Background: an optimization exercise with open tools, aiming at small area. Do not read the settings as production practice.
At most, simulation tests tie the RTL to the original design; equivalence was not proved.
The series may have gaps, and a smaller design here may also do less where the tests do not look.
For runs 4 to 7, only the layout was checked, not whether the RTL still works.

--- flow/run.sh ---
#!/bin/bash
# synth_recipe.tcl (not shown) runs the flow's synth.tcl, then flattens the netlist and writes it again
# the make line also repeats each setting of config.mk as NAME=value (left out here)
make -C /OpenROAD-flow-scripts/flow DESIGN_CONFIG=/design/flow/config.mk WORK_HOME=/design/flow/orfs CLKGATE_MAP_FILE= SYNTH_SCRIPT=/design/flow/synth_recipe.tcl finish
--- flow/config.mk ---
export PLATFORM = sky130hd
export DESIGN_NAME = color_centroid
export DESIGN_NICKNAME = color_centroid
export VERILOG_FILES = /design/flow/design.v
export SDC_FILE = /design/flow/constraint.sdc
export NUM_CORES = 4
export LEC_CHECK = 0
export CAP_MARGIN = 20
export CORE_MARGIN = 2
export CORE_UTILIZATION = 40
export SLEW_MARGIN = 20
--- flow/constraint.sdc ---
create_clock -name core_clock -period 10.0 [get_ports {clk}]
set_input_delay 2.0000 -clock core_clock [delete_from_list [all_inputs] [get_ports {clk}]]
set_output_delay 2.0000 -clock core_clock [all_outputs]
set_load 0.01 [all_outputs]
--- flow/design.v ---
module color_proc
  # (parameter
      c_img_cols    = 160,  
      c_img_rows    = 120,  
      c_img_pxls    = c_img_cols * c_img_rows,
      c_nb_img_pxls = $clog2(c_img_pxls),  
      c_nb_cols     = $clog2(c_img_cols),
      c_nb_rows     = $clog2(c_img_rows),
      c_outframe_cols = 16,  
      c_outframe_rows = 8,   
      c_inframe_cols = c_img_cols-2*c_outframe_cols,  
      c_inframe_rows = c_img_rows-2*c_outframe_rows,  
      c_inframe_pxls = c_inframe_cols * c_inframe_rows,  
      c_nb_inframe_pxls = $clog2(c_inframe_pxls),  
      c_nb_inframe_cols = $clog2(c_inframe_cols),  
      c_hist_bins = 8,  
      c_nb_hist_bins = 3,  
      c_nb_hist_val = 11,  
      c_min_colorpixels = 128,   
    c_nb_buf_red   =  4,   
    c_nb_buf_green =  4,   
    c_nb_buf_blue  =  4,   
    c_nb_buf       =   c_nb_buf_red + c_nb_buf_green + c_nb_buf_blue
  )
  (
    input        rst,        
    input        clk,        
    input [2:0] rgbfilter,  
    input        new_frame_i,  
    input  [c_nb_buf-1:0]      orig_pxl,   
    output [c_nb_img_pxls-1:0] orig_addr,  
    output                     proc_we,   
    output [c_nb_buf-1:0]      proc_pxl,  
    output [c_nb_img_pxls-1:0] proc_addr,  
    output reg   new_frame_proc_o,  
    output reg [c_nb_inframe_pxls-1:0] colorpxls_o,
    output [c_nb_hist_val-1:0] colorpxls_bin0,
    output [c_nb_hist_val-1:0] colorpxls_bin1,
    output [c_nb_hist_val-1:0] colorpxls_bin2,
    output [c_nb_hist_val-1:0] colorpxls_bin3,
    output [c_nb_hist_val-1:0] colorpxls_bin4,
    output [c_nb_hist_val-1:0] colorpxls_bin5,
    output [c_nb_hist_val-1:0] colorpxls_bin6,
    output [c_nb_hist_val-1:0] colorpxls_bin7,
    output reg [c_nb_inframe_pxls-2:0] colorpxls_left_o,
    output reg [c_nb_inframe_pxls-2:0] colorpxls_rght_o,
    output reg [c_nb_inframe_pxls-2:0] colorpxls_bin012_o,
    output reg [c_nb_inframe_pxls-2:0] colorpxls_bin567_o,  
    output reg [c_nb_inframe_pxls-2:0] colorpxls_bin01_o,
    output reg [c_nb_inframe_pxls-2:0] colorpxls_bin67_o  
  );
  localparam c_msb_red = c_nb_buf-1;
  localparam c_msb_blu = c_nb_buf_blue-1;
  localparam c_msb_grn = c_msb_blu + c_nb_buf_green;
  reg [c_nb_img_pxls-1:0]  cnt_pxl;
  reg [c_nb_img_pxls-1:0]  cnt_pxl_proc;
  reg [c_nb_img_pxls-1:0]  cnt_pxl_proc_rg;  
  wire end_pxl_cnt;
  wire end_ln;
  wire inner_frame;  
  reg  inner_frame_rg;  
  wire [c_nb_buf_red-1:0]   red;
  wire [c_nb_buf_green-1:0] grn;
  wire [c_nb_buf_blue-1:0]  blu;
  wire [5:0] rgb222;
  reg    red_limit;
  reg    grn_limit;  
  reg    blu_limit;  
  reg    yel_limit;  
  reg    cya_limit;  
  reg    mag_limit;  
  reg    gra_limit;  
  reg    color_threshold;  
  wire    whi_limit;  
  wire red_gt_grn, red_gt_blu, grn_gt_blu;
  wire [c_nb_buf_red-1:0]  red_grn_absdif;
  wire [c_nb_buf_red-1:0]  red_blu_absdif;
  wire [c_nb_buf_green-1:0] grn_blu_absdif;
  localparam  [c_nb_buf_red-1:0] c_simil_limit = 2;  
  localparam  [c_nb_buf_red-1:0] c_vdif_limit = 7;  
  wire red_grn_simil, red_blu_simil, grn_blu_simil;
  wire red_grn_vdif, red_blu_vdif, grn_blu_vdif;
  localparam  C_BLACK_PXL = {c_nb_img_pxls{1'b0}};
  integer ind; 
  reg [c_nb_hist_val-1:0] histogram_tmp [c_hist_bins-1:0]; 
  reg [c_nb_hist_val-1:0] histogram     [c_hist_bins-1:0]; 
  reg [c_nb_inframe_pxls-1:0] colorpxls;
  reg [c_nb_inframe_pxls-2:0] colorpxls_left;
  reg [c_nb_inframe_pxls-2:0] colorpxls_rght;
  reg [c_nb_inframe_pxls-2:0] colorpxls_bin012;
  reg [c_nb_inframe_pxls-2:0] colorpxls_bin567;  
  reg [c_nb_inframe_pxls-2:0] colorpxls_bin01;
  reg [c_nb_inframe_pxls-2:0] colorpxls_bin67;  
  reg [c_nb_cols-1:0] col, col_rg;
  wire [c_nb_cols-1:0] col_inframe;
  wire [c_nb_hist_bins-1:0] hist_bin;
  reg  [c_nb_hist_bins-1:0] hist_bin_rg;  
  reg [c_nb_rows-1:0] row_num;
  reg       processing;  
  reg [c_nb_buf-1:0] orig_pxl_rg; 
  assign red = orig_pxl[c_msb_red:c_msb_grn+1];
  assign grn = orig_pxl[c_msb_grn:c_msb_blu+1];
  assign blu = orig_pxl[c_msb_blu:0];
  reg    proc_we_rg1, proc_we_rg2;
  always @ (posedge rst, posedge clk)
  begin
    if (rst) begin
      orig_pxl_rg     <= 0;
      inner_frame_rg  <= 1'b0;
      hist_bin_rg     <= 0;
      cnt_pxl_proc_rg <= 0;
      proc_we_rg2     <= 0;
    end
    else begin
      orig_pxl_rg    <= orig_pxl;
      inner_frame_rg <= inner_frame;
      hist_bin_rg    <= hist_bin;
      cnt_pxl_proc_rg <= cnt_pxl_proc;
      proc_we_rg2     <= proc_we_rg1;
    end
  end
  always @ (posedge rst, posedge clk)
  begin
    if (rst) begin
      cnt_pxl    <= 0;
      cnt_pxl_proc <= 0;
      processing <= 1'b0;    
      proc_we_rg1 <= 1'b0;    
    end
    else begin
      proc_we_rg1 <= processing;   
      if (processing) begin
        cnt_pxl_proc <= cnt_pxl;
        if (end_pxl_cnt) begin
          cnt_pxl <= 0;
          processing <= 1'b0;
        end
        else
          cnt_pxl <= cnt_pxl + 1'b1;
      end
      else begin  
        if (new_frame_i) begin
          processing <= 1'b1;
        end
      end
    end
  end
  assign end_pxl_cnt = (cnt_pxl == c_img_pxls-1) ? 1'b1 : 1'b0;
  assign orig_addr = cnt_pxl;
  assign proc_addr = cnt_pxl_proc_rg;
  assign end_ln = (col == c_img_cols-1)? 1'b1 : 1'b0;
  always @ (posedge clk, posedge rst) 
  begin
    if (rst) begin   
      row_num <=0;
    end 
    else begin
      if (processing) begin
        if (end_pxl_cnt) begin
          row_num <= 0;
        end
        else if (end_ln) begin
          row_num <= row_num +1'b1;
        end
      end
      else begin
        row_num <=0;
      end
    end 
  end
  always @ (posedge clk, posedge rst) 
  begin
    if (rst) begin   
      col <= 0;
    end 
    else begin
      if (processing) begin
        if (end_ln) begin
          col <= 0;
        end
        else begin
          col <= col +1'b1;
        end 
      end 
      else begin
        col <=0;
      end
    end
  end
  always @ (posedge clk, posedge rst)
  begin
    if (rst) begin
      col_rg <= 0;
    end
    else begin
      col_rg <= col;
    end
  end 
  assign inner_frame = (col_rg  >= c_outframe_cols  &&   
                        col_rg  <  c_img_cols-c_outframe_cols &&   
                        row_num >= c_outframe_rows &&    
                        row_num <  c_img_rows-c_outframe_rows)   
                     ? 1'b1 : 1'b0;
  assign rgb222 = {red[c_nb_buf_red-1:c_nb_buf_red-2],
                   grn[c_nb_buf_green-1:c_nb_buf_green-2],
                   blu[c_nb_buf_blue-1:c_nb_buf_blue-2]};
  assign red_gt_grn = (red > grn) ? 1'b1 : 1'b0;
  assign red_gt_blu = (red > blu) ? 1'b1 : 1'b0;
  assign grn_gt_blu = (grn > blu) ? 1'b1 : 1'b0;
  assign red_grn_absdif = red_gt_grn ? red - grn : grn - red;
  assign red_blu_absdif = red_gt_blu ? red - blu : blu - red;
  assign grn_blu_absdif = grn_gt_blu ? grn - blu : blu - grn;
  assign red_grn_simil = (red_grn_absdif <= c_simil_limit) ? 1'b1 : 1'b0;
  assign red_blu_simil = (red_blu_absdif <= c_simil_limit) ? 1'b1 : 1'b0;
  assign grn_blu_simil = (grn_blu_absdif <= c_simil_limit) ? 1'b1 : 1'b0;
  assign red_grn_vdif = (red_grn_absdif >= c_vdif_limit) ? 1'b1 : 1'b0;
  assign red_blu_vdif = (red_blu_absdif >= c_vdif_limit) ? 1'b1 : 1'b0;
  assign grn_blu_vdif = (grn_blu_absdif >= c_vdif_limit) ? 1'b1 : 1'b0;
  always @ (*)
  begin
    red_limit = 1'b0;
    grn_limit = 1'b0;
    blu_limit = 1'b0;
    yel_limit = 1'b0;
    cya_limit = 1'b0;
    mag_limit = 1'b0;
    gra_limit = 1'b0;
    if (red_gt_grn) begin               
      if (red_gt_blu) begin              
        if (grn_gt_blu) begin              
          if (red_grn_vdif) begin            
            red_limit = 1'b1;                 
          end
          else if (red_grn_simil) begin      
            if (red_blu_simil) begin         
              gra_limit = 1'b1;                 
            end
            else if (grn_blu_vdif) begin     
              yel_limit = 1'b1;                 
            end
          end
        end
        else begin                        
          if (red_blu_vdif) begin            
            red_limit = 1'b1;                 
          end
          else if (red_blu_simil) begin      
            if (red_grn_simil) begin         
              gra_limit = 1'b1;                 
            end
            else if (grn_blu_vdif) begin     
              mag_limit = 1'b1;                 
            end
          end
        end
      end
      else begin                          
        if (red_blu_vdif) begin             
          blu_limit = 1'b1;                   
        end
        else if (red_blu_simil) begin       
          if (grn_blu_simil) begin            
            gra_limit = 1'b1;                   
          end
          else if (red_grn_vdif) begin        
            mag_limit = 1'b1;                   
          end
        end
      end
    end
    else begin                          
      if (red_gt_blu) begin               
        if (red_grn_vdif) begin             
          grn_limit = 1'b1;                  
        end
        else if (red_grn_simil) begin     
          if (red_blu_vdif) begin          
            yel_limit = 1'b1;               
          end
          else if (grn_blu_simil) begin    
            gra_limit = 1'b1;                
          end
        end
      end
      else begin                          
        if (grn_gt_blu) begin               
          if (grn_blu_vdif) begin            
            grn_limit = 1'b1;                   
          end
          else if (grn_blu_simil) begin       
            if (red_blu_vdif) begin             
              cya_limit = 1'b1;                  
            end
            else if (red_grn_simil) begin       
              gra_limit = 1'b1;                   
            end
          end
        end
        else begin                        
          if (grn_blu_vdif) begin          
            blu_limit = 1'b1;                   
          end
          else if (grn_blu_simil) begin     
            if (red_blu_simil) begin         
              gra_limit = 1'b1;                   
            end
            else if (red_grn_vdif) begin     
              cya_limit = 1'b1;                  
            end
          end
        end
      end
    end
  end
  assign whi_limit = gra_limit &
                     red[c_nb_buf_red-1]   &
                     grn[c_nb_buf_green-1] &
                     blu[c_nb_buf_blue-1]  &
                     red[c_nb_buf_red-2]   &
                     grn[c_nb_buf_green-2] &
                     blu[c_nb_buf_blue-2];
  assign col_inframe = col_rg - c_outframe_cols;
  assign hist_bin = col_inframe[c_nb_inframe_cols-1:c_nb_inframe_cols-c_nb_hist_bins];   
  always @ (posedge clk, posedge rst) 
  begin
    if (rst) begin  
      for(ind=0;ind<c_hist_bins;ind=ind+1) begin
        histogram_tmp[ind] <=  0;  
      end
      colorpxls         <= 0;  
      colorpxls_left    <= 0;  
      colorpxls_rght    <= 0;  
      colorpxls_bin012 <= 0;
      colorpxls_bin567 <= 0; 
      colorpxls_bin01  <= 0; 
      colorpxls_bin67  <= 0; 
    end 
    else begin 
      if (end_pxl_cnt) begin
        for(ind=0;ind<c_hist_bins;ind=ind+1) begin
          histogram_tmp[ind]  <= 0;  
        end
        colorpxls         <= 0;  
        colorpxls_left    <= 0;  
        colorpxls_rght    <= 0;  
        colorpxls_bin012 <= 0;
        colorpxls_bin567 <= 0; 
        colorpxls_bin01  <= 0; 
        colorpxls_bin67  <= 0; 
      end
      else begin
        if (inner_frame_rg == 1'b1) begin
          if (color_threshold == 1'b1) begin  
            histogram_tmp[hist_bin_rg] <= histogram_tmp[hist_bin_rg] + 1'b1;
            colorpxls <= colorpxls + 1;
            case (hist_bin)
              3'd0: begin
                colorpxls_left   <= colorpxls_left   + 1'b1;  
                colorpxls_bin012 <= colorpxls_bin012 + 1'b1;  
                colorpxls_bin01  <= colorpxls_bin01  + 1'b1;  
              end
              3'd1: begin
                colorpxls_left   <= colorpxls_left   + 1'b1;  
                colorpxls_bin012 <= colorpxls_bin012 + 1'b1;  
                colorpxls_bin01  <= colorpxls_bin01  + 1'b1;  
              end
              3'd2: begin
                colorpxls_left   <= colorpxls_left   + 1'b1;  
                colorpxls_bin012 <= colorpxls_bin012 + 1'b1;  
              end
              3'd3: begin
                colorpxls_left   <= colorpxls_left + 1'b1;   
              end
              3'd4: begin
                colorpxls_rght   <= colorpxls_rght + 1'b1;   
              end
              3'd5: begin
                colorpxls_rght   <= colorpxls_rght  + 1'b1;   
                colorpxls_bin567 <= colorpxls_bin567 + 1'b1;  
              end
              3'd6: begin
                colorpxls_rght   <= colorpxls_rght   + 1'b1;  
                colorpxls_bin567 <= colorpxls_bin567 + 1'b1;  
                colorpxls_bin67  <= colorpxls_bin67  + 1'b1;  
              end
              3'd7: begin
                colorpxls_rght   <= colorpxls_rght   + 1'b1;  
                colorpxls_bin567 <= colorpxls_bin567 + 1'b1;  
                colorpxls_bin67  <= colorpxls_bin67  + 1'b1;  
              end
            endcase
          end
        end
      end
    end
  end
  always @ (posedge clk, posedge rst) 
  begin
    if (rst) begin
      new_frame_proc_o   <= 1'b0;
      for(ind=0;ind<c_hist_bins;ind=ind+1) begin
        histogram[ind] <= 0;  
      end     
      colorpxls_o        <= 0;
      colorpxls_left_o   <= 0;
      colorpxls_rght_o   <= 0;
      colorpxls_bin012_o <= 0;
      colorpxls_bin567_o <= 0;
      colorpxls_bin01_o  <= 0;
      colorpxls_bin67_o  <= 0;
    end
    else if (end_pxl_cnt) begin
      new_frame_proc_o   <= 1'b1;
      for(ind=0;ind<c_hist_bins;ind=ind+1) begin
        histogram[ind] <= histogram_tmp[ind];
      end   
      colorpxls_o        <= colorpxls;
      colorpxls_left_o   <= colorpxls_left;
      colorpxls_rght_o   <= colorpxls_rght;
      colorpxls_bin012_o <= colorpxls_bin012;
      colorpxls_bin567_o <= colorpxls_bin567;
      colorpxls_bin01_o  <= colorpxls_bin01;
      colorpxls_bin67_o  <= colorpxls_bin67;
    end
    else
      new_frame_proc_o  <= 1'b0;
  end
  assign colorpxls_bin0 = histogram[0];
  assign colorpxls_bin1 = histogram[1];
  assign colorpxls_bin2 = histogram[2];
  assign colorpxls_bin3 = histogram[3];
  assign colorpxls_bin4 = histogram[4];
  assign colorpxls_bin5 = histogram[5];
  assign colorpxls_bin6 = histogram[6];
  assign colorpxls_bin7 = histogram[7];
  assign proc_pxl = color_threshold ? orig_pxl_rg : C_BLACK_PXL;
  assign proc_we  = proc_we_rg2;
  always @ (posedge clk)  
  begin
    color_threshold <= 1'b1;
    case (rgbfilter)
      3'b000:  
        color_threshold <= 1'b1;
      3'b100: begin  
        color_threshold <= red_limit;
      end
      3'b010: begin  
        color_threshold <= grn_limit;
      end
      3'b001: begin  
        color_threshold <= blu_limit;
      end
      3'b110: begin  
        color_threshold <= yel_limit;
      end
      3'b101: begin  
        color_threshold <= mag_limit;
      end
      3'b011: begin  
        color_threshold <= cya_limit;
      end
      3'b111: begin  
        color_threshold <= whi_limit;
      end
    endcase
  end
endmodule
module centroid
  # (parameter
      c_img_cols    = 160,  
      c_img_rows    = 120,  
      c_img_pxls    = c_img_cols * c_img_rows,
      c_nb_img_pxls = $clog2(c_img_pxls),  
      c_nb_cols     = $clog2(c_img_cols),
      c_nb_rows     = $clog2(c_img_rows),
      c_inframe_cols = 128,  
      c_inframe_rows = 104,  
      c_inframe_pxls = c_inframe_cols * c_inframe_rows,  
      c_nb_inframe_pxls = $clog2(c_inframe_pxls),  
      c_hist_bins = 8,  
      c_nb_hist_bins = $clog2(c_hist_bins),  
      c_nb_hist_val = $clog2(c_inframe_rows *(c_inframe_cols/c_hist_bins)), 
      c_nb_centroid = 8,
      c_nb_prox  = 3,
      c_min_colorpxls = 128  
  )
  (
    input        rst,        
    input        clk,        
    input        new_frame_proc_i,  
    input [c_nb_inframe_pxls-1:0] colorpxls_i,
    input [c_nb_hist_val-1:0] colorpxls_bin0_i,
    input [c_nb_hist_val-1:0] colorpxls_bin7_i,
    input [c_nb_inframe_pxls-2:0] colorpxls_left_i,
    input [c_nb_inframe_pxls-2:0] colorpxls_rght_i,
    input [c_nb_inframe_pxls-2:0] colorpxls_bin012_i,  
    input [c_nb_inframe_pxls-2:0] colorpxls_bin567_i,  
    input [c_nb_inframe_pxls-2:0] colorpxls_bin01_i,  
    input [c_nb_inframe_pxls-2:0] colorpxls_bin67_i,  
    output reg [c_nb_centroid-1:0] centroid_o,
    output reg new_centroid_o,      
    output reg [c_nb_prox-1:0] proximity_o   
  );
  wire [c_nb_inframe_pxls-2:0] colorpxls_half;
  wire [c_nb_inframe_pxls-2:0] colorpxls_div;
  reg [c_nb_centroid-1:0] centroid_tmp;
  reg [c_nb_prox-1:0]     proximity_tmp;    
  wire left;
  wire [c_nb_inframe_pxls-2:0] absdif_lft_rght;
  assign left = (colorpxls_left_i > colorpxls_rght_i) ? 1'b1 : 1'b0;
  assign absdif_lft_rght = (left == 1'b1) ? (colorpxls_left_i - colorpxls_rght_i) :
                                            (colorpxls_rght_i - colorpxls_left_i);
  assign colorpxls_half = colorpxls_i[c_nb_inframe_pxls-1:1];
  assign colorpxls_div = {3'b0 , colorpxls_i[c_nb_inframe_pxls-1:4]};
  always @(*) 
  begin
    centroid_tmp = 0;  
    if (colorpxls_i <= c_min_colorpxls)  
      centroid_tmp = 0;
    else if (absdif_lft_rght < colorpxls_div)   
      centroid_tmp[4:3] = 2'b11;  
    else if (left) begin  
      if (colorpxls_bin0_i >= colorpxls_half) 
        centroid_tmp[0] = 1'b1;  
      else if (colorpxls_bin01_i >= colorpxls_half) 
        centroid_tmp[1] = 1'b1;  
      else if (colorpxls_bin012_i >= colorpxls_half) 
        centroid_tmp[2] = 1'b1;  
      else  
        centroid_tmp[3] = 1'b1;  
    end
    else begin  
      if (colorpxls_bin7_i >= colorpxls_half) 
        centroid_tmp[7] = 1'b1;  
      else if (colorpxls_bin67_i >= colorpxls_half) 
        centroid_tmp[6] = 1'b1;  
      else if (colorpxls_bin567_i >= colorpxls_half) 
        centroid_tmp[5] = 1'b1;  
      else  
        centroid_tmp[4] = 1'b1;  
    end
  end
  always @(*)
  begin
    if (colorpxls_i[c_nb_inframe_pxls-1] == 1'b1) begin  
        proximity_tmp = 3'd7; 
    end
    else if (colorpxls_i[c_nb_inframe_pxls-2] == 1'b1) begin  
      if (colorpxls_i[c_nb_inframe_pxls-3] == 1'b1) begin  
        proximity_tmp = 3'd7;   
      end
      else
        proximity_tmp = 3'd6;   
    end
    else if (colorpxls_i[c_nb_inframe_pxls-3] == 1'b1) begin  
      proximity_tmp = 3'd5;   
    end
    else if (colorpxls_i[c_nb_inframe_pxls-4] == 1'b1) begin  
      proximity_tmp = 3'd4;   
    end
    else if (colorpxls_i[c_nb_inframe_pxls-5] == 1'b1) begin  
      proximity_tmp = 3'd3;   
    end
    else if (colorpxls_i[c_nb_inframe_pxls-6] == 1'b1) begin  
      proximity_tmp = 3'd2;   
    end
    else if (colorpxls_i[c_nb_inframe_pxls-7] == 1'b1) begin  
      proximity_tmp = 3'd1;   
    end
    else
      proximity_tmp = 3'd0;   
  end
  always @ (posedge clk, posedge rst) 
  begin
    if (rst) begin
      new_centroid_o <= 1'b0;
      centroid_o <= 0; 
      proximity_o <= 0;
    end
    else begin
      new_centroid_o <= new_frame_proc_i;
      if (new_frame_proc_i == 1'b1) begin
        centroid_o <= centroid_tmp; 
        proximity_o <= proximity_tmp;
      end
    end
  end
endmodule
module color_centroid
  (
    input         clk,
    input         rst,           
    input  [2:0]  rgbfilter,     
    input         new_frame_i,   
    output [14:0] orig_addr,
    input  [11:0] orig_pxl,
    output        proc_we,
    output [14:0] proc_addr,
    output [11:0] proc_pxl,
    output [7:0]  centroid,
    output        new_centroid,
    output [2:0]  proximity
  );
  localparam c_img_cols      = 160;
  localparam c_img_rows      = 120;
  localparam c_img_pxls      = c_img_cols * c_img_rows;
  localparam c_nb_img_cols   = 8;
  localparam c_nb_img_rows   = 7;
  localparam c_nb_img_pxls   = 15;
  localparam c_outframe_cols = 16;
  localparam c_outframe_rows = 8;
  localparam c_inframe_cols  = c_img_cols-2*c_outframe_cols;  
  localparam c_inframe_rows  = c_img_rows-2*c_outframe_rows;  
  localparam c_inframe_pxls  = c_inframe_cols * c_inframe_rows;  
  localparam c_nb_inframe_pxls = 14;
  localparam c_hist_bins     = 8;
  localparam c_nb_hist_bins  = 3;
  localparam c_nb_hist_val   = 11;
  localparam c_nb_centroid   = 8;
  localparam c_nb_prox       = 3;
  localparam c_nb_buf_red    = 4;
  localparam c_nb_buf_green  = 4;
  localparam c_nb_buf_blue   = 4;
  localparam c_nb_buf        = 12;
  wire [c_nb_hist_val-1:0] colorpxls_bin0;
  wire [c_nb_hist_val-1:0] colorpxls_bin7;
  wire [c_nb_inframe_pxls-1:0] colorpxls;
  wire [c_nb_inframe_pxls-2:0] colorpxls_left;
  wire [c_nb_inframe_pxls-2:0] colorpxls_rght;
  wire [c_nb_inframe_pxls-2:0] colorpxls_bin012;
  wire [c_nb_inframe_pxls-2:0] colorpxls_bin567;
  wire [c_nb_inframe_pxls-2:0] colorpxls_bin01;
  wire [c_nb_inframe_pxls-2:0] colorpxls_bin67;
  wire new_frame_proc;
  color_proc
    #(
      .c_img_cols     (c_img_cols),
      .c_img_rows     (c_img_rows),
      .c_img_pxls     (c_img_pxls),
      .c_nb_cols      (c_nb_img_cols),
      .c_nb_rows      (c_nb_img_rows),
      .c_nb_img_pxls  (c_nb_img_pxls),
      .c_outframe_cols(c_outframe_cols),
      .c_outframe_rows(c_outframe_rows),
      .c_inframe_cols (c_inframe_cols),
      .c_inframe_rows (c_inframe_rows),
      .c_inframe_pxls (c_inframe_pxls),
      .c_hist_bins    (c_hist_bins),
      .c_nb_hist_val  (c_nb_hist_val),
      .c_nb_buf_red   (c_nb_buf_red),
      .c_nb_buf_green (c_nb_buf_green),
      .c_nb_buf_blue  (c_nb_buf_blue),
      .c_nb_buf       (c_nb_buf)
    )
    color_filter
    (
      .rst        (rst),
      .clk        (clk),
      .rgbfilter  (rgbfilter),
      .new_frame_i(new_frame_i),
      .orig_addr  (orig_addr),
      .orig_pxl   (orig_pxl),
      .proc_we    (proc_we),
      .proc_addr  (proc_addr),
      .proc_pxl   (proc_pxl),
      .new_frame_proc_o (new_frame_proc),
      .colorpxls_o    (colorpxls),
      .colorpxls_bin0 (colorpxls_bin0),
      .colorpxls_bin1 (),
      .colorpxls_bin2 (),
      .colorpxls_bin3 (),
      .colorpxls_bin4 (),
      .colorpxls_bin5 (),
      .colorpxls_bin6 (),
      .colorpxls_bin7 (colorpxls_bin7),
      .colorpxls_left_o   (colorpxls_left),
      .colorpxls_rght_o   (colorpxls_rght),
      .colorpxls_bin012_o (colorpxls_bin012),
      .colorpxls_bin567_o (colorpxls_bin567),
      .colorpxls_bin01_o  (colorpxls_bin01),
      .colorpxls_bin67_o  (colorpxls_bin67)
    );
  centroid
    #(
      .c_img_cols     (c_img_cols),
      .c_img_rows     (c_img_rows),
      .c_img_pxls     (c_img_pxls),
      .c_nb_cols      (c_nb_img_cols),
      .c_nb_rows      (c_nb_img_rows),
      .c_nb_img_pxls  (c_nb_img_pxls),
      .c_inframe_cols (c_inframe_cols),
      .c_inframe_rows (c_inframe_rows),
      .c_inframe_pxls (c_inframe_pxls),
      .c_hist_bins    (c_hist_bins),
      .c_nb_hist_bins (c_nb_hist_bins),
      .c_nb_hist_val  (c_nb_hist_val),
      .c_nb_centroid  (c_nb_centroid),
      .c_nb_prox      (c_nb_prox),
      .c_min_colorpxls(128)
    )
    centroid_calc
    (
      .rst              (rst),
      .clk              (clk),
      .new_frame_proc_i (new_frame_proc),
      .colorpxls_i      (colorpxls),
      .colorpxls_bin0_i (colorpxls_bin0),
      .colorpxls_bin7_i (colorpxls_bin7),
      .colorpxls_left_i  (colorpxls_left),
      .colorpxls_rght_i  (colorpxls_rght),
      .colorpxls_bin012_i(colorpxls_bin012),
      .colorpxls_bin567_i(colorpxls_bin567),
      .colorpxls_bin01_i (colorpxls_bin01),
      .colorpxls_bin67_i (colorpxls_bin67),
      .centroid_o     (centroid),
      .new_centroid_o (new_centroid),
      .proximity_o    (proximity)
    );
endmodule
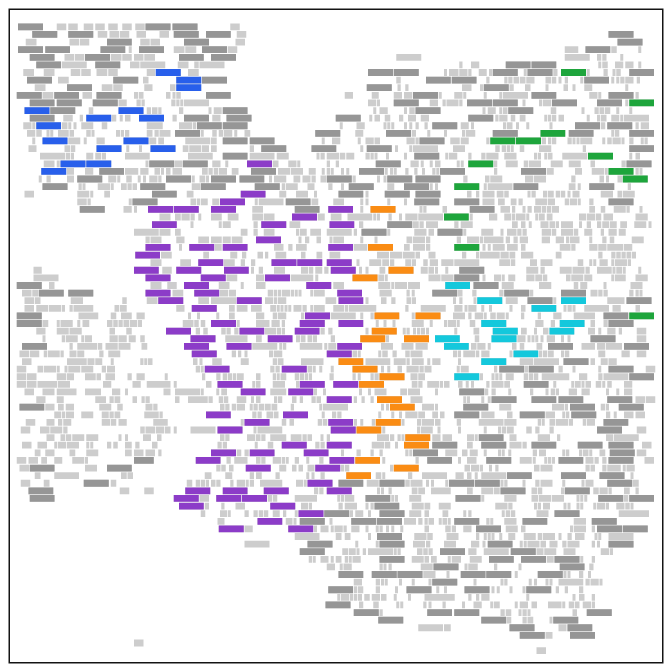
**Above:** run 1 (where the registers sit).
Other sequential cells in the stronger grey, the rest of the logic in the fainter grey.
legend:
  color_filter.cnt_pxl:
    colour: blue
    flops: 15
    where: north-west
  color_filter.colorpxls:
    colour: cyan
    flops: 14
    where: east
  color_filter.colorpxls_left_o:
    colour: green
    flops: 13
    where: north-east
  color_filter.histogram_tmp:
    colour: purple
    flops: 88
  color_filter.histogram:
    colour: orange
    flops: 22
    where: centre

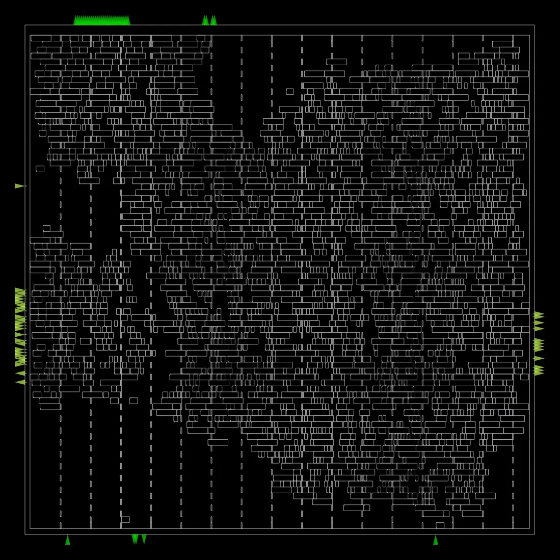
**Above:** run 1 (placed standard cells).
fillers: 4860
Seq/total area: 0.413
final instance count without filler cells: 2929

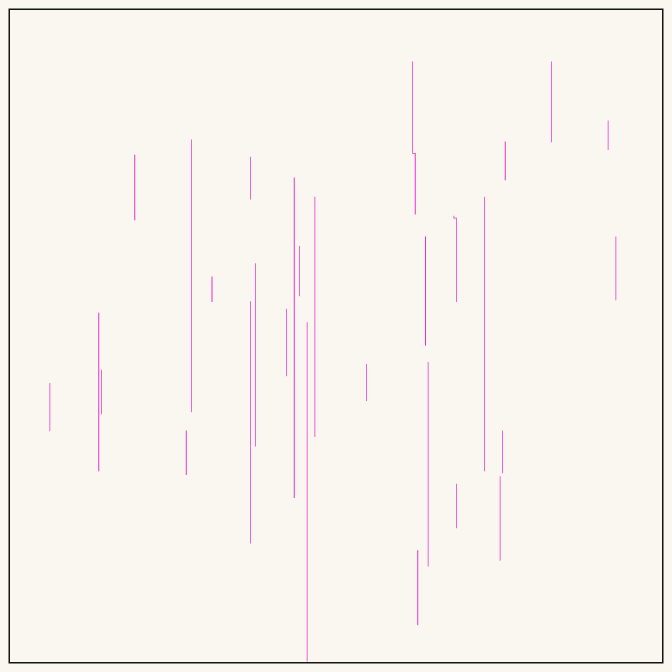
**Above:** run 1 (M4 wires).
longest straight run: 121 µm
share of all routed wire: 2.4%
main direction: vertical

[run 1: state kept, by name, summed over array words and instances, names as in the netlist, 14 cells and up]
signal / cells
color_filter.histogram_tmp: 88
color_filter.cnt_pxl: 15
color_filter.colorpxls_o: 14
color_filter.cnt_pxl_proc: 15
color_filter.cnt_pxl_proc_rg: 15
color_filter.colorpxls: 14
color_filter.histogram: 22
[run 1: synthesized netlist by cell type (7+ instances only)]
cell	count	share of area
o21ai_0	148	0.035
o2111ai_1	7	0.0029
xor2_1	72	0.030
a31oi_1	7	0.0021
mux2_2	59	0.032
and3_1	32	0.0095
nand2_1	377	0.067
a21oi_1	108	0.026
o21a_1	9	0.0032
inv_1	91	0.016
dfrtp_1	394	0.47
xnor2_1	34	0.014
nand4_1	40	0.012
a21o_1	30	0.011
nand2b_1	19	0.0057
buf_2	29	0.0069
and2_1	16	0.0048
or3_1	22	0.0066
nor3_1	17	0.0041
o31ai_1	7	0.0025
fa_1	8	0.0076
ha_1	147	0.088
a211oi_1	17	0.0061
nor2b_1	17	0.0051
nand3_1	66	0.016
clkbuf_1	39	0.0070
mux2i_1	22	0.010
nor2_1	167	0.030
[run 1: how the worst max path moves through the flow]
stage	start	to	slack (ns)
2_1_floorplan	rst	centroid_calc.centroid_o[0]	2.70
3_3_place_gp	orig_pxl[1]	color_filter.color_threshold	4.53
3_5_place_dp	orig_pxl[1]	color_filter.color_threshold	4.51
4_1_cts	color_filter.colorpxls_rght_o[1]	centroid_calc.centroid_o[7]	4.78
5_1_grt	color_filter.colorpxls_rght_o[1]	centroid_calc.centroid_o[7]	4.39
6_report	color_filter.colorpxls_rght_o[1]	centroid_calc.centroid_o[7]	4.81
[run 1: worst reg2reg max path: stages, from the launching register on]
cell and delay (ns):
dfrtp_1 0.40, inv_1 0.11, ha_1 0.36, nor2b_1 0.16
o21ai_1 0.22, a211oi_2 0.14, nor4b_2 0.43, or2_1 0.81
mux2_2 0.42, a21oi_1 0.13, o21ai_0 0.11, xor2_1 0.16
ha_1 0.18, a21o_1 0.17, a211oi_1 0.22, a21oi_1 0.10
nor3_1 0.15, o21bai_1 0.10, nor3b_1 0.34, o211a_4 0.26
o32ai_2 0.10
[run 1: routing by layer]
metal,vias up,part of all wire
met4,0,0.024
li1,7604,-
met2,287,0.49
met3,68,0.038
met5,-,0
met1,7799,0.45
[run 1: placed cells by master (no fill, tap or decap), types with 7 or more instances in the layout]
master,Yosys,layout
or3_1,22,21
buf_4,2,15
clkbuf_1,39,9
and3_1,32,32
nor3_1,17,17
and2_1,16,16
a21o_1,30,30
clkbuf_8,0,11
clkdlybuf4s50_1,0,72
clkinv_2,0,8
mux2_2,59,59
ha_1,147,147
nand3_1,66,66
nand4_1,40,40
xnor2_1,34,34
clkbuf_16,0,47
a31oi_1,7,7
nand2_1,377,377
nor2_1,167,167
fa_1,8,8
o2111ai_1,7,7
inv_1,91,90
a211oi_1,17,17
o31ai_1,7,7
nand2b_1,19,19
o21ai_0,148,148
a21oi_1,108,108
mux2i_1,22,22
dfrtp_1,394,394
nor2b_1,17,17
o21a_1,9,9
xor2_1,72,72
[run 1: cell families (layout without fill, tap and decap cells)]
kind of cell / Yosys count / count (layout) / share of synthesized area
compound gates: 422 / 422 / 0.128
xor+xnor: 108 / 108 / 0.0457
fa+ha+maj: 155 / 155 / 0.0952
buf+inv: 174 / 268 / 0.0343
flops: 395 / 395 / 0.470
mux: 87 / 87 / 0.0485
simple gates: 814 / 814 / 0.178
[run 1: area by class of cell]
| cell class | count | area share |
|---|---|---|
| Multi-Input combinational cell | 1586 | 0.435 |
| Sequential cell | 395 | 0.413 |
| Clock buffer | 67 | 0.0569 |
| Timing Repair Buffer | 90 | 0.0379 |
| Tap cell | 680 | 0.0355 |
| Inverter | 95 | 0.0153 |
| Clock inverter | 16 | 0.00679 |
[run 1: through the flow]
step / hold slack [ns]
CTS: 0.355
global route: 0.365
finish: 0.352
detailed placement: 0.341
floorplan: 0.331
global placement: 0.334
==> results.txt, run 1 <==
Mapped Cells ~2200; hold path cells 0; worst r2r path cells 20; Worst path depth 20; final hold violations 0; met3 Use GR 0.0266; Pre-Repair DR Iteration Count 5; Slew HR 0.320; Placed Area 22400 µm²; crit-path leading delay family simple AND/OR/NAND/NOR gates; worst endpoint data arrival time 5.65 ns; hpwl dp around 34000 µm; routed length per placed instance around 17 µm; Hold WC Path Type flop to flop; Placer Congestion 0.869; Layout Utilization 0.464; Peak Freq around 190 MHz; clock buffer depth 3; Hold Crit Start color_filter.proc_we_rg1; CP Launch Type flop; setup ws final 4.81 ns; Worst R2R Start color_filter.colorpxls_rght_o[1]; Period minus WS final between 5 and 6 ns; crit path kind flop to flop; Post-synth top flop dfrtp_1; Post-route DRC 0; vias in the first global route 15800; Place WS 4.51 ns; I/O Buffers ~70; Die Height about 230 µm; reg2reg end centroid_calc.centroid_o[7]; Root Driver clkbuf_16; ant diodes 0; YS warnings 4; crit-path cells inv_1 > ha_1 > nor2b_1 > o21ai_1 > a211oi_2 > nor4b_2 > or2_1 > mux2_2 > a21oi_1 > o21ai_0 > xor2_1 > ha_1 > a21o_1 > a211oi_1 > a21oi_1 > nor3_1 > o21bai_1 > nor3b_1 > o211a_4 > o32ai_2; Resize count post-CTS 0; Final Cycle Share 0.519; area of the multi-input gates around 10000 µm²; sequential element share of the synthesized area 0.470; Setup Viol. Count Final 0; Register Area 9880 µm²; design area 23900 µm²; async set-reset flop share out of synthesis 0.997; flop-to-flop setup slack 4.81 ns; largest net degree at the start of global routing 184; max-slew violation count 0; hold buffers post-CTS 0; Vias 15800; Slowest-stage cell, CP or2_1; postcts setup bufs 0; All-Layer GR Usage 0.190; initial DRC count 995; CTS clk-pin slew, worst paths about 0.06 ns; number of flops mapped to enable cells by yosys 0; die span in x 233 µm; core outline area 51600 µm²; Synth Register Bits just under 400; worst path bufs/invs 1; DR vias/cell 5.38; CTS tree built; CP Data Required Time 10.45 ns; Skew-Pair Late Insertion Delay 0.59 ns; Initial Utilization 0.407; GRT met1 Usage 0.247; # Max-Cap Violations 0; Row Count 83; P&R area growth vs syn 14.0%; unrepaired setup endpoints after global routing false; ANT nets after route 0; TritonCTS buffer count 46; share of layout cells above drive strength 1 0.0880; initial antenna violation count 0; synth unique cells 93; busiest grt layer met2; Mapped Nets ~2300; status complete, no violations; fin nets about 2400
==> run 2: a larger rewrite; changed files in full <==
==> flow/design.v <==
module color_centroid
  (
    input         clk,
    input         rst,           
    input  [2:0]  rgbfilter,     
    input         new_frame_i,   
    output [14:0] orig_addr,
    input  [11:0] orig_pxl,
    output        proc_we,
    output [14:0] proc_addr,
    output [11:0] proc_pxl,
    output [7:0]  centroid,
    output        new_centroid,
    output [2:0]  proximity
  );
  reg [14:0] cnt;
  reg        processing;
  reg        we1, we2;
  wire end_cnt = cnt[14] & cnt[11] & cnt[9] & (&cnt[7:0]);  
  always @(posedge clk, posedge rst)
    if (rst) begin
      cnt        <= 15'd0;
      processing <= 1'b0;
      we1        <= 1'b0;
      we2        <= 1'b0;
    end else begin
      we1 <= processing;
      we2 <= we1;
      if (processing) begin
        if (end_cnt) begin
          cnt        <= 15'd0;
          processing <= 1'b0;
        end else
          cnt <= cnt + 1'b1;
      end else if (new_frame_i)
        processing <= 1'b1;
    end
  assign orig_addr = cnt;
  assign proc_we   = we2;
  wire        wnorm = processing & we1;
  wire [14:0] cnt_m2 = cnt - 15'd2;
  assign proc_addr = (cnt_m2 & ~({15{~wnorm}} & 15'h3500)) | {14'd0, ~we1};
  wire frame_done = we1 & ~processing;
  assign new_centroid = we2 & ~we1;
  reg [11:0] pxl_rg;
  reg        thr;
  wire [3:0] red = orig_pxl[11:8];
  wire [3:0] grn = orig_pxl[7:4];
  wire [3:0] blu = orig_pxl[3:0];
  wire red_gt_grn = red > grn;
  wire red_gt_blu = red > blu;
  wire grn_gt_blu = grn > blu;
  wire [3:0] rg_d = red_gt_grn ? red - grn : grn - red;
  wire [3:0] rb_d = red_gt_blu ? red - blu : blu - red;
  wire [3:0] gb_d = grn_gt_blu ? grn - blu : blu - grn;
  wire rg_s = rg_d <= 4'd2;
  wire rb_s = rb_d <= 4'd2;
  wire gb_s = gb_d <= 4'd2;
  wire rg_v = rg_d >= 4'd7;
  wire rb_v = rb_d >= 4'd7;
  wire gb_v = gb_d >= 4'd7;
  reg red_l, grn_l, blu_l, yel_l, cya_l, mag_l, gra_l;
  always @(*) begin
    red_l = 1'b0; grn_l = 1'b0; blu_l = 1'b0; yel_l = 1'b0;
    cya_l = 1'b0; mag_l = 1'b0; gra_l = 1'b0;
    if (red_gt_grn) begin
      if (red_gt_blu) begin
        if (grn_gt_blu) begin
          if (rg_v) red_l = 1'b1;
          else if (rg_s) begin
            if (rb_s) gra_l = 1'b1;
            else if (gb_v) yel_l = 1'b1;
          end
        end else begin
          if (rb_v) red_l = 1'b1;
          else if (rb_s) begin
            if (rg_s) gra_l = 1'b1;
            else if (gb_v) mag_l = 1'b1;
          end
        end
      end else begin
        if (rb_v) blu_l = 1'b1;
        else if (rb_s) begin
          if (gb_s) gra_l = 1'b1;
          else if (rg_v) mag_l = 1'b1;
        end
      end
    end else begin
      if (red_gt_blu) begin
        if (rg_v) grn_l = 1'b1;
        else if (rg_s) begin
          if (rb_v) yel_l = 1'b1;
          else if (gb_s) gra_l = 1'b1;
        end
      end else begin
        if (grn_gt_blu) begin
          if (gb_v) grn_l = 1'b1;
          else if (gb_s) begin
            if (rb_v) cya_l = 1'b1;
            else if (rg_s) gra_l = 1'b1;
          end
        end else begin
          if (gb_v) blu_l = 1'b1;
          else if (gb_s) begin
            if (rb_s) gra_l = 1'b1;
            else if (rg_v) cya_l = 1'b1;
          end
        end
      end
    end
  end
  wire whi_l = gra_l & (&red[3:2]) & (&grn[3:2]) & (&blu[3:2]);
  reg pass;
  always @(*)
    case (rgbfilter)
      3'b100:  pass = red_l;
      3'b010:  pass = grn_l;
      3'b001:  pass = blu_l;
      3'b110:  pass = yel_l;
      3'b101:  pass = mag_l;
      3'b011:  pass = cya_l;
      3'b111:  pass = whi_l;
      default: pass = 1'b1;
    endcase
  always @(posedge clk) begin
    pxl_rg <= orig_pxl;
    thr    <= pass;
  end
  assign proc_pxl = thr ? pxl_rg : 12'd0;
  reg  [3:0] bk;
  wire [3:0] lo = cnt_m2[3:0];
  always @(posedge clk)
    if (!processing)
      bk <= 4'd9;
    else if (cnt[3:0] == 4'd1)
      bk <= (bk == 4'd9) ? 4'd0 : bk + 1'b1;
  wire rowin = (cnt >= 15'd1280) && (cnt < 15'd17920);
  wire colin = (bk >= 4'd1) && (bk <= 4'd8);
  wire pi    = thr & colin & rowin;
  wire       lastc = (lo == 4'd15);
  wire [2:0] grp   = lastc ? bk[2:0] : bk[2:0] - 1'b1;
  reg [13:0] cnt_t;
  reg [12:0] cnt_l, cnt_012, cnt_567;
  reg [11:0] cnt_01, cnt_67;
  reg [10:0] cnt_0, cnt_7;
  wire clr = ~|cnt[14:10];
  always @(posedge clk)
    if (clr) begin
      cnt_t <= 0; cnt_l <= 0; cnt_012 <= 0; cnt_567 <= 0;
      cnt_01 <= 0; cnt_67 <= 0; cnt_0 <= 0; cnt_7 <= 0;
    end else if (pi) begin
      cnt_t <= cnt_t + 1'b1;
      if (grp <= 3'd3) cnt_l   <= cnt_l + 1'b1;
      if (grp <= 3'd2) cnt_012 <= cnt_012 + 1'b1;
      if (grp <= 3'd1) cnt_01  <= cnt_01 + 1'b1;
      if (grp >= 3'd5) cnt_567 <= cnt_567 + 1'b1;
      if (grp >= 3'd6) cnt_67  <= cnt_67 + 1'b1;
      if (bk == 4'd1)  cnt_0   <= cnt_0 + 1'b1;
      if (bk == 4'd8)  cnt_7   <= cnt_7 + 1'b1;
    end
  wire [14:0] dif  = {1'b0, cnt_l, 1'b0} - {1'b0, cnt_t};   
  wire        left = ~dif[14] & (|dif[13:0]);
  wire [13:0] adif = dif[14] ? (~dif[13:0] + 1'b1) : dif[13:0];
  wire [12:0] half = cnt_t[13:1];
  reg [7:0] cen_tmp;
  always @(*) begin
    cen_tmp = 8'd0;
    if (cnt_t <= 14'd128)
      cen_tmp = 8'd0;
    else if (adif < {4'd0, cnt_t[13:4]})
      cen_tmp = 8'b00011000;
    else if (left) begin
      if (cnt_0 >= half)        cen_tmp[0] = 1'b1;
      else if (cnt_01 >= half)  cen_tmp[1] = 1'b1;
      else if (cnt_012 >= half) cen_tmp[2] = 1'b1;
      else                      cen_tmp[3] = 1'b1;
    end else begin
      if (cnt_7 >= half)        cen_tmp[7] = 1'b1;
      else if (cnt_67 >= half)  cen_tmp[6] = 1'b1;
      else if (cnt_567 >= half) cen_tmp[5] = 1'b1;
      else                      cen_tmp[4] = 1'b1;
    end
  end
  reg [2:0] prox_tmp;
  always @(*)
    if (cnt_t[13])      prox_tmp = 3'd7;
    else if (cnt_t[12]) prox_tmp = cnt_t[11] ? 3'd7 : 3'd6;
    else if (cnt_t[11]) prox_tmp = 3'd5;
    else if (cnt_t[10]) prox_tmp = 3'd4;
    else if (cnt_t[9])  prox_tmp = 3'd3;
    else if (cnt_t[8])  prox_tmp = 3'd2;
    else if (cnt_t[7])  prox_tmp = 3'd1;
    else                prox_tmp = 3'd0;
  reg [7:0] cen_o;
  reg [2:0] prox_o;
  always @(posedge clk, posedge rst)
    if (rst) begin
      cen_o  <= 8'd0;
      prox_o <= 3'd0;
    end else if (frame_done) begin
      cen_o  <= cen_tmp;
      prox_o <= prox_tmp;
    end
  assign centroid  = cen_o;
  assign proximity = prox_o;
endmodule
==> flow/config.mk <==
export PLATFORM = sky130hd
export DESIGN_NAME = color_centroid
export DESIGN_NICKNAME = color_centroid
export VERILOG_FILES = /design/flow/design.v
export SDC_FILE = /design/flow/constraint.sdc
export NUM_CORES = 4
export LEC_CHECK = 0
export ABC_AREA = 1
export CAP_MARGIN = 20
export CORE_MARGIN = 2
export CORE_UTILIZATION = 40
export SLEW_MARGIN = 20
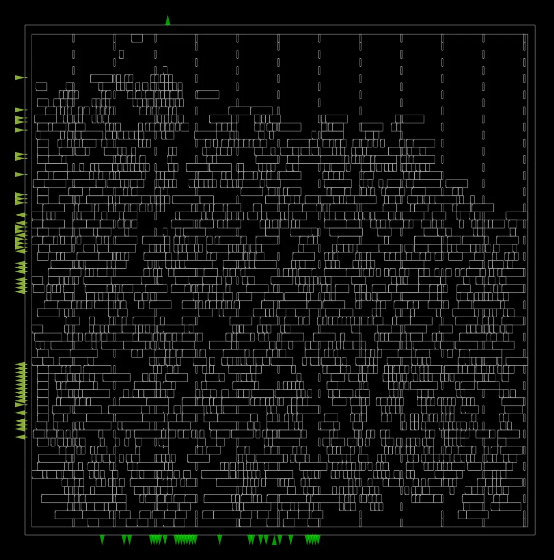
**Above:** run 2 (placed standard cells).
final instance count without filler cells: 2103
core outline area: 27700 µm²

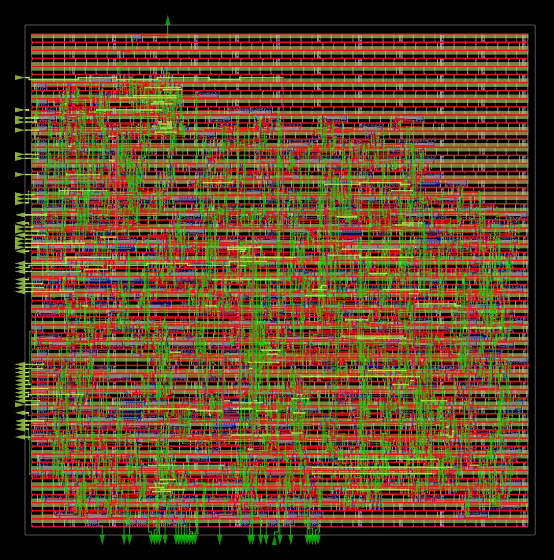
**Above:** run 2 (the routed nets).
All-Layer GR Usage: 0.198
Post-Route WL: 28600 µm
Top Layer Used: met4

==> run 2 against run 1 <==
  * Still clean
  * Clock-buffer cell count shrank 50
  * Worst setup slack better by 0.013 ns
  * Global-route usage increased by 0.85 points
  * Critical path depth fell by 10
  * First-iteration DRC count decreased by 40%
  * Sequential cell count shrank 250
  * Largest cell class unchanged
==> results.txt, run 2 <==
status complete, no violations; clock buffer depth 2 (-1); initial antenna violation count 0 (unchanged); Post-synth top flop dfxtp_1; postcts setup bufs 0 (unchanged); Peak Freq 193 MHz (+0.26%); sequential element share of the synthesized area 0.271 (-0.200); max reg flops 15 (-83%); Min Hold Slack 0.459 ns (+0.107 ns); Row Count 61 (-27%); fin nets 1872 (-22%); Slew HR 0.489 (+0.169); P&R area growth vs syn 15.6%; vias in the first global route 9748 (-38%); crit path kind flop to output port; CP Launch Type flop; Synth area leader dfxtp_1; Final Cycle Share 0.518 (-0.00132); die span in x 172 µm (-26%); share of layout cells above drive strength 1 0.0446 (-0.0434); DR vias/cell 5.10 (-5.1%); Resize count post-CTS 0 (unchanged); Root Driver clkbuf_16; most common library cells after synthesis nand2_1, inv_1, ha_1, nor2_1, a21oi_1; number of flops mapped to enable cells by yosys 0 (unchanged); ANT nets after route 0 (unchanged); share of the synthesized area in the top cell type 0.206 (-0.263); Post-route DRC 0 (unchanged); synth unique cells 58 (-38%); Hold WC Path Type flop to flop; final hold violations 0 (unchanged); Register Area 3050 µm² (-69%); max-slew violation count 0 (unchanged); I/O Buffers 72 (unchanged); Biggest register cnt; Area contributors post-synth dfxtp_1, ha_1, nand2_1, inv_1, dfrtp_1; Die Height 172 µm (-26%); Mapped Cells 1640 (-24%); ant diodes 0 (unchanged); TritonCTS buffer count 17 (-63%); unrepaired setup endpoints after global routing false; worst endpoint data arrival time 3.18 ns (-2.47 ns); most frequent cells in the layout nand2_1, inv_1, nor2_1, ha_1, a21oi_1; CTS tree built; Pre-Repair DR Iteration Count 6 (+1); area of the multi-input gates 7130 µm² (-32%); top flop regs cnt: 15 flops, cnt_t: 14 flops; CP Data Required Time 8.00 ns (-2.45 ns); Vias 10700 (-32%); initial DRC count 594 (-40%); CTS clk-pin slew, worst paths 0.07 ns (about the same)
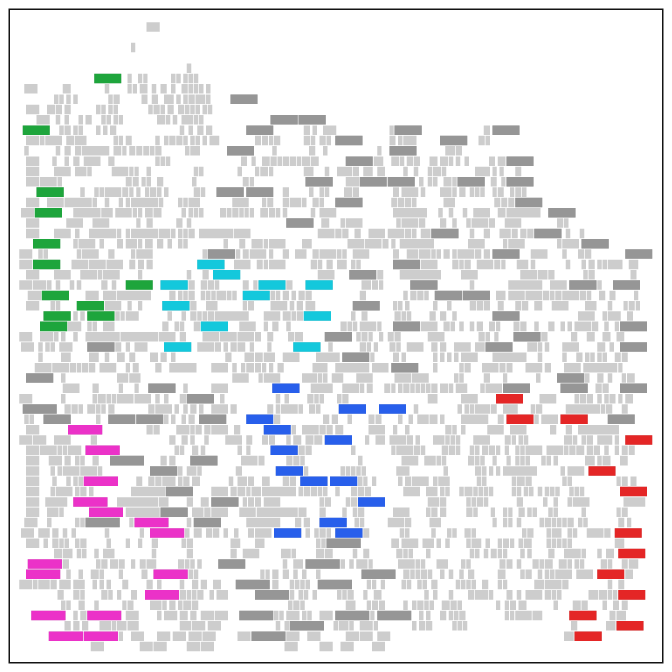
**Above:** run 2 (where the registers sit).
Other sequential cells in the stronger grey, the rest of the logic in the fainter grey.
legend:
  cnt:
    colour: magenta
    flops: 15
    where: south-west
  pxl_rg:
    colour: green
    flops: 12
    where: west
  cnt_t:
    colour: blue
    flops: 14
  cnt_0:
    colour: cyan
    flops: 11
  cnt_l:
    colour: red
    flops: 13
    where: south-east
not coloured: 80

## run 2: cell types whose count changed after synthesis, moves of 28 or more
cell and change:
dfxtp_1 +115, dfrtp_1 -365, mux2_2 -59, xor2_1 -47
nor2_1 -32, nor3_1 +56, inv_1 +164, nand3_1 +32
o21ai_0 -58, a21o_1 -28, xnor2_1 -28
## run 2: final timing paths
| kind | start | to | slack [ns] | cells past startpoint |
|---|---|---|---|---|
| max | cnt[1] | proc_addr[13] | 4.82 | 10 |
| min | cnt_7[10] | cnt_7[10] | 0.46 | 1 |
| max reg2reg | cnt_t[9] | cen_o[6] | 5.62 | 22 |
| min reg2reg | cnt_7[10] | cnt_7[10] | 0.46 | 1 |
| max in group asynchronous | rst | cnt[0] | 7.78 | 3 |
| min in group asynchronous | rst | cen_o[4] | 1.93 | 3 |
## run 2: layout make-up
type / instances / share of cell area
Timing Repair Buffer: 75 / 0.0571
Sequential cell: 145 / 0.234
Tap cell: 378 / 0.0364
Clock inverter: 15 / 0.0160
Clock buffer: 17 / 0.0327
Multi-Input combinational cell: 1211 / 0.548
Inverter: 262 / 0.0756
## run 2: per-layer routing
layer / vias up / global-route usage / routed length, µm
met1: 4885 / 0.263 / 13800
li1: 5598 / - / -
met3: 35 / 0.0336 / 1220
met5: - / 0 / 0
met4: 0 / 0.0585 / 486
met2: 216 / 0.331 / 13100
## run 2: cell families (layout without fill, tap and decap cells)
kind of cell	after synthesis	count (layout)	synth area share
buf+inv	284	369	0.0960
fa+ha+maj	142	142	0.163
simple gates	764	764	0.311
xor+xnor	33	33	0.0280
flops	145	145	0.271
compound gates	272	272	0.132
## run 2: per-stage QoR
| step | instance area (µm²) | util | setup WS [ns] | cells |
|---|---|---|---|---|
| finish | 13000 | 0.470 | 4.82 | 2103 |
| global route | 13000 | 0.470 | 4.62 | 2103 |
| CTS | 13000 | 0.470 | 4.79 | 2103 |
| detailed placement | 12400 | 0.447 | 4.84 | 2071 |
| global placement | 12400 | 0.447 | 4.86 | 2071 |
| floorplan | 11300 | - | 5.95 | 1640 |
## run 2: worst max-delay path, cell delays in order, from the launching register on
cell,delay (ns)
dfrtp_1,0.43
inv_1,0.18
ha_1,0.24
nand3_1,0.14
nor3_1,0.31
nor3b_1,0.35
nand3_1,0.22
nor2_1,0.13
nor2_1,0.05
nor3_1,0.14
clkdlybuf4s50_1,0.56
--- run 3 (diff from run 2) ---
--- a/flow/config.mk
+++ b/flow/config.mk
@@ -5,7 +5,6 @@
 export SDC_FILE = /design/flow/constraint.sdc
 export NUM_CORES = 4
 export LEC_CHECK = 0
-export ABC_AREA = 1
 export CAP_MARGIN = 20
 export CORE_MARGIN = 2
 export CORE_UTILIZATION = 40
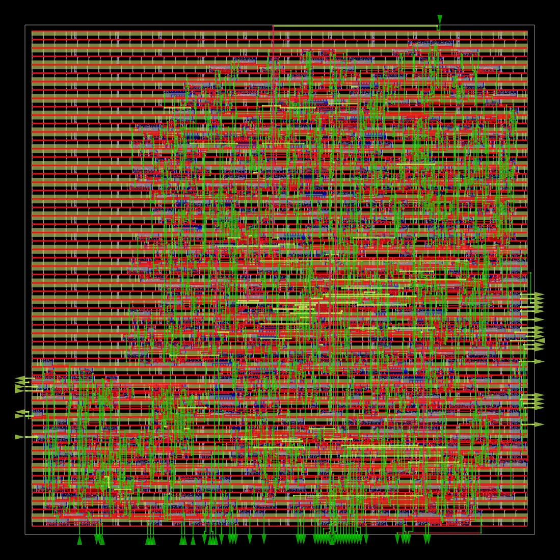
**Above:** run 3 (the routed nets).
met3 wire len: 870 µm
WL met2: 11600 µm
All-Layer GR Usage: 0.192

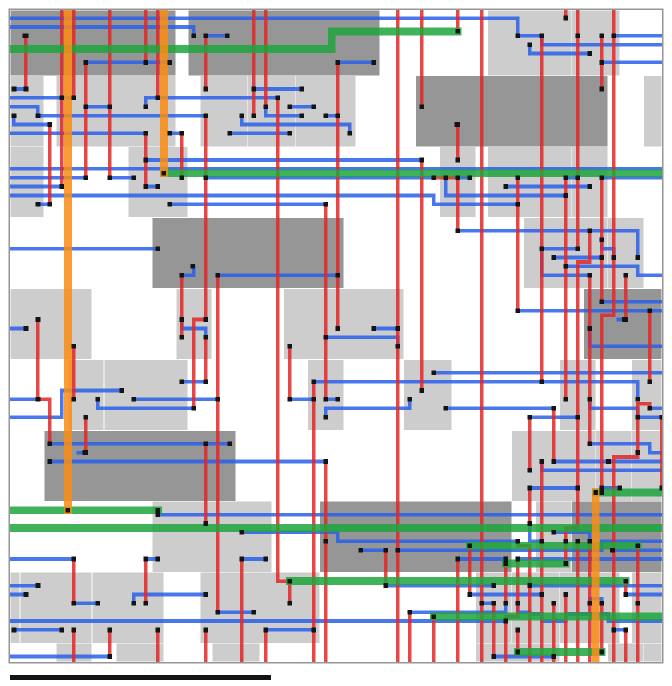
**Above:** run 3 (a small window of the routed layout).
The bar under the picture is 10 µm long. Region (70, 70) to (95, 95) µm. Cells in grey, sequential cells in the stronger grey; small squares are vias.
legend:
  met2:
    colour: red
  met3:
    colour: green
  met4:
    colour: orange
  met1:
    colour: blue
cells with their middle in the window: 39
netlist names of flops here include: cnt_01 (2), cnt_7 (2)
most frequent: nor2_1 (8), xnor2_1 (6), dfxtp_1 (6)
sequential cells in the window: 6

==> run 3 against run 2 <==
  * Cell count shrank 23%
  * Sequential share of layout area grew 1.9 points
  * Synthesized cell count down 26%
  * Sequential cell count is the same
  * Cell area down 7.5%
  * Global-route usage down 0.64 points
  * Via count shrank 19%
  * Area after synthesis fell by 7.6%
  * First-iteration DRC count shrank 18%
==> results.txt, run 3 <==
Skew-Pair Late Insertion Delay between 0.4 and 0.5 ns; Post-Route WL 25200 µm (-12%); CP Launch Type primary input; commonest non-fill, non-tap cell in the layout nor2_1; clock buffer depth 2 (unchanged); CTS clk-pin slew, worst paths 0.07 ns (about the same); crit-path cells clkdlybuf4s50_1 > inv_1 > ha_1 > a41oi_1 > mux2i_1 > xnor2_1 > o211ai_1 > or4_1 > a211oi_1 > o21ai_0 > o221ai_1; initial DRC count 488 (-18%); most numerous cell in the Yosys netlist nor2_1; io pins 73; unrepaired setup endpoints after global routing false; Root Driver clkbuf_16; P&R area growth vs syn 15.7%; Place WS 4.19 ns (-0.653 ns); hold buffers post-CTS 0; Row Count 59 (-3.3%); vias in the first global route 8128 (-17%); peak per-stage delay on the critical path 0.89 ns (+0.33 ns); Hold WC Path Type flop to flop; share of the synthesized area in the top cell type 0.223 (+0.0170); Setup Viol. Count Final 0; CP Data Required Time 10.35 ns (+2.35 ns); largest net degree at the start of global routing 100; Final Cycle Share 0.536 (+0.0184); clock sinks 145; Biggest register cnt; Resize count post-CTS 0 (unchanged); most frequent cells in the layout nor2_1, ha_1, dfxtp_1, nand2_1, clkdlybuf4s50_1; clk_skew 0.0215 ns; most common library cells after synthesis nor2_1, ha_1, dfxtp_1; # Max-Cap Violations 0; Pre-Repair DR Iteration Count 5 (-1); Slowest-stage cell, CP a41oi_1; Post-route DRC 0 (unchanged); crit-path leading delay family compound AO/OA/AOI/OAI gates; Period minus WS final ~5.4 ns; hpwl dp 18400 µm; Max FO, Critical Path 12; CTS tree built; Vias 8682 (-19%); synthesized area 10400 µm²; Synth Register Bits 145; YS warnings 1; ANT nets after route 0 (unchanged); final hold violations 0 (unchanged); Mapped Cells 1220 (-26%); number of flops mapped to enable cells by yosys 0 (unchanged); postcts setup bufs 0 (unchanged); crit path kind primary input to flop; I/O Buffers 72 (unchanged); Area contributors post-synth dfxtp_1, ha_1, dfrtp_1, xor2_1, nor2_1; Slew @ Worst Pin 1.17 ns; TritonCTS buffer count 17 (unchanged); Placer Congestion 0.858; async set-reset flop share out of synthesis 0.200; status complete, no violations; total gr overflow 0; die span in x 165 µm (-3.8%); synth unique cells 79 (+36%); max-slew violation count 0 (unchanged); fin nets 1441 (-23%); die footprint 27300 µm²; initial antenna violation count 0 (unchanged); setup ws final 4.64 ns (-0.184 ns); DR vias/cell 5.33 (+4.4%); top flop regs cnt: 15 flops, cnt_t: 14 flops; Initial Utilization 0.404; Synth area leader dfxtp_1; routed length per placed instance between 15 and 20 µm; first-pass GRT wire length 41500 µm; design area 12000 µm² (-7.5%); worst path bufs/invs 2 (unchanged); H-tree level count 4; Avg Cell Area, Syn 8.52 µm²; Slew HR 0.214 (-0.275); sequential element share of the synthesized area 0.293 (+0.0223); ant diodes 0 (unchanged); CP Capture Type flop; Peak Freq 186 MHz (-3.4%); Die Height 165 µm (-3.8%); worst endpoint data arrival time 5.72 ns (+2.54 ns); Placed Area 11400 µm² (-7.7%); Post-synth top flop dfxtp_1; share of layout cells above drive strength 1 0.0448 (+0.000185); max reg flops 15 (unchanged); Mapped Nets 1380; Fin Setup TNS 0 ns
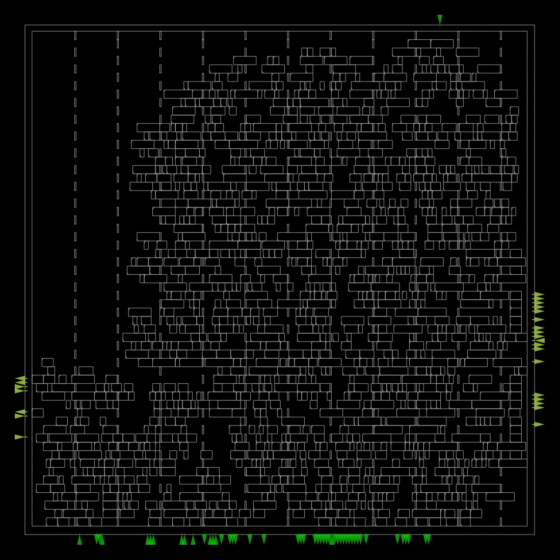
**Above:** run 3 (placed standard cells).
fillers: 2517
core outline area: 25800 µm²

[run 3: cell count changes after synthesis, sizes merged, moves of 15 or more]
cell   previous run  this run
a21o              2        28
a21oi           130        65
and2              2        17
and3              6        21
inv             260        56
mux2i             0        20
nand2           356       101
nand3           101        35
nor3             81        23
o21ai            96        50
or3               0        22
xnor2             6        58
xor2             27        67
[run 3: worst paths after layout]
path / startpoint / to / slack, ns / cells after the start
setup reg to reg: cnt_t[1] / cen_o[0] / 4.84 / 19
min in group asynchronous: rst / cen_o[7] / 1.93 / 3
max in group asynchronous: rst / processing / 7.79 / 3
hold reg to reg: cen_o[1] / cen_o[1] / 0.48 / 2
setup / recovery: orig_pxl[1] / thr / 4.64 / 11
hold / removal: cen_o[1] / cen_o[1] / 0.48 / 2
[run 3: tightest hold or removal path: cells and delay by family, from the launching register on]
family	cells	cell delay, ns
compound gates	1	0.05
flops	1	0.35
simple gates	1	0.05
[run 3: metrics by stage]
| stage | utilization | std cells | hold slack (ns) |
|---|---|---|---|
| detailed placement | 0.443 | 1597 | 0.464 |
| CTS | 0.467 | 1629 | 0.490 |
| floorplan | - | 1220 | 0.397 |
| global placement | 0.443 | 1597 | 0.464 |
| global route | 0.467 | 1629 | 0.508 |
| finish | 0.467 | 1629 | 0.483 |
[run 3: cells by family (layout without fill, tap and decap cells)]
logic type | count (synthesis) | count (layout) | synth area share
XOR/XNOR | 125 | 125 | 0.106
flip-flops | 145 | 145 | 0.293
AO/OA/AOI/OAI | 237 | 237 | 0.155
AND/OR/NAND/NOR | 462 | 462 | 0.216
buffers and inverters | 89 | 163 | 0.0341
multiplexers | 20 | 20 | 0.0193
adder cells (fa/ha/maj) | 142 | 142 | 0.176
[run 3: layout make-up]
class                   count  area (µm²)
clock buffers              17         425
flip-flops and latches    145        3050
inverters                  57         214
well taps                 335         419
clock inverters            15         189
multi-input cells         986        7000
repair buffers             74         736
fillers                  2517       13700
[run 3: layer usage]
| metal | routed length [µm] | global-route usage |
|---|---|---|
| met2 | 11600 | 0.315 |
| met1 | 12400 | 0.258 |
| met4 | 381 | 0.0581 |
| met3 | 870 | 0.0330 |
| met5 | 0 | 0 |
==> run 4: a larger rewrite; changed files in full <==
==> flow/design.v <==
module color_centroid
  (
    input         clk,
    input         rst,           
    input  [2:0]  rgbfilter,     
    input         new_frame_i,   
    output [14:0] orig_addr,
    input  [11:0] orig_pxl,
    output        proc_we,
    output [14:0] proc_addr,
    output [11:0] proc_pxl,
    output [7:0]  centroid,
    output        new_centroid,
    output [2:0]  proximity
  );
  reg [14:0] cnt;
  reg        processing;
  reg        we1, we2;
  wire end_cnt = cnt[14] & cnt[11] & cnt[9] & (&cnt[7:0]);  
  always @(posedge clk, posedge rst)
    if (rst) begin
      cnt        <= 15'd0;
      processing <= 1'b0;
      we1        <= 1'b0;
      we2        <= 1'b0;
    end else begin
      we1 <= processing;
      we2 <= we1;
      if (processing) begin
        if (end_cnt) begin
          cnt        <= 15'd0;
          processing <= 1'b0;
        end else
          cnt <= cnt + 1'b1;
      end else if (new_frame_i)
        processing <= 1'b1;
    end
  assign orig_addr = cnt;
  assign proc_we   = we2;
  wire        wnorm = processing & we1;
  wire [14:0] cnt_m2 = cnt - 15'd2;
  assign proc_addr = (cnt_m2 & ~({15{~wnorm}} & 15'h3500)) | {14'd0, ~we1};
  wire frame_done = we1 & ~processing;
  assign new_centroid = we2 & ~we1;
  reg [11:0] pxl_rg;
  reg        thr;
  wire [3:0] red = orig_pxl[11:8];
  wire [3:0] grn = orig_pxl[7:4];
  wire [3:0] blu = orig_pxl[3:0];
  wire signed [4:0] d_rg = {1'b0, red} - {1'b0, grn};
  wire signed [4:0] d_rb = {1'b0, red} - {1'b0, blu};
  wire signed [4:0] d_gb = {1'b0, grn} - {1'b0, blu};
  wire v_rg = d_rg >= 5'sd7;
  wire v_gr = d_rg <= -5'sd7;
  wire s_rg = (d_rg >= -5'sd2) && (d_rg <= 5'sd2);
  wire v_rb = d_rb >= 5'sd7;
  wire v_br = d_rb <= -5'sd7;
  wire s_rb = (d_rb >= -5'sd2) && (d_rb <= 5'sd2);
  wire v_gb = d_gb >= 5'sd7;
  wire v_bg = d_gb <= -5'sd7;
  wire s_gb = (d_gb >= -5'sd2) && (d_gb <= 5'sd2);
  wire fr = rgbfilter[2];
  wire fg = rgbfilter[1];
  wire fb = rgbfilter[0];
  wire hi = &{red[3:2], grn[3:2], blu[3:2]};
  wire pass = (~(fr & ~fg) | v_rg) & (~(fr & ~fb) | v_rb) &
              (~(fg & ~fr) | v_gr) & (~(fg & ~fb) | v_gb) &
              (~(fb & ~fr) | v_br) & (~(fb & ~fg) | v_bg) &
              (~(fr & fg) | s_rg) & (~(fr & fb) | s_rb) & (~(fg & fb) | s_gb) &
              (~(fr & fg & fb) | hi);
  always @(posedge clk) begin
    pxl_rg <= orig_pxl;
    thr    <= pass;
  end
  assign proc_pxl = thr ? pxl_rg : 12'd0;
  wire [3:0] ph = cnt[3:0];
  wire       ph1  = (ph == 4'd1);            
  wire       init = (ph == 4'd2);            
  wire       xf   = (ph >= 4'd2) && (ph <= 4'd5);
  reg  [3:0] bk;
  always @(posedge clk)
    if (!processing)
      bk <= 4'd9;
    else if (ph == 4'd5)
      bk <= (bk == 4'd9) ? 4'd0 : bk + 1'b1;
  wire colin = xf ? (bk <= 4'd7) : (bk >= 4'd1 && bk <= 4'd8);
  wire rowin = (cnt >= 15'd1280) && (cnt < 15'd17920);
  wire pi    = thr & colin & rowin;
  reg [3:0] pc;       
  reg [3:0] sh;       
  reg       f_last;   
  always @(posedge clk) begin
    pc <= ph1 ? 4'd0 : pc + {3'd0, pi};
    sh <= ph1 ? pc : {1'b0, sh[3:1]};
    if (ph1 && colin) f_last <= pi;
  end
  wire f_own = ph1 & pi;       
  wire f_grp = ph1 & f_last;   
  wire clr = ~|cnt[14:10];
  wire e_0   = (bk == 4'd1);
  wire e_7   = (bk == 4'd8);
  wire e_l   = (bk >= 4'd1) && (bk <= 4'd4);
  wire e_01  = (bk >= 4'd1) && (bk <= 4'd2);
  wire e_012 = (bk >= 4'd1) && (bk <= 4'd3);
  wire e_67  = (bk >= 4'd7) && (bk <= 4'd8);
  wire e_567 = (bk >= 4'd6) && (bk <= 4'd8);
  reg [15:0] r_t, r_l, r_0, r_01, r_012, r_7, r_67, r_567;
  reg        c_t, c_l, c_0, c_01, c_012, c_7, c_67, c_567;
  wire a_t   = sh[0];
  wire a_l   = e_l   & sh[0];
  wire a_0   = e_0   & sh[0];
  wire a_01  = e_01  & sh[0];
  wire a_012 = e_012 & sh[0];
  wire a_7   = e_7   & sh[0];
  wire a_67  = e_67  & sh[0];
  wire a_567 = e_567 & sh[0];
  wire [1:0] s_t = {(r_t[0] & a_t) | (c_t & (r_t[0] | a_t)), r_t[0] ^ a_t ^ c_t};
  wire [1:0] s_l = {(r_l[0] & a_l) | (c_l & (r_l[0] | a_l)), r_l[0] ^ a_l ^ c_l};
  wire [1:0] s_0 = {(r_0[0] & a_0) | (c_0 & (r_0[0] | a_0)), r_0[0] ^ a_0 ^ c_0};
  wire [1:0] s_01 = {(r_01[0] & a_01) | (c_01 & (r_01[0] | a_01)), r_01[0] ^ a_01 ^ c_01};
  wire [1:0] s_012 = {(r_012[0] & a_012) | (c_012 & (r_012[0] | a_012)), r_012[0] ^ a_012 ^ c_012};
  wire [1:0] s_7 = {(r_7[0] & a_7) | (c_7 & (r_7[0] | a_7)), r_7[0] ^ a_7 ^ c_7};
  wire [1:0] s_67 = {(r_67[0] & a_67) | (c_67 & (r_67[0] | a_67)), r_67[0] ^ a_67 ^ c_67};
  wire [1:0] s_567 = {(r_567[0] & a_567) | (c_567 & (r_567[0] | a_567)), r_567[0] ^ a_567 ^ c_567};
  always @(posedge clk) begin
    r_t   <= {s_t[0]   & ~clr, r_t[15:1]};
    r_l   <= {s_l[0]   & ~clr, r_l[15:1]};
    r_0   <= {s_0[0]   & ~clr, r_0[15:1]};
    r_01  <= {s_01[0]  & ~clr, r_01[15:1]};
    r_012 <= {s_012[0] & ~clr, r_012[15:1]};
    r_7   <= {s_7[0]   & ~clr, r_7[15:1]};
    r_67  <= {s_67[0]  & ~clr, r_67[15:1]};
    r_567 <= {s_567[0] & ~clr, r_567[15:1]};
    c_t   <= s_t[1]   | f_own;
    c_l   <= s_l[1]   | (e_l   & f_grp);
    c_0   <= s_0[1]   | (e_0   & f_own);
    c_01  <= s_01[1]  | (e_01  & f_grp);
    c_012 <= s_012[1] | (e_012 & f_grp);
    c_7   <= s_7[1]   | (e_7   & f_own);
    c_67  <= s_67[1]  | (e_67  & f_grp);
    c_567 <= s_567[1] | (e_567 & f_grp);
  end
  wire t_b = r_t[0];                         
  wire h_b = r_t[1];                         
  wire q_b = r_t[4] & ~(&ph[3:1]);           
  wire u_b = r_l[15];                        
  reg ge_0, ge_01, ge_012, ge_7, ge_67, ge_567;
  reg gt_l, cy1, cy2, lt1, lt2;
  wire cy1e = cy1 & ~init;
  wire cy2e = cy2 & ~init;
  wire s1 = t_b ^ q_b ^ cy1e;                
  wire s2 = u_b ^ q_b ^ cy2e;                
  always @(posedge clk) begin
    ge_0   <= (r_0[0]   & ~h_b) | (~(r_0[0]   ^ h_b) & (ge_0   | init));
    ge_01  <= (r_01[0]  & ~h_b) | (~(r_01[0]  ^ h_b) & (ge_01  | init));
    ge_012 <= (r_012[0] & ~h_b) | (~(r_012[0] ^ h_b) & (ge_012 | init));
    ge_7   <= (r_7[0]   & ~h_b) | (~(r_7[0]   ^ h_b) & (ge_7   | init));
    ge_67  <= (r_67[0]  & ~h_b) | (~(r_67[0]  ^ h_b) & (ge_67  | init));
    ge_567 <= (r_567[0] & ~h_b) | (~(r_567[0] ^ h_b) & (ge_567 | init));
    gt_l   <= (u_b & ~t_b) | (~(u_b ^ t_b) & gt_l & ~init);
    cy1    <= (t_b & q_b) | (cy1e & (t_b ^ q_b));
    cy2    <= (u_b & q_b) | (cy2e & (u_b ^ q_b));
    lt1    <= (~u_b & s1) | (~(u_b ^ s1) & lt1 & ~init);
    lt2    <= (~t_b & s2) | (~(t_b ^ s2) & lt2 & ~init);
  end
  wire [13:0] tv = r_t[15:2];
  wire few = ~|tv[13:8] & ~(tv[7] & |tv[6:0]);    
  wire cen   = lt1 & lt2;                           
  reg [7:0] cen_tmp;
  always @(*) begin
    cen_tmp = 8'd0;
    if (few)
      cen_tmp = 8'd0;
    else if (cen)
      cen_tmp = 8'b00011000;
    else if (gt_l) begin
      if (ge_0)        cen_tmp[0] = 1'b1;
      else if (ge_01)  cen_tmp[1] = 1'b1;
      else if (ge_012) cen_tmp[2] = 1'b1;
      else             cen_tmp[3] = 1'b1;
    end else begin
      if (ge_7)        cen_tmp[7] = 1'b1;
      else if (ge_67)  cen_tmp[6] = 1'b1;
      else if (ge_567) cen_tmp[5] = 1'b1;
      else             cen_tmp[4] = 1'b1;
    end
  end
  reg [2:0] prox_tmp;
  always @(*)
    if (tv[13])      prox_tmp = 3'd7;
    else if (tv[12]) prox_tmp = tv[11] ? 3'd7 : 3'd6;
    else if (tv[11]) prox_tmp = 3'd5;
    else if (tv[10]) prox_tmp = 3'd4;
    else if (tv[9])  prox_tmp = 3'd3;
    else if (tv[8])  prox_tmp = 3'd2;
    else if (tv[7])  prox_tmp = 3'd1;
    else             prox_tmp = 3'd0;
  reg [7:0] cen_o;
  reg [2:0] prox_o;
  always @(posedge clk, posedge rst)
    if (rst) begin
      cen_o  <= 8'd0;
      prox_o <= 3'd0;
    end else if (frame_done) begin
      cen_o  <= cen_tmp;
      prox_o <= prox_tmp;
    end
  assign centroid  = cen_o;
  assign proximity = prox_o;
endmodule
==> flow/config.mk <==
export PLATFORM = sky130hd
export DESIGN_NAME = color_centroid
export DESIGN_NICKNAME = color_centroid
export VERILOG_FILES = /design/flow/design.v
export SDC_FILE = /design/flow/constraint.sdc
export NUM_CORES = 4
export LEC_CHECK = 0
export CAP_MARGIN = 20
export CORE_MARGIN = 2
export CORE_UTILIZATION = 40
export CTS_BUF_LIST = sky130_fd_sc_hd__clkbuf_2
export SLEW_MARGIN = 20
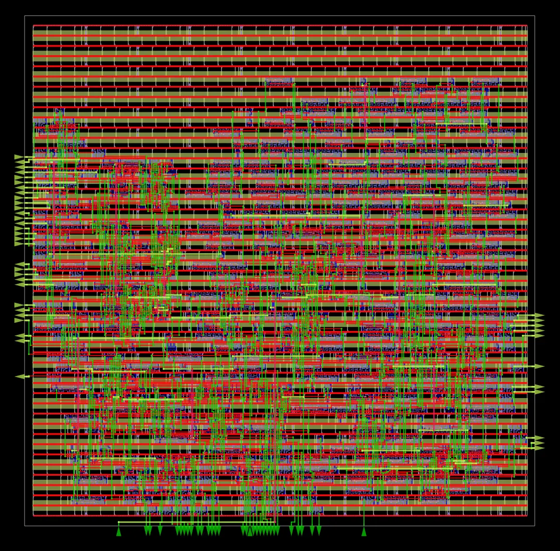
**Above:** run 4 (the routed nets).
routed length per placed instance: 13.2 µm
WL met1: 5940 µm
Vias: 4665

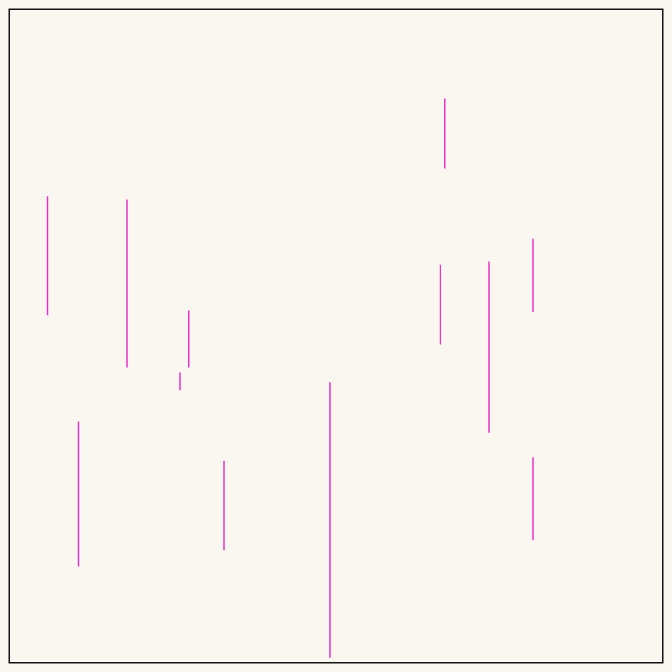
**Above:** run 4 (M4 wires).
main direction: vertical
share of all routed wire: 2.1%
longest straight run: 57.1 µm

==> run 4 against run 3 <==
  * Area after synthesis is 33% lower
  * Register-to-register slack better by 2.6 ns
  * Clock-buffer cell count is 53 higher
  * Hold slack worse by 0.16 ns
  * Worst setup slack better by 0.18 ns
  * Maximum frequency is 3.5% higher
  * Critical path depth is 5 lower
  * Via count is 46% lower
  * Highest routed layer unchanged
==> results.txt, run 4 <==
status complete, no violations; sequential element share of the synthesized area 0.603 (+0.310); CP Data Required Time 8.00 ns (-2.35 ns); Synth Register Bits 202 (+39%); Max FO, Critical Path 14 (+2); crit path kind flop to output port; first-pass GRT wire length 21900 µm (-47%); final hold violations 0 (unchanged); most frequent cells in the layout dfxtp_1, clkdlybuf4s50_1, clkbuf_2, nand2_1, inv_1; Final Cycle Share 0.518 (-0.0181); clock sinks 202 (+39%); Min Hold Slack 0.322 ns (-0.160 ns); Die Height 136 µm (-18%); worst endpoint data arrival time 3.18 ns (-2.54 ns); postcts setup bufs 0 (unchanged); Mapped Cells 618 (-49%); peak per-stage delay on the critical path 0.58 ns (-0.31 ns); max-slew violation count 0 (unchanged); I/O Buffers 72 (unchanged); clock buffer depth 3 (+1); initial DRC count 142 (-71%); crit-path leading delay family simple AND/OR/NAND/NOR gates; Initial Utilization 0.405 (+0.00151); CP Launch Type flop; vias in the first global route 4797 (-41%); io pins 73 (unchanged); Slew HR 0.572 (+0.358); hold buffers post-CTS 0 (unchanged); core outline area 17200 µm² (-33%); Post-Route WL 12900 µm (-49%); Placed Area 7880 µm² (-31%); die footprint 18500 µm² (-32%); largest net degree at the start of global routing 30 (-70%); share of the synthesized area in the top cell type 0.495 (+0.272); total gr overflow 0 (unchanged); ANT nets after route 0 (unchanged); Synth area leader dfxtp_1; Fin Setup TNS 0 ns (unchanged); Hold WC Path Type flop to flop; commonest non-fill, non-tap cell in the layout dfxtp_1; TritonCTS buffer count 48 (+31); flop-to-flop setup slack 7.47 ns (+2.63 ns); clk_skew 0.0365 ns (+0.0150 ns); Row Count 48 (-19%); share of layout cells above drive strength 1 0.118 (+0.0731); most numerous cell in the Yosys netlist dfxtp_1; fin nets 783 (-46%); most common library cells after synthesis dfxtp_1, nand2_1, inv_1; Skew-Pair Late Insertion Delay 0.75 ns (+0.31 ns); Area contributors post-synth dfxtp_1, dfrtp_1, ha_1, fa_1, nand2_1; Post-route DRC 0 (unchanged); P&R area growth vs syn 19.2%; unrepaired setup endpoints after global routing false; synth unique cells 53 (-33%); async set-reset flop share out of synthesis 0.144 (-0.0564); CTS clk-pin slew, worst paths 0.10 ns (+0.03 ns); Pre-Repair DR Iteration Count 5 (unchanged); CP Capture Type output port; Slowest-stage cell, CP dfrtp_1; Period minus WS final 5.18 ns (-0.181 ns); CTS tree built; Mapped Nets 679 (-51%); YS warnings 1 (unchanged); DR vias/cell 4.76 (-11%); All-Layer GR Usage 0.146 (-0.0455); Root Driver clkbuf_2; Peak Freq 193 MHz (+3.5%); number of flops mapped to enable cells by yosys 1 (+1); Resize count post-CTS 0 (unchanged); H-tree level count 2 (-2); # Max-Cap Violations 0 (unchanged); die span in x 136 µm (-18%); crit-path cells nor4_4 > nand2_1 > or4_4 > nor3_2 > xor2_1 > clkdlybuf4s50_1; synthesized area 6960 µm² (-33%); Setup Viol. Count Final 0 (unchanged); design area 8300 µm² (-31%); Post-synth top flop dfxtp_1; initial antenna violation count 1 (+1); Slew @ Worst Pin 0.640 ns (-0.527 ns); worst path bufs/invs 1 (-1); Placer Congestion 0.774 (-9.7%); hpwl dp 8980 µm (-51%); Avg Cell Area, Syn 11.3 µm² (+32%)
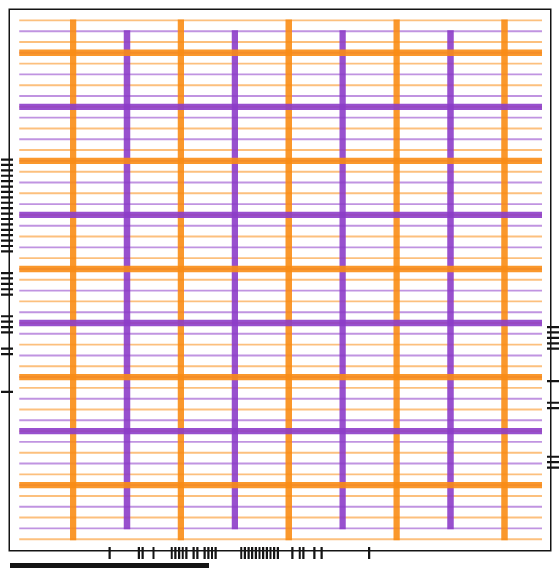
**Above:** run 4 (PDN straps and rails).
The bar under the picture is 50 µm long. Pins as bars on the die edge.
legend:
  VSS:
    colour: orange
  VDD:
    colour: purple
signal pins: 73
rows: 48
met5 straps: 9
met1 rails: 49

run 4: path summary, 6_finish.rpt:
check,start,endpoint,depth (start not counted)
min in group asynchronous,rst,cnt[4],2
min reg2reg,r_7[14],r_7[13],0
min,r_7[14],r_7[13],0
max reg2reg,cnt[1],pc[1],10
max,cnt[3],proc_addr[14],6
max in group asynchronous,rst,cnt[12],2
run 4: cell type report:
type                    count  area [µm²]
flip-flops and latches    202        4200
diodes                      1        2.50
clock buffers              70         350
fillers                  1624        8880
clock inverters            13        65.1
multi-input cells         353        2500
inverters                  44         165
well taps                 225         282
repair buffers             73         728
run 4: routing by layer:
| layer | vias up | routed length [µm] | track usage |
|---|---|---|---|
| met5 | - | 0 | 0 |
| met2 | 123 | 6020 | 0.240 |
| met1 | 2207 | 5940 | 0.180 |
| met3 | 26 | 695 | 0.0410 |
| met4 | 0 | 277 | 0.0642 |
| li1 | 2309 | - | - |
run 4: kinds of logic after synthesis:
family                   synth area share
buffers and inverters              0.0367
flip-flops                          0.603
multiplexers                      0.00432
XOR/XNOR                           0.0428
AND/OR/NAND/NOR                     0.139
AO/OA/AOI/OAI                      0.0820
adder cells (fa/ha/maj)            0.0914
run 4: metrics by stage:
step	util	setup slack [ns]	instances
global placement	0.459	5.63	897
floorplan	-	6.22	618
CTS	0.483	4.72	980
detailed placement	0.459	5.59	897
global route	0.483	4.59	981
finish	0.483	4.82	981
--- run 5 (diff from run 4) ---
--- a/flow/config.mk
+++ b/flow/config.mk
@@ -8,5 +8,5 @@
 export CAP_MARGIN = 20
 export CORE_MARGIN = 2
 export CORE_UTILIZATION = 40
-export CTS_BUF_LIST = sky130_fd_sc_hd__clkbuf_2
+export CTS_BUF_LIST = sky130_fd_sc_hd__clkbuf_4
 export SLEW_MARGIN = 20
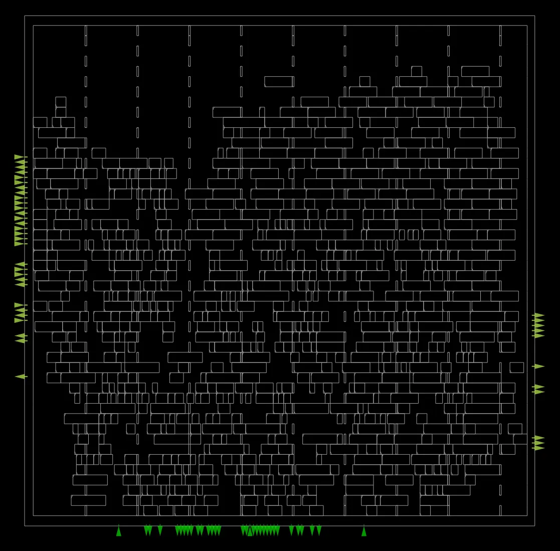
**Above:** run 5 (placed standard cells).
Layout Utilization: 0.495
final instance count without filler cells: 985
Well Taps: 225
num sequential: 202

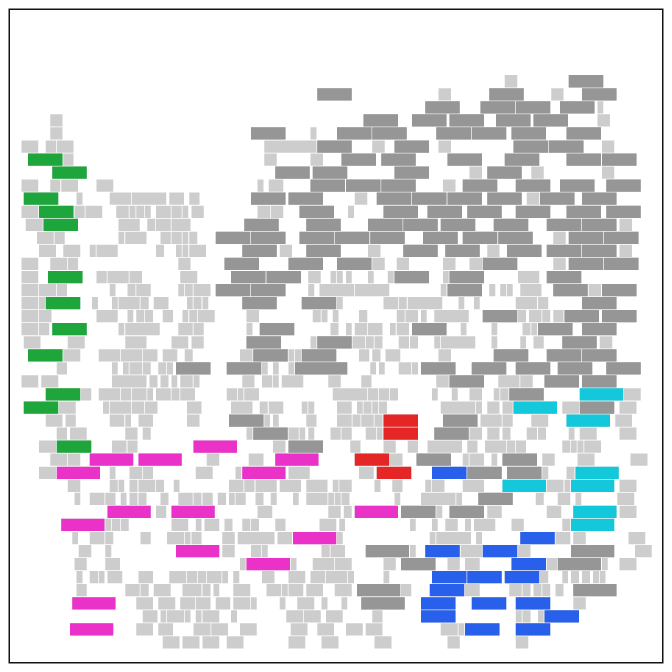
**Above:** run 5 (where the registers sit).
Other sequential cells in the stronger grey, the rest of the logic in the fainter grey.
legend:
  pxl_rg:
    colour: green
    flops: 12
  r_t:
    colour: blue
    flops: 16
    where: south-east
  cen_o:
    colour: cyan
    flops: 8
    where: south-east
  bk:
    colour: red
    flops: 4
  cnt:
    colour: magenta
    flops: 15
not coloured: 147

==> run 5 against run 4 <==
  * Hold slack lost 0.039 ns
  * Critical path type unchanged
  * Cell count is 0.41% higher
==> results.txt, run 5 <==
max-slew violation count 0 (unchanged); unrepaired setup endpoints after global routing false; vias in the first global route 4819 (+0.46%); Peak Freq 197 MHz (+2.2%); Slew HR 0.574 (+0.00120); Root Driver clkbuf_4; reg2reg end pc[2]; final hold violations 0 (unchanged); Area contributors post-synth dfxtp_1, dfrtp_1, ha_1, fa_1, nand2_1; P&R area growth vs syn 22.2%; sequential element share of the synthesized area 0.603 (unchanged); Post-Route WL 13000 µm (+0.26%); Pre-Repair DR Iteration Count 4 (-1); Slew @ Worst Pin 0.639 ns (-0.00180 ns); largest net degree at the start of global routing 30 (unchanged); Initial Utilization 0.405 (unchanged); H-tree level count 2 (unchanged); die span in x 136 µm (unchanged); I/O Buffers 72 (unchanged); WL met1 5980 µm (+0.56%); Place WS 5.59 ns (unchanged); Mapped Nets 679 (unchanged); hpwl dp 8980 µm (unchanged); worst r2r path cells 11 (+1); Post-route DRC 0 (unchanged); fillers 1605 (-1.2%); design area 8500 µm² (+2.5%); synthesized area 6960 µm² (unchanged); Die Height 136 µm (unchanged); Worst R2R Start cnt[1]; Skew-Pair Late Insertion Delay 0.65 ns (-0.10 ns); Vias 4651 (-0.30%); Final Cycle Share 0.507 (-0.0112); initial DRC count 152 (+7.0%); All-Layer GR Usage 0.146 (-0.000272); share of layout cells above drive strength 1 0.115 (-0.00326); Avg Cell Area, Syn 11.3 µm² (unchanged); most numerous cell in the Yosys netlist dfxtp_1; Synth area leader dfxtp_1; routed length per placed instance 13.2 µm (-0.14%); clk_skew 0.0632 ns (+0.0268 ns); Post-synth top flop dfxtp_1; Hold Crit Start r_0[14]; hold path cells 0 (unchanged); initial antenna violation count 1 (unchanged); Resize count post-CTS 0 (unchanged); area of the multi-input gates 2500 µm² (unchanged); Synth Register Bits 202 (unchanged); Mapped Cells 618 (unchanged); Max FO, Critical Path 14 (unchanged); number of flops mapped to enable cells by yosys 1 (unchanged); die footprint 18500 µm² (unchanged); io pins 73 (unchanged); TritonCTS buffer count 49 (+2.1%); setup ws final 4.93 ns (+0.112 ns); DR vias/cell 4.72 (-0.70%); hold buffers post-CTS 0 (unchanged); Register Area 4200 µm² (unchanged); CP Data Required Time 8.00 ns (about the same); YS warnings 1 (unchanged); met3 wire len 652 µm (-6.2%); Fin Setup TNS 0 ns (unchanged); Placed Area 7880 µm² (unchanged); Top Layer Used met4; clock sinks 202 (unchanged); first-pass GRT wire length 21900 µm (+0.13%); crit path kind flop to output port; fin nets 784 (+0.13%); WL met2 6110 µm (+1.4%); # Max-Cap Violations 0 (unchanged); total gr overflow 0 (unchanged); worst endpoint data arrival time 3.07 ns (-0.11 ns); core outline area 17200 µm² (unchanged); status complete, no violations; Setup Viol. Count Final 0 (unchanged); CTS tree built; share of the synthesized area in the top cell type 0.495 (unchanged); flop-to-flop setup slack 7.49 ns (+0.02 ns); CP Capture Type output port; synth unique cells 53 (unchanged); async set-reset flop share out of synthesis 0.144 (unchanged); most common library cells after synthesis dfxtp_1, nand2_1, inv_1; Period minus WS final 5.07 ns (-0.112 ns); CP Launch Type flop; Hold WC Path Type flop to flop; most frequent cells in the layout dfxtp_1, clkdlybuf4s50_1, clkbuf_4, nand2_1, inv_1; CTS clk-pin slew, worst paths 0.07 ns (-0.03 ns); ANT nets after route 0 (unchanged); Row Count 48 (unchanged)
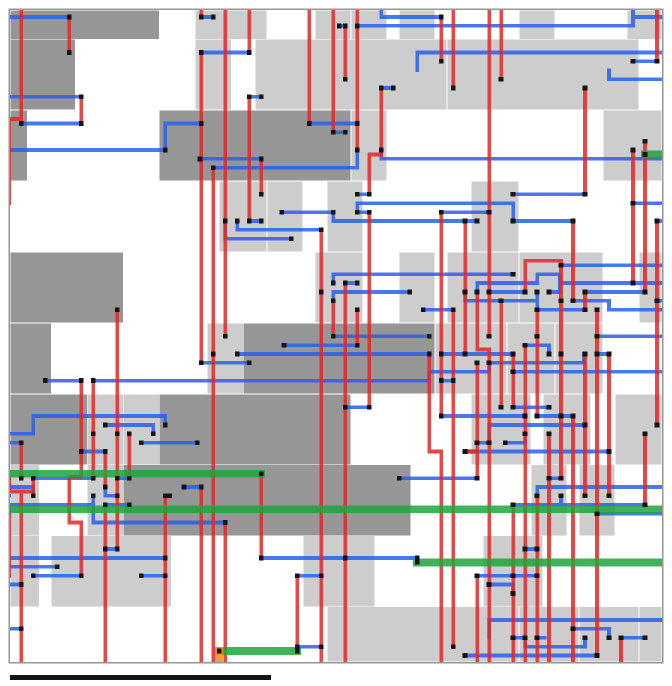
**Above:** run 5 (a small window of the routed layout).
The bar under the picture is 10 µm long. Region (55, 55) to (80, 80) µm. Cells in grey, sequential cells in the stronger grey; small squares are vias.
legend:
  met3:
    colour: green
  met1:
    colour: blue
  met2:
    colour: red
  met4:
    colour: orange
cells with their middle in the window: 39
most frequent: nand2_1 (7), nor2_1 (4), dfxtp_1 (4)
sequential cells in the window: 5

run 5: cell counts after synthesis:
No cell type changed its count.
run 5: logic make-up after synthesis:
| group | after synthesis | share of synthesized area |
|---|---|---|
| DFF | 202 | 0.603 |
| adders and majority gates | 43 | 0.0914 |
| buffers and inverters | 63 | 0.0367 |
| and+or+nand+nor | 188 | 0.139 |
| AOI/OAI and AO/OA | 85 | 0.0820 |
| muxes | 3 | 0.00432 |
| xor gates and xnor gates | 34 | 0.0428 |
run 5: layout make-up:
type / count / area share
sequential: 202 / 0.494
multi-input combinational: 353 / 0.294
timing repair buffer: 73 / 0.0857
clock buffer: 68 / 0.0600
tap: 225 / 0.0331
inverter: 44 / 0.0194
clock inverter: 19 / 0.0131
antenna: 1 / 0.000294
run 5: stage by stage:
stage	hold WS, ns	cells
2_1_floorplan	0.310	618
3_3_place_gp	0.312	897
3_5_place_dp	0.312	897
4_1_cts	0.297	984
5_1_grt	0.301	985
6_report	0.284	985
run 5: worst max path at each step:
stage / startpoint / endpoint / slack [ns] / depth (start not counted)
finish: cnt[3] / proc_addr[14] / 4.93 / 6
global route: cnt[3] / proc_addr[14] / 4.74 / 6
CTS: cnt[3] / proc_addr[14] / 4.85 / 6
detailed placement: cnt[3] / proc_addr[14] / 5.59 / 6
global placement: cnt[3] / proc_addr[14] / 5.63 / 6
floorplan: cnt[4] / proc_addr[14] / 6.22 / 6
run 5: critical path: stages (launching register included):
cell	delay [ns]
dfrtp_1	0.56
nor4_4	0.39
nand2_1	0.12
or4_4	0.46
nor3_2	0.19
xor2_1	0.16
clkdlybuf4s50_1	0.55
run 5: layer usage:
layer | up-vias | global-route usage
li1 | 2311 | -
met1 | 2194 | 0.181
met2 | 128 | 0.238
met3 | 18 | 0.0406
met4 | 0 | 0.0660
met5 | - | 0
--- run 6 (diff from run 5) ---
--- a/flow/config.mk
+++ b/flow/config.mk
@@ -8,5 +8,7 @@
 export CAP_MARGIN = 20
 export CORE_MARGIN = 2
 export CORE_UTILIZATION = 40
-export CTS_BUF_LIST = sky130_fd_sc_hd__clkbuf_4
+export CTS_BUF_LIST = sky130_fd_sc_hd__clkbuf_8
+export CTS_CLUSTER_DIAMETER = 60
+export CTS_CLUSTER_SIZE = 20
 export SLEW_MARGIN = 20
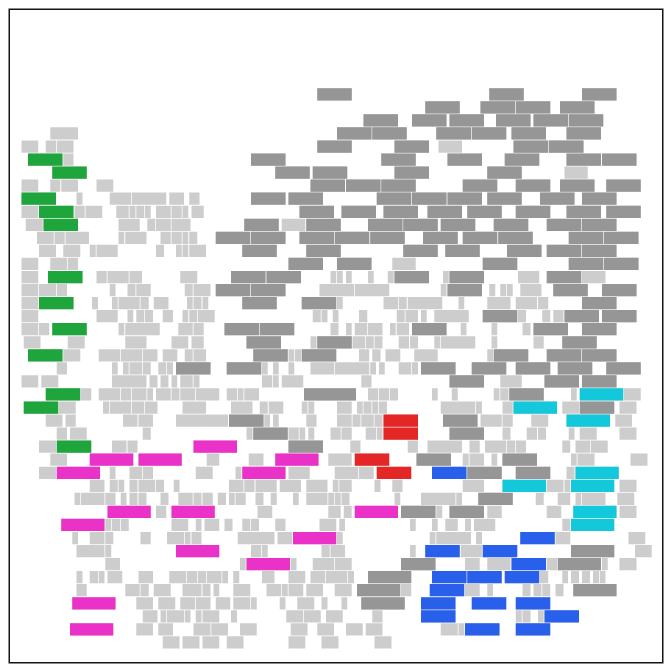
**Above:** run 6 (where the registers sit).
Other sequential cells in the stronger grey, the rest of the logic in the fainter grey.
legend:
  r_t:
    colour: blue
    flops: 16
    where: south-east
  cnt:
    colour: magenta
    flops: 15
  bk:
    colour: red
    flops: 4
  pxl_rg:
    colour: green
    flops: 12
  cen_o:
    colour: cyan
    flops: 8
    where: south-east
not coloured: 147

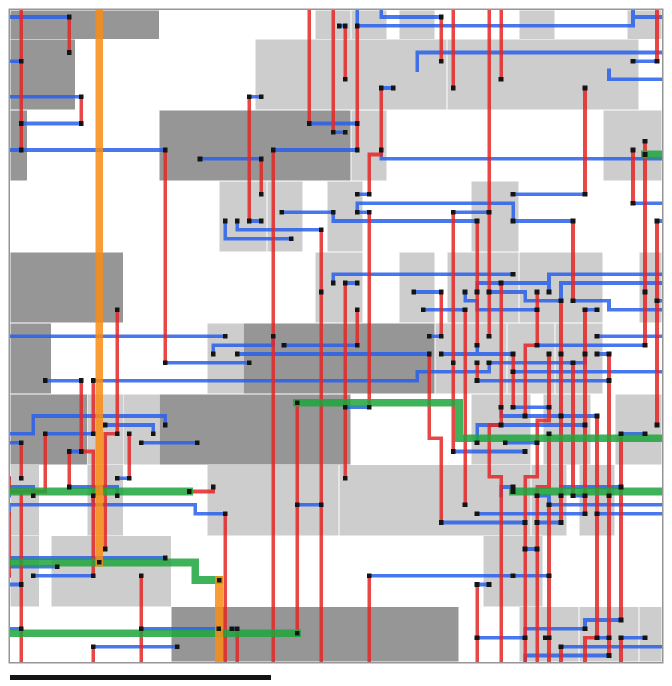
**Above:** run 6 (a small window of the routed layout).
The bar under the picture is 10 µm long. Region (55, 55) to (80, 80) µm. Cells in grey, sequential cells in the stronger grey; small squares are vias.

==> run 6 against run 5 <==
  * Register-to-register slack worse by 0.02 ns
  * Highest routed layer unchanged
  * Die area stayed put
  * Via count is 4.3% lower
  * Routed wire length is 3.8% lower
  * Utilization is 1.9 points lower
  * Synthesized cell count stayed put
  * Critical path type unchanged
==> results.txt, run 6 <==
Post-synth top flop dfxtp_1; Mapped Nets 679 (unchanged); status complete, no violations; Fin Setup TNS 0 ns (unchanged); Final Cycle Share 0.497 (-0.0104); Avg Cell Area, Syn 11.3 µm² (unchanged); synthesized area 6960 µm² (unchanged); CP Launch Type flop; ANT nets after route 0 (unchanged); Initial Utilization 0.405 (unchanged); crit-path cells nor4_4 > nand2_1 > or4_4 > nor3_2 > xor2_1 > clkdlybuf4s50_1; Root Driver clkbuf_8; synth unique cells 53 (unchanged); worst endpoint data arrival time 2.97 ns (-0.10 ns); CTS tree built; clk_skew 0.0216 ns (-0.0417 ns); CP Capture Type output port; sequential element share of the synthesized area 0.603 (unchanged); Area contributors post-synth dfxtp_1, dfrtp_1, ha_1, fa_1, nand2_1; Peak Freq 201 MHz (+2.1%); Post-route DRC 0 (unchanged); DR vias/cell 4.84 (+2.4%); share of layout cells above drive strength 1 0.0518 (-0.0628); Resize count post-CTS 0 (unchanged); hpwl dp 8980 µm (unchanged); Post-Route WL 12500 µm (-3.8%); Max FO, Critical Path 14 (unchanged); most common library cells after synthesis dfxtp_1, nand2_1, inv_1; peak per-stage delay on the critical path 0.59 ns (+0.03 ns); final instance count without filler cells 920 (-6.6%); Row Count 48 (unchanged); largest net degree at the start of global routing 30 (unchanged); total gr overflow 0 (unchanged); Synth area leader dfxtp_1; Slew HR 0.574 (+0.000787); most frequent cells in the layout dfxtp_1, clkdlybuf4s50_1, nand2_1, inv_1, nor2_1; clock buffer depth 3; Layout Utilization 0.476 (-0.0185); Placer Congestion 0.774; All-Layer GR Usage 0.140 (-0.00656); Synth Register Bits 202 (unchanged); TritonCTS buffer count 15 (-69%); async set-reset flop share out of synthesis 0.144 (unchanged); YS warnings 1 (unchanged); P&R area growth vs syn 17.6%; Hold WC Path Type flop to flop; postcts setup bufs 0; Setup Viol. Count Final 0 (unchanged); Mapped Cells 618 (unchanged); Vias 4450 (-4.3%); most numerous cell in the Yosys netlist dfxtp_1; first-pass GRT wire length 21200 µm (-3.2%); vias in the first global route 4501 (-6.6%); routed length per placed instance 13.6 µm (+3.0%); Placed Area 7880 µm² (unchanged); commonest non-fill, non-tap cell in the layout dfxtp_1; io pins 73 (unchanged); Die Height 136 µm (unchanged); max-slew violation count 0 (unchanged); CTS clk-pin slew, worst paths 0.12 ns (+0.05 ns); crit path kind flop to output port; clock sinks 202 (unchanged); Skew-Pair Late Insertion Delay 0.51 ns (-0.14 ns); ant diodes 0 (-1); Pre-Repair DR Iteration Count 4 (unchanged); CP Data Required Time 8.00 ns (about the same); number of flops mapped to enable cells by yosys 1 (unchanged); Period minus WS final 4.97 ns (-0.104 ns); I/O Buffers 72 (unchanged); initial antenna violation count 0 (-1); final hold violations 0 (unchanged); hold buffers post-CTS 0 (unchanged); unrepaired setup endpoints after global routing false; die footprint 18500 µm² (unchanged); initial DRC count 164 (+7.9%); design area 8180 µm² (-3.7%); share of the synthesized area in the top cell type 0.495 (unchanged); Slew @ Worst Pin 0.637 ns (-0.00118 ns); cell count after placement 897 (unchanged); # Max-Cap Violations 0 (unchanged); fin nets 750 (-4.3%); H-tree level count 1 (-1); Slowest-stage cell, CP dfrtp_1; die span in x 136 µm (unchanged)
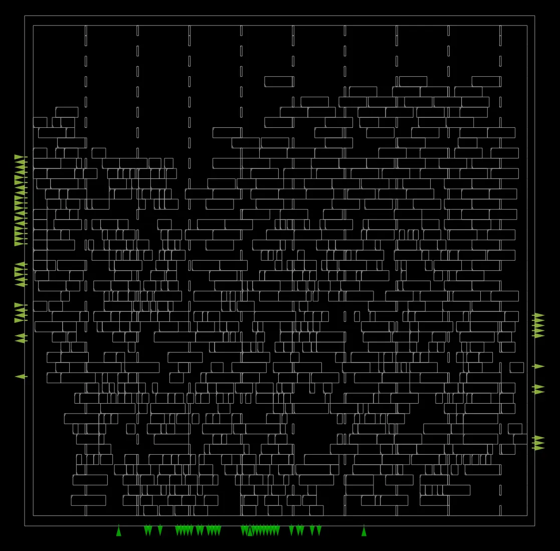
**Above:** run 6 (placed standard cells).
core outline area: 17200 µm²
fillers: 1609

-- run 6: cell types whose count changed in the layout (fill, tap and decap cells not counted), sizes merged --
cell	before	now
diode	1	0
inv	46	48
clkinv	15	1
clkbuf	68	16
-- run 6: critical path: cells and delay by family (launching register included) --
family,cells,cell delay (ns)
XOR/XNOR,1,0.16
buffers and inverters,1,0.55
flip-flops,1,0.59
AND/OR/NAND/NOR,4,1.16
-- run 6: final timing paths --
| kind | slack [ns] | start | to | cells after the start |
|---|---|---|---|---|
| max | 5.03 | cnt[3] | proc_addr[14] | 6 |
| min | 0.32 | r_l[8] | r_l[7] | 0 |
| max reg2reg | 7.47 | cnt[1] | pc[2] | 11 |
| min reg2reg | 0.32 | r_l[8] | r_l[7] | 0 |
| max in group asynchronous | 7.68 | rst | cnt[11] | 2 |
| min in group asynchronous | 1.88 | rst | cnt[1] | 2 |
-- run 6: layout make-up --
class	instances	area (µm²)
inverter	44	165
fill	1609	8990
timing repair buffer	73	728
clock buffer	16	220
sequential	202	4200
multi-input combinational	353	2500
clock inverter	7	86.3
tap	225	282
-- run 6: kinds of logic (layout without fill, tap and decap cells) --
family | Yosys count | after routing | synth area share
DFF | 202 | 202 | 0.603
and+or+nand+nor | 188 | 188 | 0.139
AOI/OAI and AO/OA | 85 | 85 | 0.0820
buffers and inverters | 63 | 140 | 0.0367
adders and majority gates | 43 | 43 | 0.0914
xor gates and xnor gates | 34 | 34 | 0.0428
muxes | 3 | 3 | 0.00432
-- run 6: per-stage QoR --
stage          setup slack (ns)  hold WS (ns)
2_1_floorplan              6.22         0.310
3_3_place_gp               5.63         0.312
3_5_place_dp               5.59         0.312
4_1_cts                    5.00         0.325
5_1_grt                    4.85         0.339
6_report                   5.03         0.324
-- run 6: metal layers --
metal / up-vias / part of all wire / track usage
met3: 22 / 0.049 / 0.0265
met4: 0 / 0.022 / 0.0388
met2: 115 / 0.46 / 0.234
met5: - / 0 / 0
li1: 2201 / - / -
met1: 2112 / 0.47 / 0.185
--- run 7 (diff from run 6) ---
==> flow/flow/run.sh (new file) <==
#!/bin/bash
# Standard ORFS layout; the only change is the cell used to buffer the
# ports (the smallest plain buffer instead of the default choice).
set -euo pipefail
export BUFFER_PORTS_ARGS="-buffer_cell sky130_fd_sc_hd__buf_1"
bash standard.sh > orfs_make.log 2>&1
==> flow/standard.sh (new file) <==
#!/bin/bash
# synth_recipe.tcl (not shown) runs the flow's synth.tcl, then flattens the netlist and writes it again
# the make line also repeats each setting of config.mk as NAME=value (left out here)
make -C /OpenROAD-flow-scripts/flow DESIGN_CONFIG=/design/flow/config.mk WORK_HOME=/design/flow/orfs CLKGATE_MAP_FILE= SYNTH_SCRIPT=/design/flow/synth_recipe.tcl "${@:-finish}"
removed: flow/run.sh
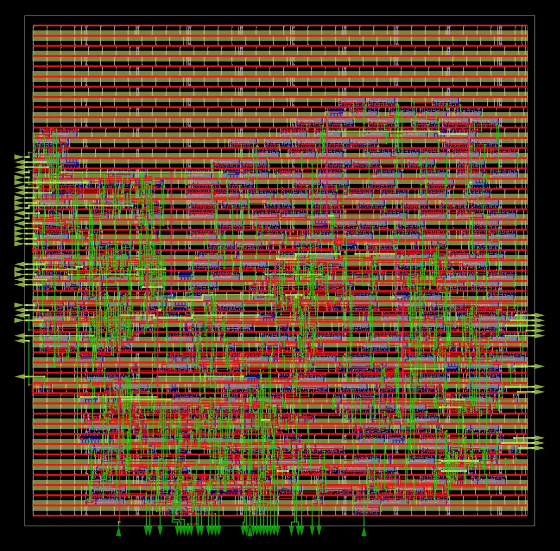
**Above:** run 7 (the routed nets).
WL met2: 5410 µm
routed length per placed instance: 13.0 µm
Post-Route WL: 12000 µm
WL met1: 5780 µm

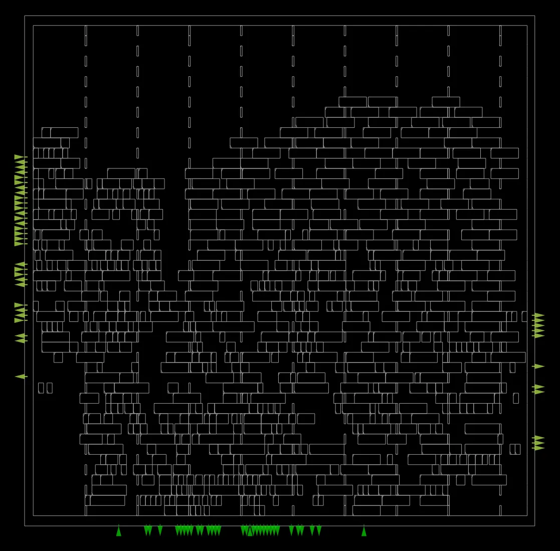
**Above:** run 7 (placed standard cells).
final instance count without filler cells: 919
Seq/total area: 0.545
Layout Utilization: 0.448
fillers: 1651
Row Count: 48

==> run 7 against run 6 <==
  * First-iteration DRC count fell by 8.5%
  * Synthesized cell count did not move
  * Hold slack got worse by 0.0016 ns
  * Clock-buffer cell count fell by 1
  * Worst setup slack improved by 0.42 ns
  * Critical path depth did not move
  * Critical path type unchanged
  * Critical endpoint unchanged
  * Largest cell class unchanged
  * Highest routed layer unchanged
==> results.txt, run 7 <==
status complete, no violations; Slowest-stage cell, CP dfrtp_1; Hold WC Path Type flop to flop; final hold violations 0 (unchanged); hold buffers post-CTS 0 (unchanged); clock sinks 202 (unchanged); Mapped Cells 618 (unchanged); synthesized area 6960 µm² (unchanged); number of flops mapped to enable cells by yosys 1 (unchanged); Mapped Nets 679 (unchanged); clk_skew 0.0313 ns (+0.00979 ns); ant diodes 0 (unchanged); share of the synthesized area in the top cell type 0.495 (unchanged); Initial Utilization 0.405 (unchanged); sequential element share of the synthesized area 0.603 (unchanged); Setup Viol. Count Final 0 (unchanged); async set-reset flop share out of synthesis 0.144 (unchanged); first-pass GRT wire length 20100 µm (-5.3%); CP Capture Type output port; crit-path leading delay family simple AND/OR/NAND/NOR gates; worst r2r path cells 10 (-1); Resize count post-CTS 0 (unchanged); ANT nets after route 0 (unchanged); H-tree level count 1 (unchanged); hold path cells 0 (unchanged); All-Layer GR Usage 0.132 (-0.00746); reg2reg end pc[1]; Max FO, Critical Path 14 (unchanged); CP Data Required Time 8.00 ns (about the same); worst path bufs/invs 1 (unchanged); commonest non-fill, non-tap cell in the layout dfxtp_1; peak per-stage delay on the critical path 0.58 ns (about the same); Pre-Repair DR Iteration Count 5 (+1); CP Launch Type flop; postcts setup bufs 0 (unchanged); initial DRC count 150 (-8.5%); most common library cells after synthesis dfxtp_1, nand2_1, inv_1; Slew HR 0.571 (-0.00372); share of layout cells above drive strength 1 0.0504 (-0.00137); Placer Congestion 0.831 (+7.4%); core outline area 17200 µm² (unchanged); Period minus WS final 4.55 ns (-0.421 ns); hpwl dp 8560 µm (-4.6%); Post-route DRC 0 (unchanged); CTS clk-pin slew, worst paths 0.11 ns (about the same); Slew @ Worst Pin 0.643 ns (+0.00557 ns); crit path kind flop to output port; CTS tree built; I/O Buffers 72 (unchanged); Hold Crit Start r_0[8]; hold endpoint r_0[7]; worst endpoint data arrival time 2.55 ns (-0.42 ns); die footprint 18500 µm² (unchanged); Vias 4398 (-1.2%); TritonCTS buffer count 15 (unchanged); Post-synth top flop dfxtp_1; design area 7700 µm² (-5.9%); Worst R2R Start cnt[1]; fin nets 750 (unchanged); Peak Freq 220 MHz (+9.3%); Synth Register Bits 202 (unchanged); crit-path cells nor4_4 > nand2_1 > or4_4 > nor3_2 > xor2_1 > buf_1; Root Driver clkbuf_8; largest net degree at the start of global routing 30 (unchanged); flop-to-flop setup slack 7.41 ns (-0.06 ns); initial antenna violation count 0 (unchanged); Fin Setup TNS 0 ns (unchanged); total gr overflow 0 (unchanged); # Max-Cap Violations 0 (unchanged); synth unique cells 53 (unchanged); DR vias/cell 4.79 (-1.1%); max-slew violation count 0 (unchanged); Avg Cell Area, Syn 11.3 µm² (unchanged); io pins 73 (unchanged); clock buffer depth 3 (unchanged); Area contributors post-synth dfxtp_1, dfrtp_1, ha_1, fa_1, nand2_1; Placed Area 7430 µm² (-5.7%); Die Height 136 µm (unchanged); YS warnings 1 (unchanged); most numerous cell in the Yosys netlist dfxtp_1; Synth area leader dfxtp_1; Final Cycle Share 0.455 (-0.0421); most frequent cells in the layout dfxtp_1, buf_1, nand2_1, inv_1, nor2_1; P&R area growth vs syn 10.6%; die span in x 136 µm (unchanged); unrepaired setup endpoints after global routing false; Skew-Pair Late Insertion Delay 0.50 ns (about the same); vias in the first global route 4238 (-5.8%)
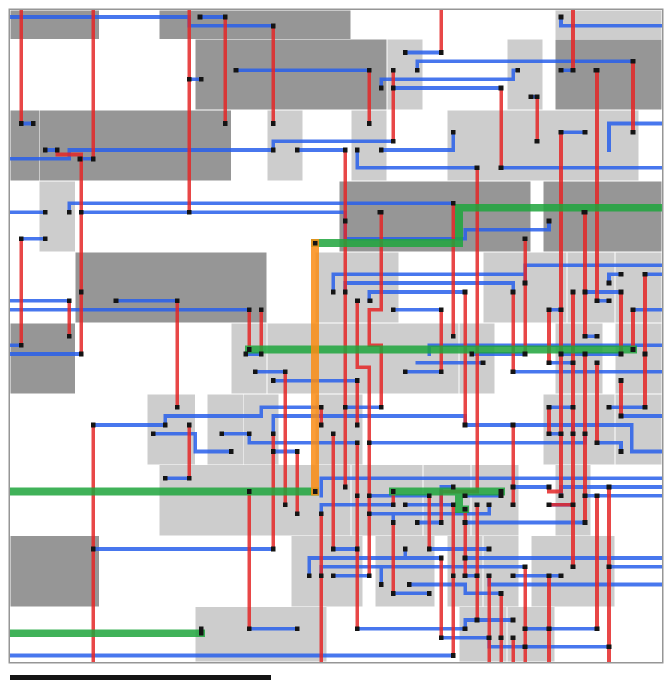
**Above:** run 7 (a small window of the routed layout).
The bar under the picture is 10 µm long. Region (55, 55) to (80, 80) µm. Cells in grey, sequential cells in the stronger grey; small squares are vias.
legend:
  met1:
    colour: blue
  met2:
    colour: red
  met3:
    colour: green
  met4:
    colour: orange
sequential cells in the window: 6
most frequent: dfxtp_1 (6), nor2_1 (5), o21ai_0 (5)
cells with their middle in the window: 38

## run 7: cell count changes in the layout (fill, tap and decap cells not counted), sizes merged
cell	delta
buf	+72
bufinv	-1
clkbuf	-1
clkdlybuf4s50	-72
clkinv	+1
## run 7: cell type report
cell class | count | area, µm²
Tap cell | 225 | 282
Multi-Input combinational cell | 353 | 2500
Timing Repair Buffer | 73 | 278
Inverter | 44 | 165
Fill cell | 1651 | 9480
Clock inverter | 7 | 65.1
Clock buffer | 15 | 206
Sequential cell | 202 | 4200
## run 7: worst max path at each step
stage | start | endpoint | cells after the start | slack, ns
CTS | cnt[3] | proc_addr[14] | 6 | 5.42
finish | cnt[3] | proc_addr[14] | 6 | 5.45
global route | cnt[3] | proc_addr[14] | 6 | 5.31
floorplan | cnt[4] | proc_addr[14] | 6 | 6.22
global placement | cnt[3] | proc_addr[14] | 6 | 6.02
detailed placement | orig_pxl[4] | thr | 11 | 5.99
## run 7: cell families after synthesis
family                   synth area share
buffers and inverters              0.0367
adder cells (fa/ha/maj)            0.0914
XOR/XNOR                           0.0428
multiplexers                      0.00432
flip-flops                          0.603
AO/OA/AOI/OAI                      0.0820
AND/OR/NAND/NOR                     0.139
## run 7: stage by stage
step                setup slack [ns]  hold slack, ns  cells   util
floorplan                       6.22           0.310    618      -
global placement                6.02           0.311    897  0.432
detailed placement              5.99           0.312    897  0.432
CTS                             5.42           0.325    919  0.448
global route                    5.31           0.333    919  0.448
finish                          5.45           0.322    919  0.448
## run 7: layer usage
| layer | vias up | routed length (µm) | GRT usage |
|---|---|---|---|
| met4 | 0 | 219 | 0.0336 |
| li1 | 2206 | - | - |
| met3 | 21 | 555 | 0.0283 |
| met5 | - | 0 | 0 |
| met2 | 89 | 5410 | 0.216 |
| met1 | 2082 | 5780 | 0.179 |
--- run 8 (diff from run 7) ---
--- a/flow/design.v
+++ b/flow/design.v
@@ -47,27 +47,81 @@
   wire [3:0] red = orig_pxl[11:8];
   wire [3:0] grn = orig_pxl[7:4];
   wire [3:0] blu = orig_pxl[3:0];
-  wire signed [4:0] d_rg = {1'b0, red} - {1'b0, grn};
-  wire signed [4:0] d_rb = {1'b0, red} - {1'b0, blu};
-  wire signed [4:0] d_gb = {1'b0, grn} - {1'b0, blu};
-  wire v_rg = d_rg >= 5'sd7;
-  wire v_gr = d_rg <= -5'sd7;
-  wire s_rg = (d_rg >= -5'sd2) && (d_rg <= 5'sd2);
-  wire v_rb = d_rb >= 5'sd7;
-  wire v_br = d_rb <= -5'sd7;
-  wire s_rb = (d_rb >= -5'sd2) && (d_rb <= 5'sd2);
-  wire v_gb = d_gb >= 5'sd7;
-  wire v_bg = d_gb <= -5'sd7;
-  wire s_gb = (d_gb >= -5'sd2) && (d_gb <= 5'sd2);
-  wire fr = rgbfilter[2];
-  wire fg = rgbfilter[1];
-  wire fb = rgbfilter[0];
-  wire hi = &{red[3:2], grn[3:2], blu[3:2]};
-  wire pass = (~(fr & ~fg) | v_rg) & (~(fr & ~fb) | v_rb) &
-              (~(fg & ~fr) | v_gr) & (~(fg & ~fb) | v_gb) &
-              (~(fb & ~fr) | v_br) & (~(fb & ~fg) | v_bg) &
-              (~(fr & fg) | s_rg) & (~(fr & fb) | s_rb) & (~(fg & fb) | s_gb) &
-              (~(fr & fg & fb) | hi);
+  wire red_gt_grn = red > grn;
+  wire red_gt_blu = red > blu;
+  wire grn_gt_blu = grn > blu;
+  wire [3:0] rg_d = red_gt_grn ? red - grn : grn - red;
+  wire [3:0] rb_d = red_gt_blu ? red - blu : blu - red;
+  wire [3:0] gb_d = grn_gt_blu ? grn - blu : blu - grn;
+  wire rg_s = rg_d <= 4'd2;
+  wire rb_s = rb_d <= 4'd2;
+  wire gb_s = gb_d <= 4'd2;
+  wire rg_v = rg_d >= 4'd7;
+  wire rb_v = rb_d >= 4'd7;
+  wire gb_v = gb_d >= 4'd7;
+  reg red_l, grn_l, blu_l, yel_l, cya_l, mag_l, gra_l;
+  always @(*) begin
+    red_l = 1'b0; grn_l = 1'b0; blu_l = 1'b0; yel_l = 1'b0;
+    cya_l = 1'b0; mag_l = 1'b0; gra_l = 1'b0;
+    if (red_gt_grn) begin
+      if (red_gt_blu) begin
+        if (grn_gt_blu) begin
+          if (rg_v) red_l = 1'b1;
+          else if (rg_s) begin
+            if (rb_s) gra_l = 1'b1;
+            else if (gb_v) yel_l = 1'b1;
+          end
+        end else begin
+          if (rb_v) red_l = 1'b1;
+          else if (rb_s) begin
+            if (rg_s) gra_l = 1'b1;
+            else if (gb_v) mag_l = 1'b1;
+          end
+        end
+      end else begin
+        if (rb_v) blu_l = 1'b1;
+        else if (rb_s) begin
+          if (gb_s) gra_l = 1'b1;
+          else if (rg_v) mag_l = 1'b1;
+        end
+      end
+    end else begin
+      if (red_gt_blu) begin
+        if (rg_v) grn_l = 1'b1;
+        else if (rg_s) begin
+          if (rb_v) yel_l = 1'b1;
+          else if (gb_s) gra_l = 1'b1;
+        end
+      end else begin
+        if (grn_gt_blu) begin
+          if (gb_v) grn_l = 1'b1;
+          else if (gb_s) begin
+            if (rb_v) cya_l = 1'b1;
+            else if (rg_s) gra_l = 1'b1;
+          end
+        end else begin
+          if (gb_v) blu_l = 1'b1;
+          else if (gb_s) begin
+            if (rb_s) gra_l = 1'b1;
+            else if (rg_v) cya_l = 1'b1;
+          end
+        end
+      end
+    end
+  end
+  wire whi_l = gra_l & (&red[3:2]) & (&grn[3:2]) & (&blu[3:2]);
+  reg pass;
+  always @(*)
+    case (rgbfilter)
+      3'b100:  pass = red_l;
+      3'b010:  pass = grn_l;
+      3'b001:  pass = blu_l;
+      3'b110:  pass = yel_l;
+      3'b101:  pass = mag_l;
+      3'b011:  pass = cya_l;
+      3'b111:  pass = whi_l;
+      default: pass = 1'b1;
+    endcase
   always @(posedge clk) begin
     pxl_rg <= orig_pxl;
     thr    <= pass;
==> flow/run.sh (new file) <==
#!/bin/bash
# synth_recipe.tcl (not shown) runs the flow's synth.tcl, then flattens the netlist and writes it again
# the make line also repeats each setting of config.mk as NAME=value (left out here)
make -C /OpenROAD-flow-scripts/flow DESIGN_CONFIG=/design/flow/config.mk WORK_HOME=/design/flow/orfs CLKGATE_MAP_FILE= SYNTH_SCRIPT=/design/flow/synth_recipe.tcl finish
--- a/flow/config.mk
+++ b/flow/config.mk
@@ -8,7 +8,4 @@
 export CAP_MARGIN = 20
 export CORE_MARGIN = 2
 export CORE_UTILIZATION = 40
-export CTS_BUF_LIST = sky130_fd_sc_hd__clkbuf_8
-export CTS_CLUSTER_DIAMETER = 60
-export CTS_CLUSTER_SIZE = 20
 export SLEW_MARGIN = 20
removed: flow/flow/run.sh
removed: flow/standard.sh
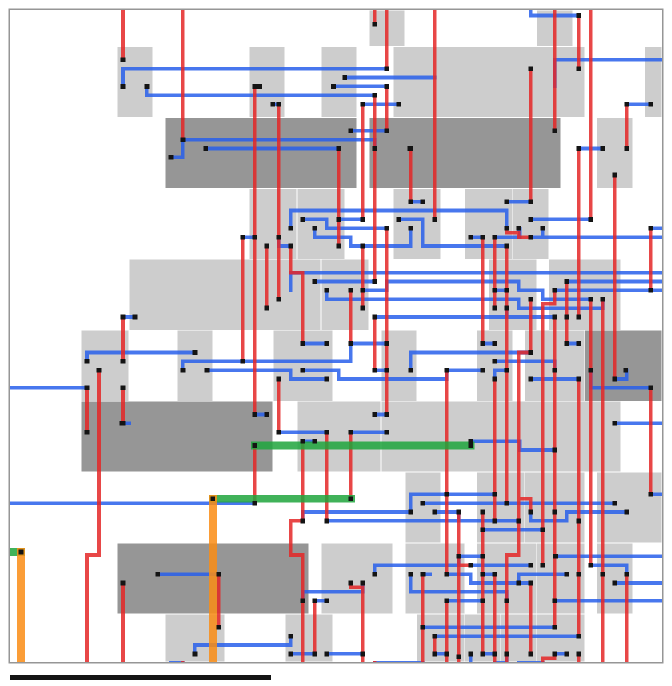
**Above:** run 8 (a small window of the routed layout).
The bar under the picture is 10 µm long. Region (58, 58) to (83, 83) µm. Cells in grey, sequential cells in the stronger grey; small squares are vias.

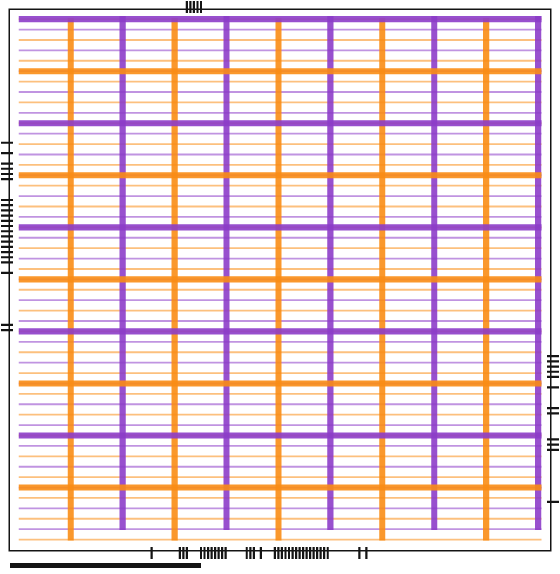
**Above:** run 8 (PDN straps and rails).
The bar under the picture is 50 µm long. Pins as bars on the die edge.
die span in x: 141 µm

==> run 8 against run 7 <==
  * Synthesized cell count is 10% higher
  * Routed wire length grew 22%
  * Sequential cell count is the same
  * Clock-buffer cell count rose by 12
  * Register-to-register slack got worse by 0.08 ns
  * Highest routed layer unchanged
==> results.txt, run 8 <==
status complete, no violations; YS warnings 1 (unchanged); Post-synth top flop dfxtp_1; most frequent cells in the layout dfxtp_1, clkdlybuf4s50_1, inv_1, nor2_1, nand2_1; hold path cells 0 (unchanged); ant diodes 0 (unchanged); unrepaired setup endpoints after global routing false; clk_skew 0.00840 ns (-0.0229 ns); Setup Viol. Count Final 0 (unchanged); hold endpoint r_01[0]; initial antenna violation count 0 (unchanged); Skew-Pair Late Insertion Delay 0.49 ns (about the same); postcts setup bufs 0 (unchanged); All-Layer GR Usage 0.148 (+0.0157); fin nets 827 (+10%); CTS clk-pin slew, worst paths 0.06 ns (-0.05 ns); TritonCTS buffer count 21 (+6); H-tree level count 1 (unchanged); CP Data Required Time 8.00 ns (about the same); Hold WC Path Type flop to flop; vias in the first global route 4889 (+15%); commonest non-fill, non-tap cell in the layout dfxtp_1; crit path kind flop to output port; Post-route DRC 0 (unchanged); share of the synthesized area in the top cell type 0.458 (-0.0370); core outline area 18600 µm² (+8.2%); Mapped Cells 682 (+10%); final hold violations 0 (unchanged); CP Launch Type flop; hold buffers post-CTS 0 (unchanged); most numerous cell in the Yosys netlist dfxtp_1; sequential element share of the synthesized area 0.558 (-0.0451); clock sinks 202 (unchanged); # Max-Cap Violations 0 (unchanged); Avg Cell Area, Syn 11.0 µm² (-2.1%); Synth Register Bits 202 (unchanged); routed length per placed instance 14.5 µm (+12%); Period minus WS final 5.25 ns (+0.706 ns); Place WS 4.62 ns (-1.38 ns); synthesized area 7520 µm² (+8.1%); Post-Route WL 14600 µm (+22%); DR vias/cell 5.00 (+4.5%); largest net degree at the start of global routing 20 (-33%); max-slew violation count 0 (unchanged); Fin Setup TNS 0 ns (unchanged); io pins 73 (unchanged); hpwl dp 10700 µm (+25%); P&R area growth vs syn 21.1%; CTS tree built; die footprint 19900 µm² (+7.8%); Slew HR 0.492 (-0.0790); Worst R2R Start cnt[1]; worst endpoint data arrival time 3.25 ns (+0.70 ns); synth unique cells 64 (+21%); share of layout cells above drive strength 1 0.0753 (+0.0249); Row Count 50 (+4.2%); number of flops mapped to enable cells by yosys 1 (unchanged); fillers 1682 (+1.9%); most common library cells after synthesis dfxtp_1, inv_1, nor2_1; Resize count post-CTS 0 (unchanged); async set-reset flop share out of synthesis 0.144 (unchanged); flop-to-flop setup slack 7.33 ns (-0.08 ns); Placer Congestion 0.835 (+0.46%); Pre-Repair DR Iteration Count 5 (unchanged); reg2reg end pc[1]; Peak Freq 190 MHz (-13%); I/O Buffers 72 (unchanged); Vias 5023 (+14%); clock buffer depth 3 (unchanged); ANT nets after route 0 (unchanged); setup ws final 4.75 ns (-0.706 ns); Max FO, Critical Path 10 (-4); CP Capture Type output port; Final Cycle Share 0.525 (+0.0706); Initial Utilization 0.405 (about the same); Synth area leader dfxtp_1; first-pass GRT wire length 24400 µm (+22%); total gr overflow 0 (unchanged); Slew @ Worst Pin 0.761 ns (+0.118 ns); Mapped Nets 754 (+11%); initial DRC count 309 (+110%); worst r2r path cells 10 (unchanged); Area contributors post-synth dfxtp_1, dfrtp_1, ha_1, fa_1, inv_1; Hold Crit Start r_01[1]; Root Driver clkbuf_16
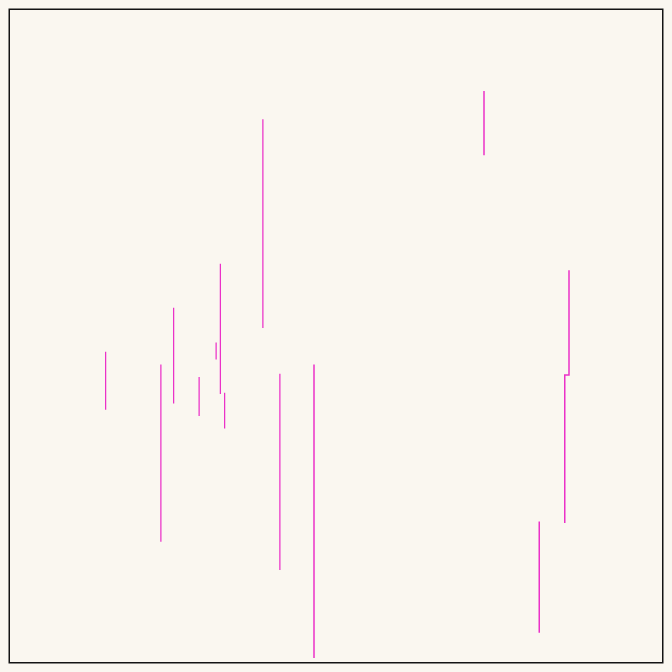
**Above:** run 8 (M4 wires).
main direction: vertical
share of all routed wire: 2.5%

==> run 8: changes by cell type after synthesis, moves of 5 or more <==
cell      change
nor4_1        +5
clkbuf_1      +9
nor2_1        +8
buf_2         -5
inv_1         +5
ha_1          +8
and3b_1       +5
==> run 8: critical path: stages, from the launching register on <==
cell and delay [ns]:
dfrtp_1 0.50, inv_1 0.20, ha_1 0.21, nand2_1 0.09, nor3_1 0.24, nand2b_1 0.13
or4_1 0.46, nor3_1 0.20, xnor2_1 0.09, nor2_1 0.10, clkdlybuf4s50_1 0.54
==> run 8: how the worst max path moves through the flow <==
stage           startpoint             to  slack [ns]  cells past startpoint
3_3_place_gp   orig_pxl[1]            thr        4.74                     11
2_1_floorplan  orig_pxl[8]            thr        5.57                     12
5_1_grt             cnt[2]  proc_addr[13]        4.45                     10
4_1_cts             cnt[2]  proc_addr[13]        4.70                     10
6_report            cnt[2]  proc_addr[13]        4.75                     10
3_5_place_dp   orig_pxl[5]            thr        4.62                     11
==> run 8: area by class of cell <==
class | count | area [µm²] | share of cell area
Sequential cell | 202 | 4200 | 0.461
Multi-Input combinational cell | 408 | 3030 | 0.333
Timing Repair Buffer | 73 | 748 | 0.0822
Inverter | 49 | 184 | 0.0202
Clock inverter | 11 | 71.3 | 0.00783
Clock buffer | 27 | 578 | 0.0635
Tap cell | 234 | 293 | 0.0321
==> run 8: metrics by stage <==
stage           util  instances  hold slack [ns]  area [µm²]
4_1_cts        0.490       1004            0.326        9110
3_5_place_dp   0.455        966            0.312        8460
3_3_place_gp   0.454        965            0.311        8430
5_1_grt        0.490       1004            0.329        9110
2_1_floorplan      -        682            0.310        7520
6_report       0.490       1004            0.322        9110
==> run 8: cells by family after synthesis <==
family | Yosys count | synth area share
flops | 202 | 0.558
mux | 8 | 0.0113
fa+ha+maj | 54 | 0.106
simple gates | 215 | 0.150
buf+inv | 72 | 0.0381
xor+xnor | 29 | 0.0338
compound gates | 102 | 0.102
==> run 8: per-layer routing <==
metal / wire length [µm] / vias to the layer above / track usage
met5: 0 / - / 0
met4: 360 / 0 / 0.0453
met3: 626 / 32 / 0.0245
met2: 6800 / 141 / 0.244
met1: 6810 / 2386 / 0.200
li1: - / 2464 / -

-- static timing again, ports no longer ideal --
The flow's constraints put no driver on any port. The routed layouts listed below were extracted and timed again, unchanged, in two steps. Step 1: set_driving_cell puts a clkbuf_16 on clk and a buf_2 on each other input, an assumption about the parent block. Step 2 adds t to the input delays and takes it off the output delays; t is the mean of the earliest and latest rising clock arrival at the registers after step 1. Input paths then give back, and output paths get back, about the clock's delay inside the block. a / b / c = ideal ports / drivers / drivers and shift; a / b = the first two.
run | t, ns | setup WS [ns] | hold slack, ns | worst setup path at the end | clock arrival spread, ns
run 1 | 0.628 | 4.807 / 4.807 / 4.498 | 0.352 / 0.352 / 0.352 | input to register | 0.030 / 0.030
run 2 | 0.482 | 4.820 / 4.771 / 4.845 | 0.459 / 0.459 / 0.459 | input to register | 0.012 / 0.012
run 3 | 0.471 | 4.637 / 4.654 / 4.184 | 0.483 / 0.483 / 0.483 | input to register | 0.022 / 0.021
run 4 | 0.764 | 4.818 / 4.784 / 5.547 | 0.322 / 0.322 / 0.322 | register to output | 0.041 / 0.041
run 5 | 0.643 | 4.929 / 4.896 / 5.540 | 0.284 / 0.284 / 0.284 | register to output | 0.071 / 0.071
run 6 | 0.532 | 5.034 / 4.999 / 5.531 | 0.324 / 0.324 / 0.324 | register to output | 0.024 / 0.025
run 7 | 0.522 | 5.455 / 5.421 / 5.943 | 0.322 / 0.322 / 0.322 | register to output | 0.032 / 0.032
run 8 | 0.520 | 4.749 / 4.713 / 4.530 | 0.322 / 0.322 / 0.322 | input to register | 0.011 / 0.011
After both steps setup and hold are still met in every run listed. The setup slack of run 3, which loses most, moves by +0.017 ns with the drivers and by -0.453 ns with both steps.
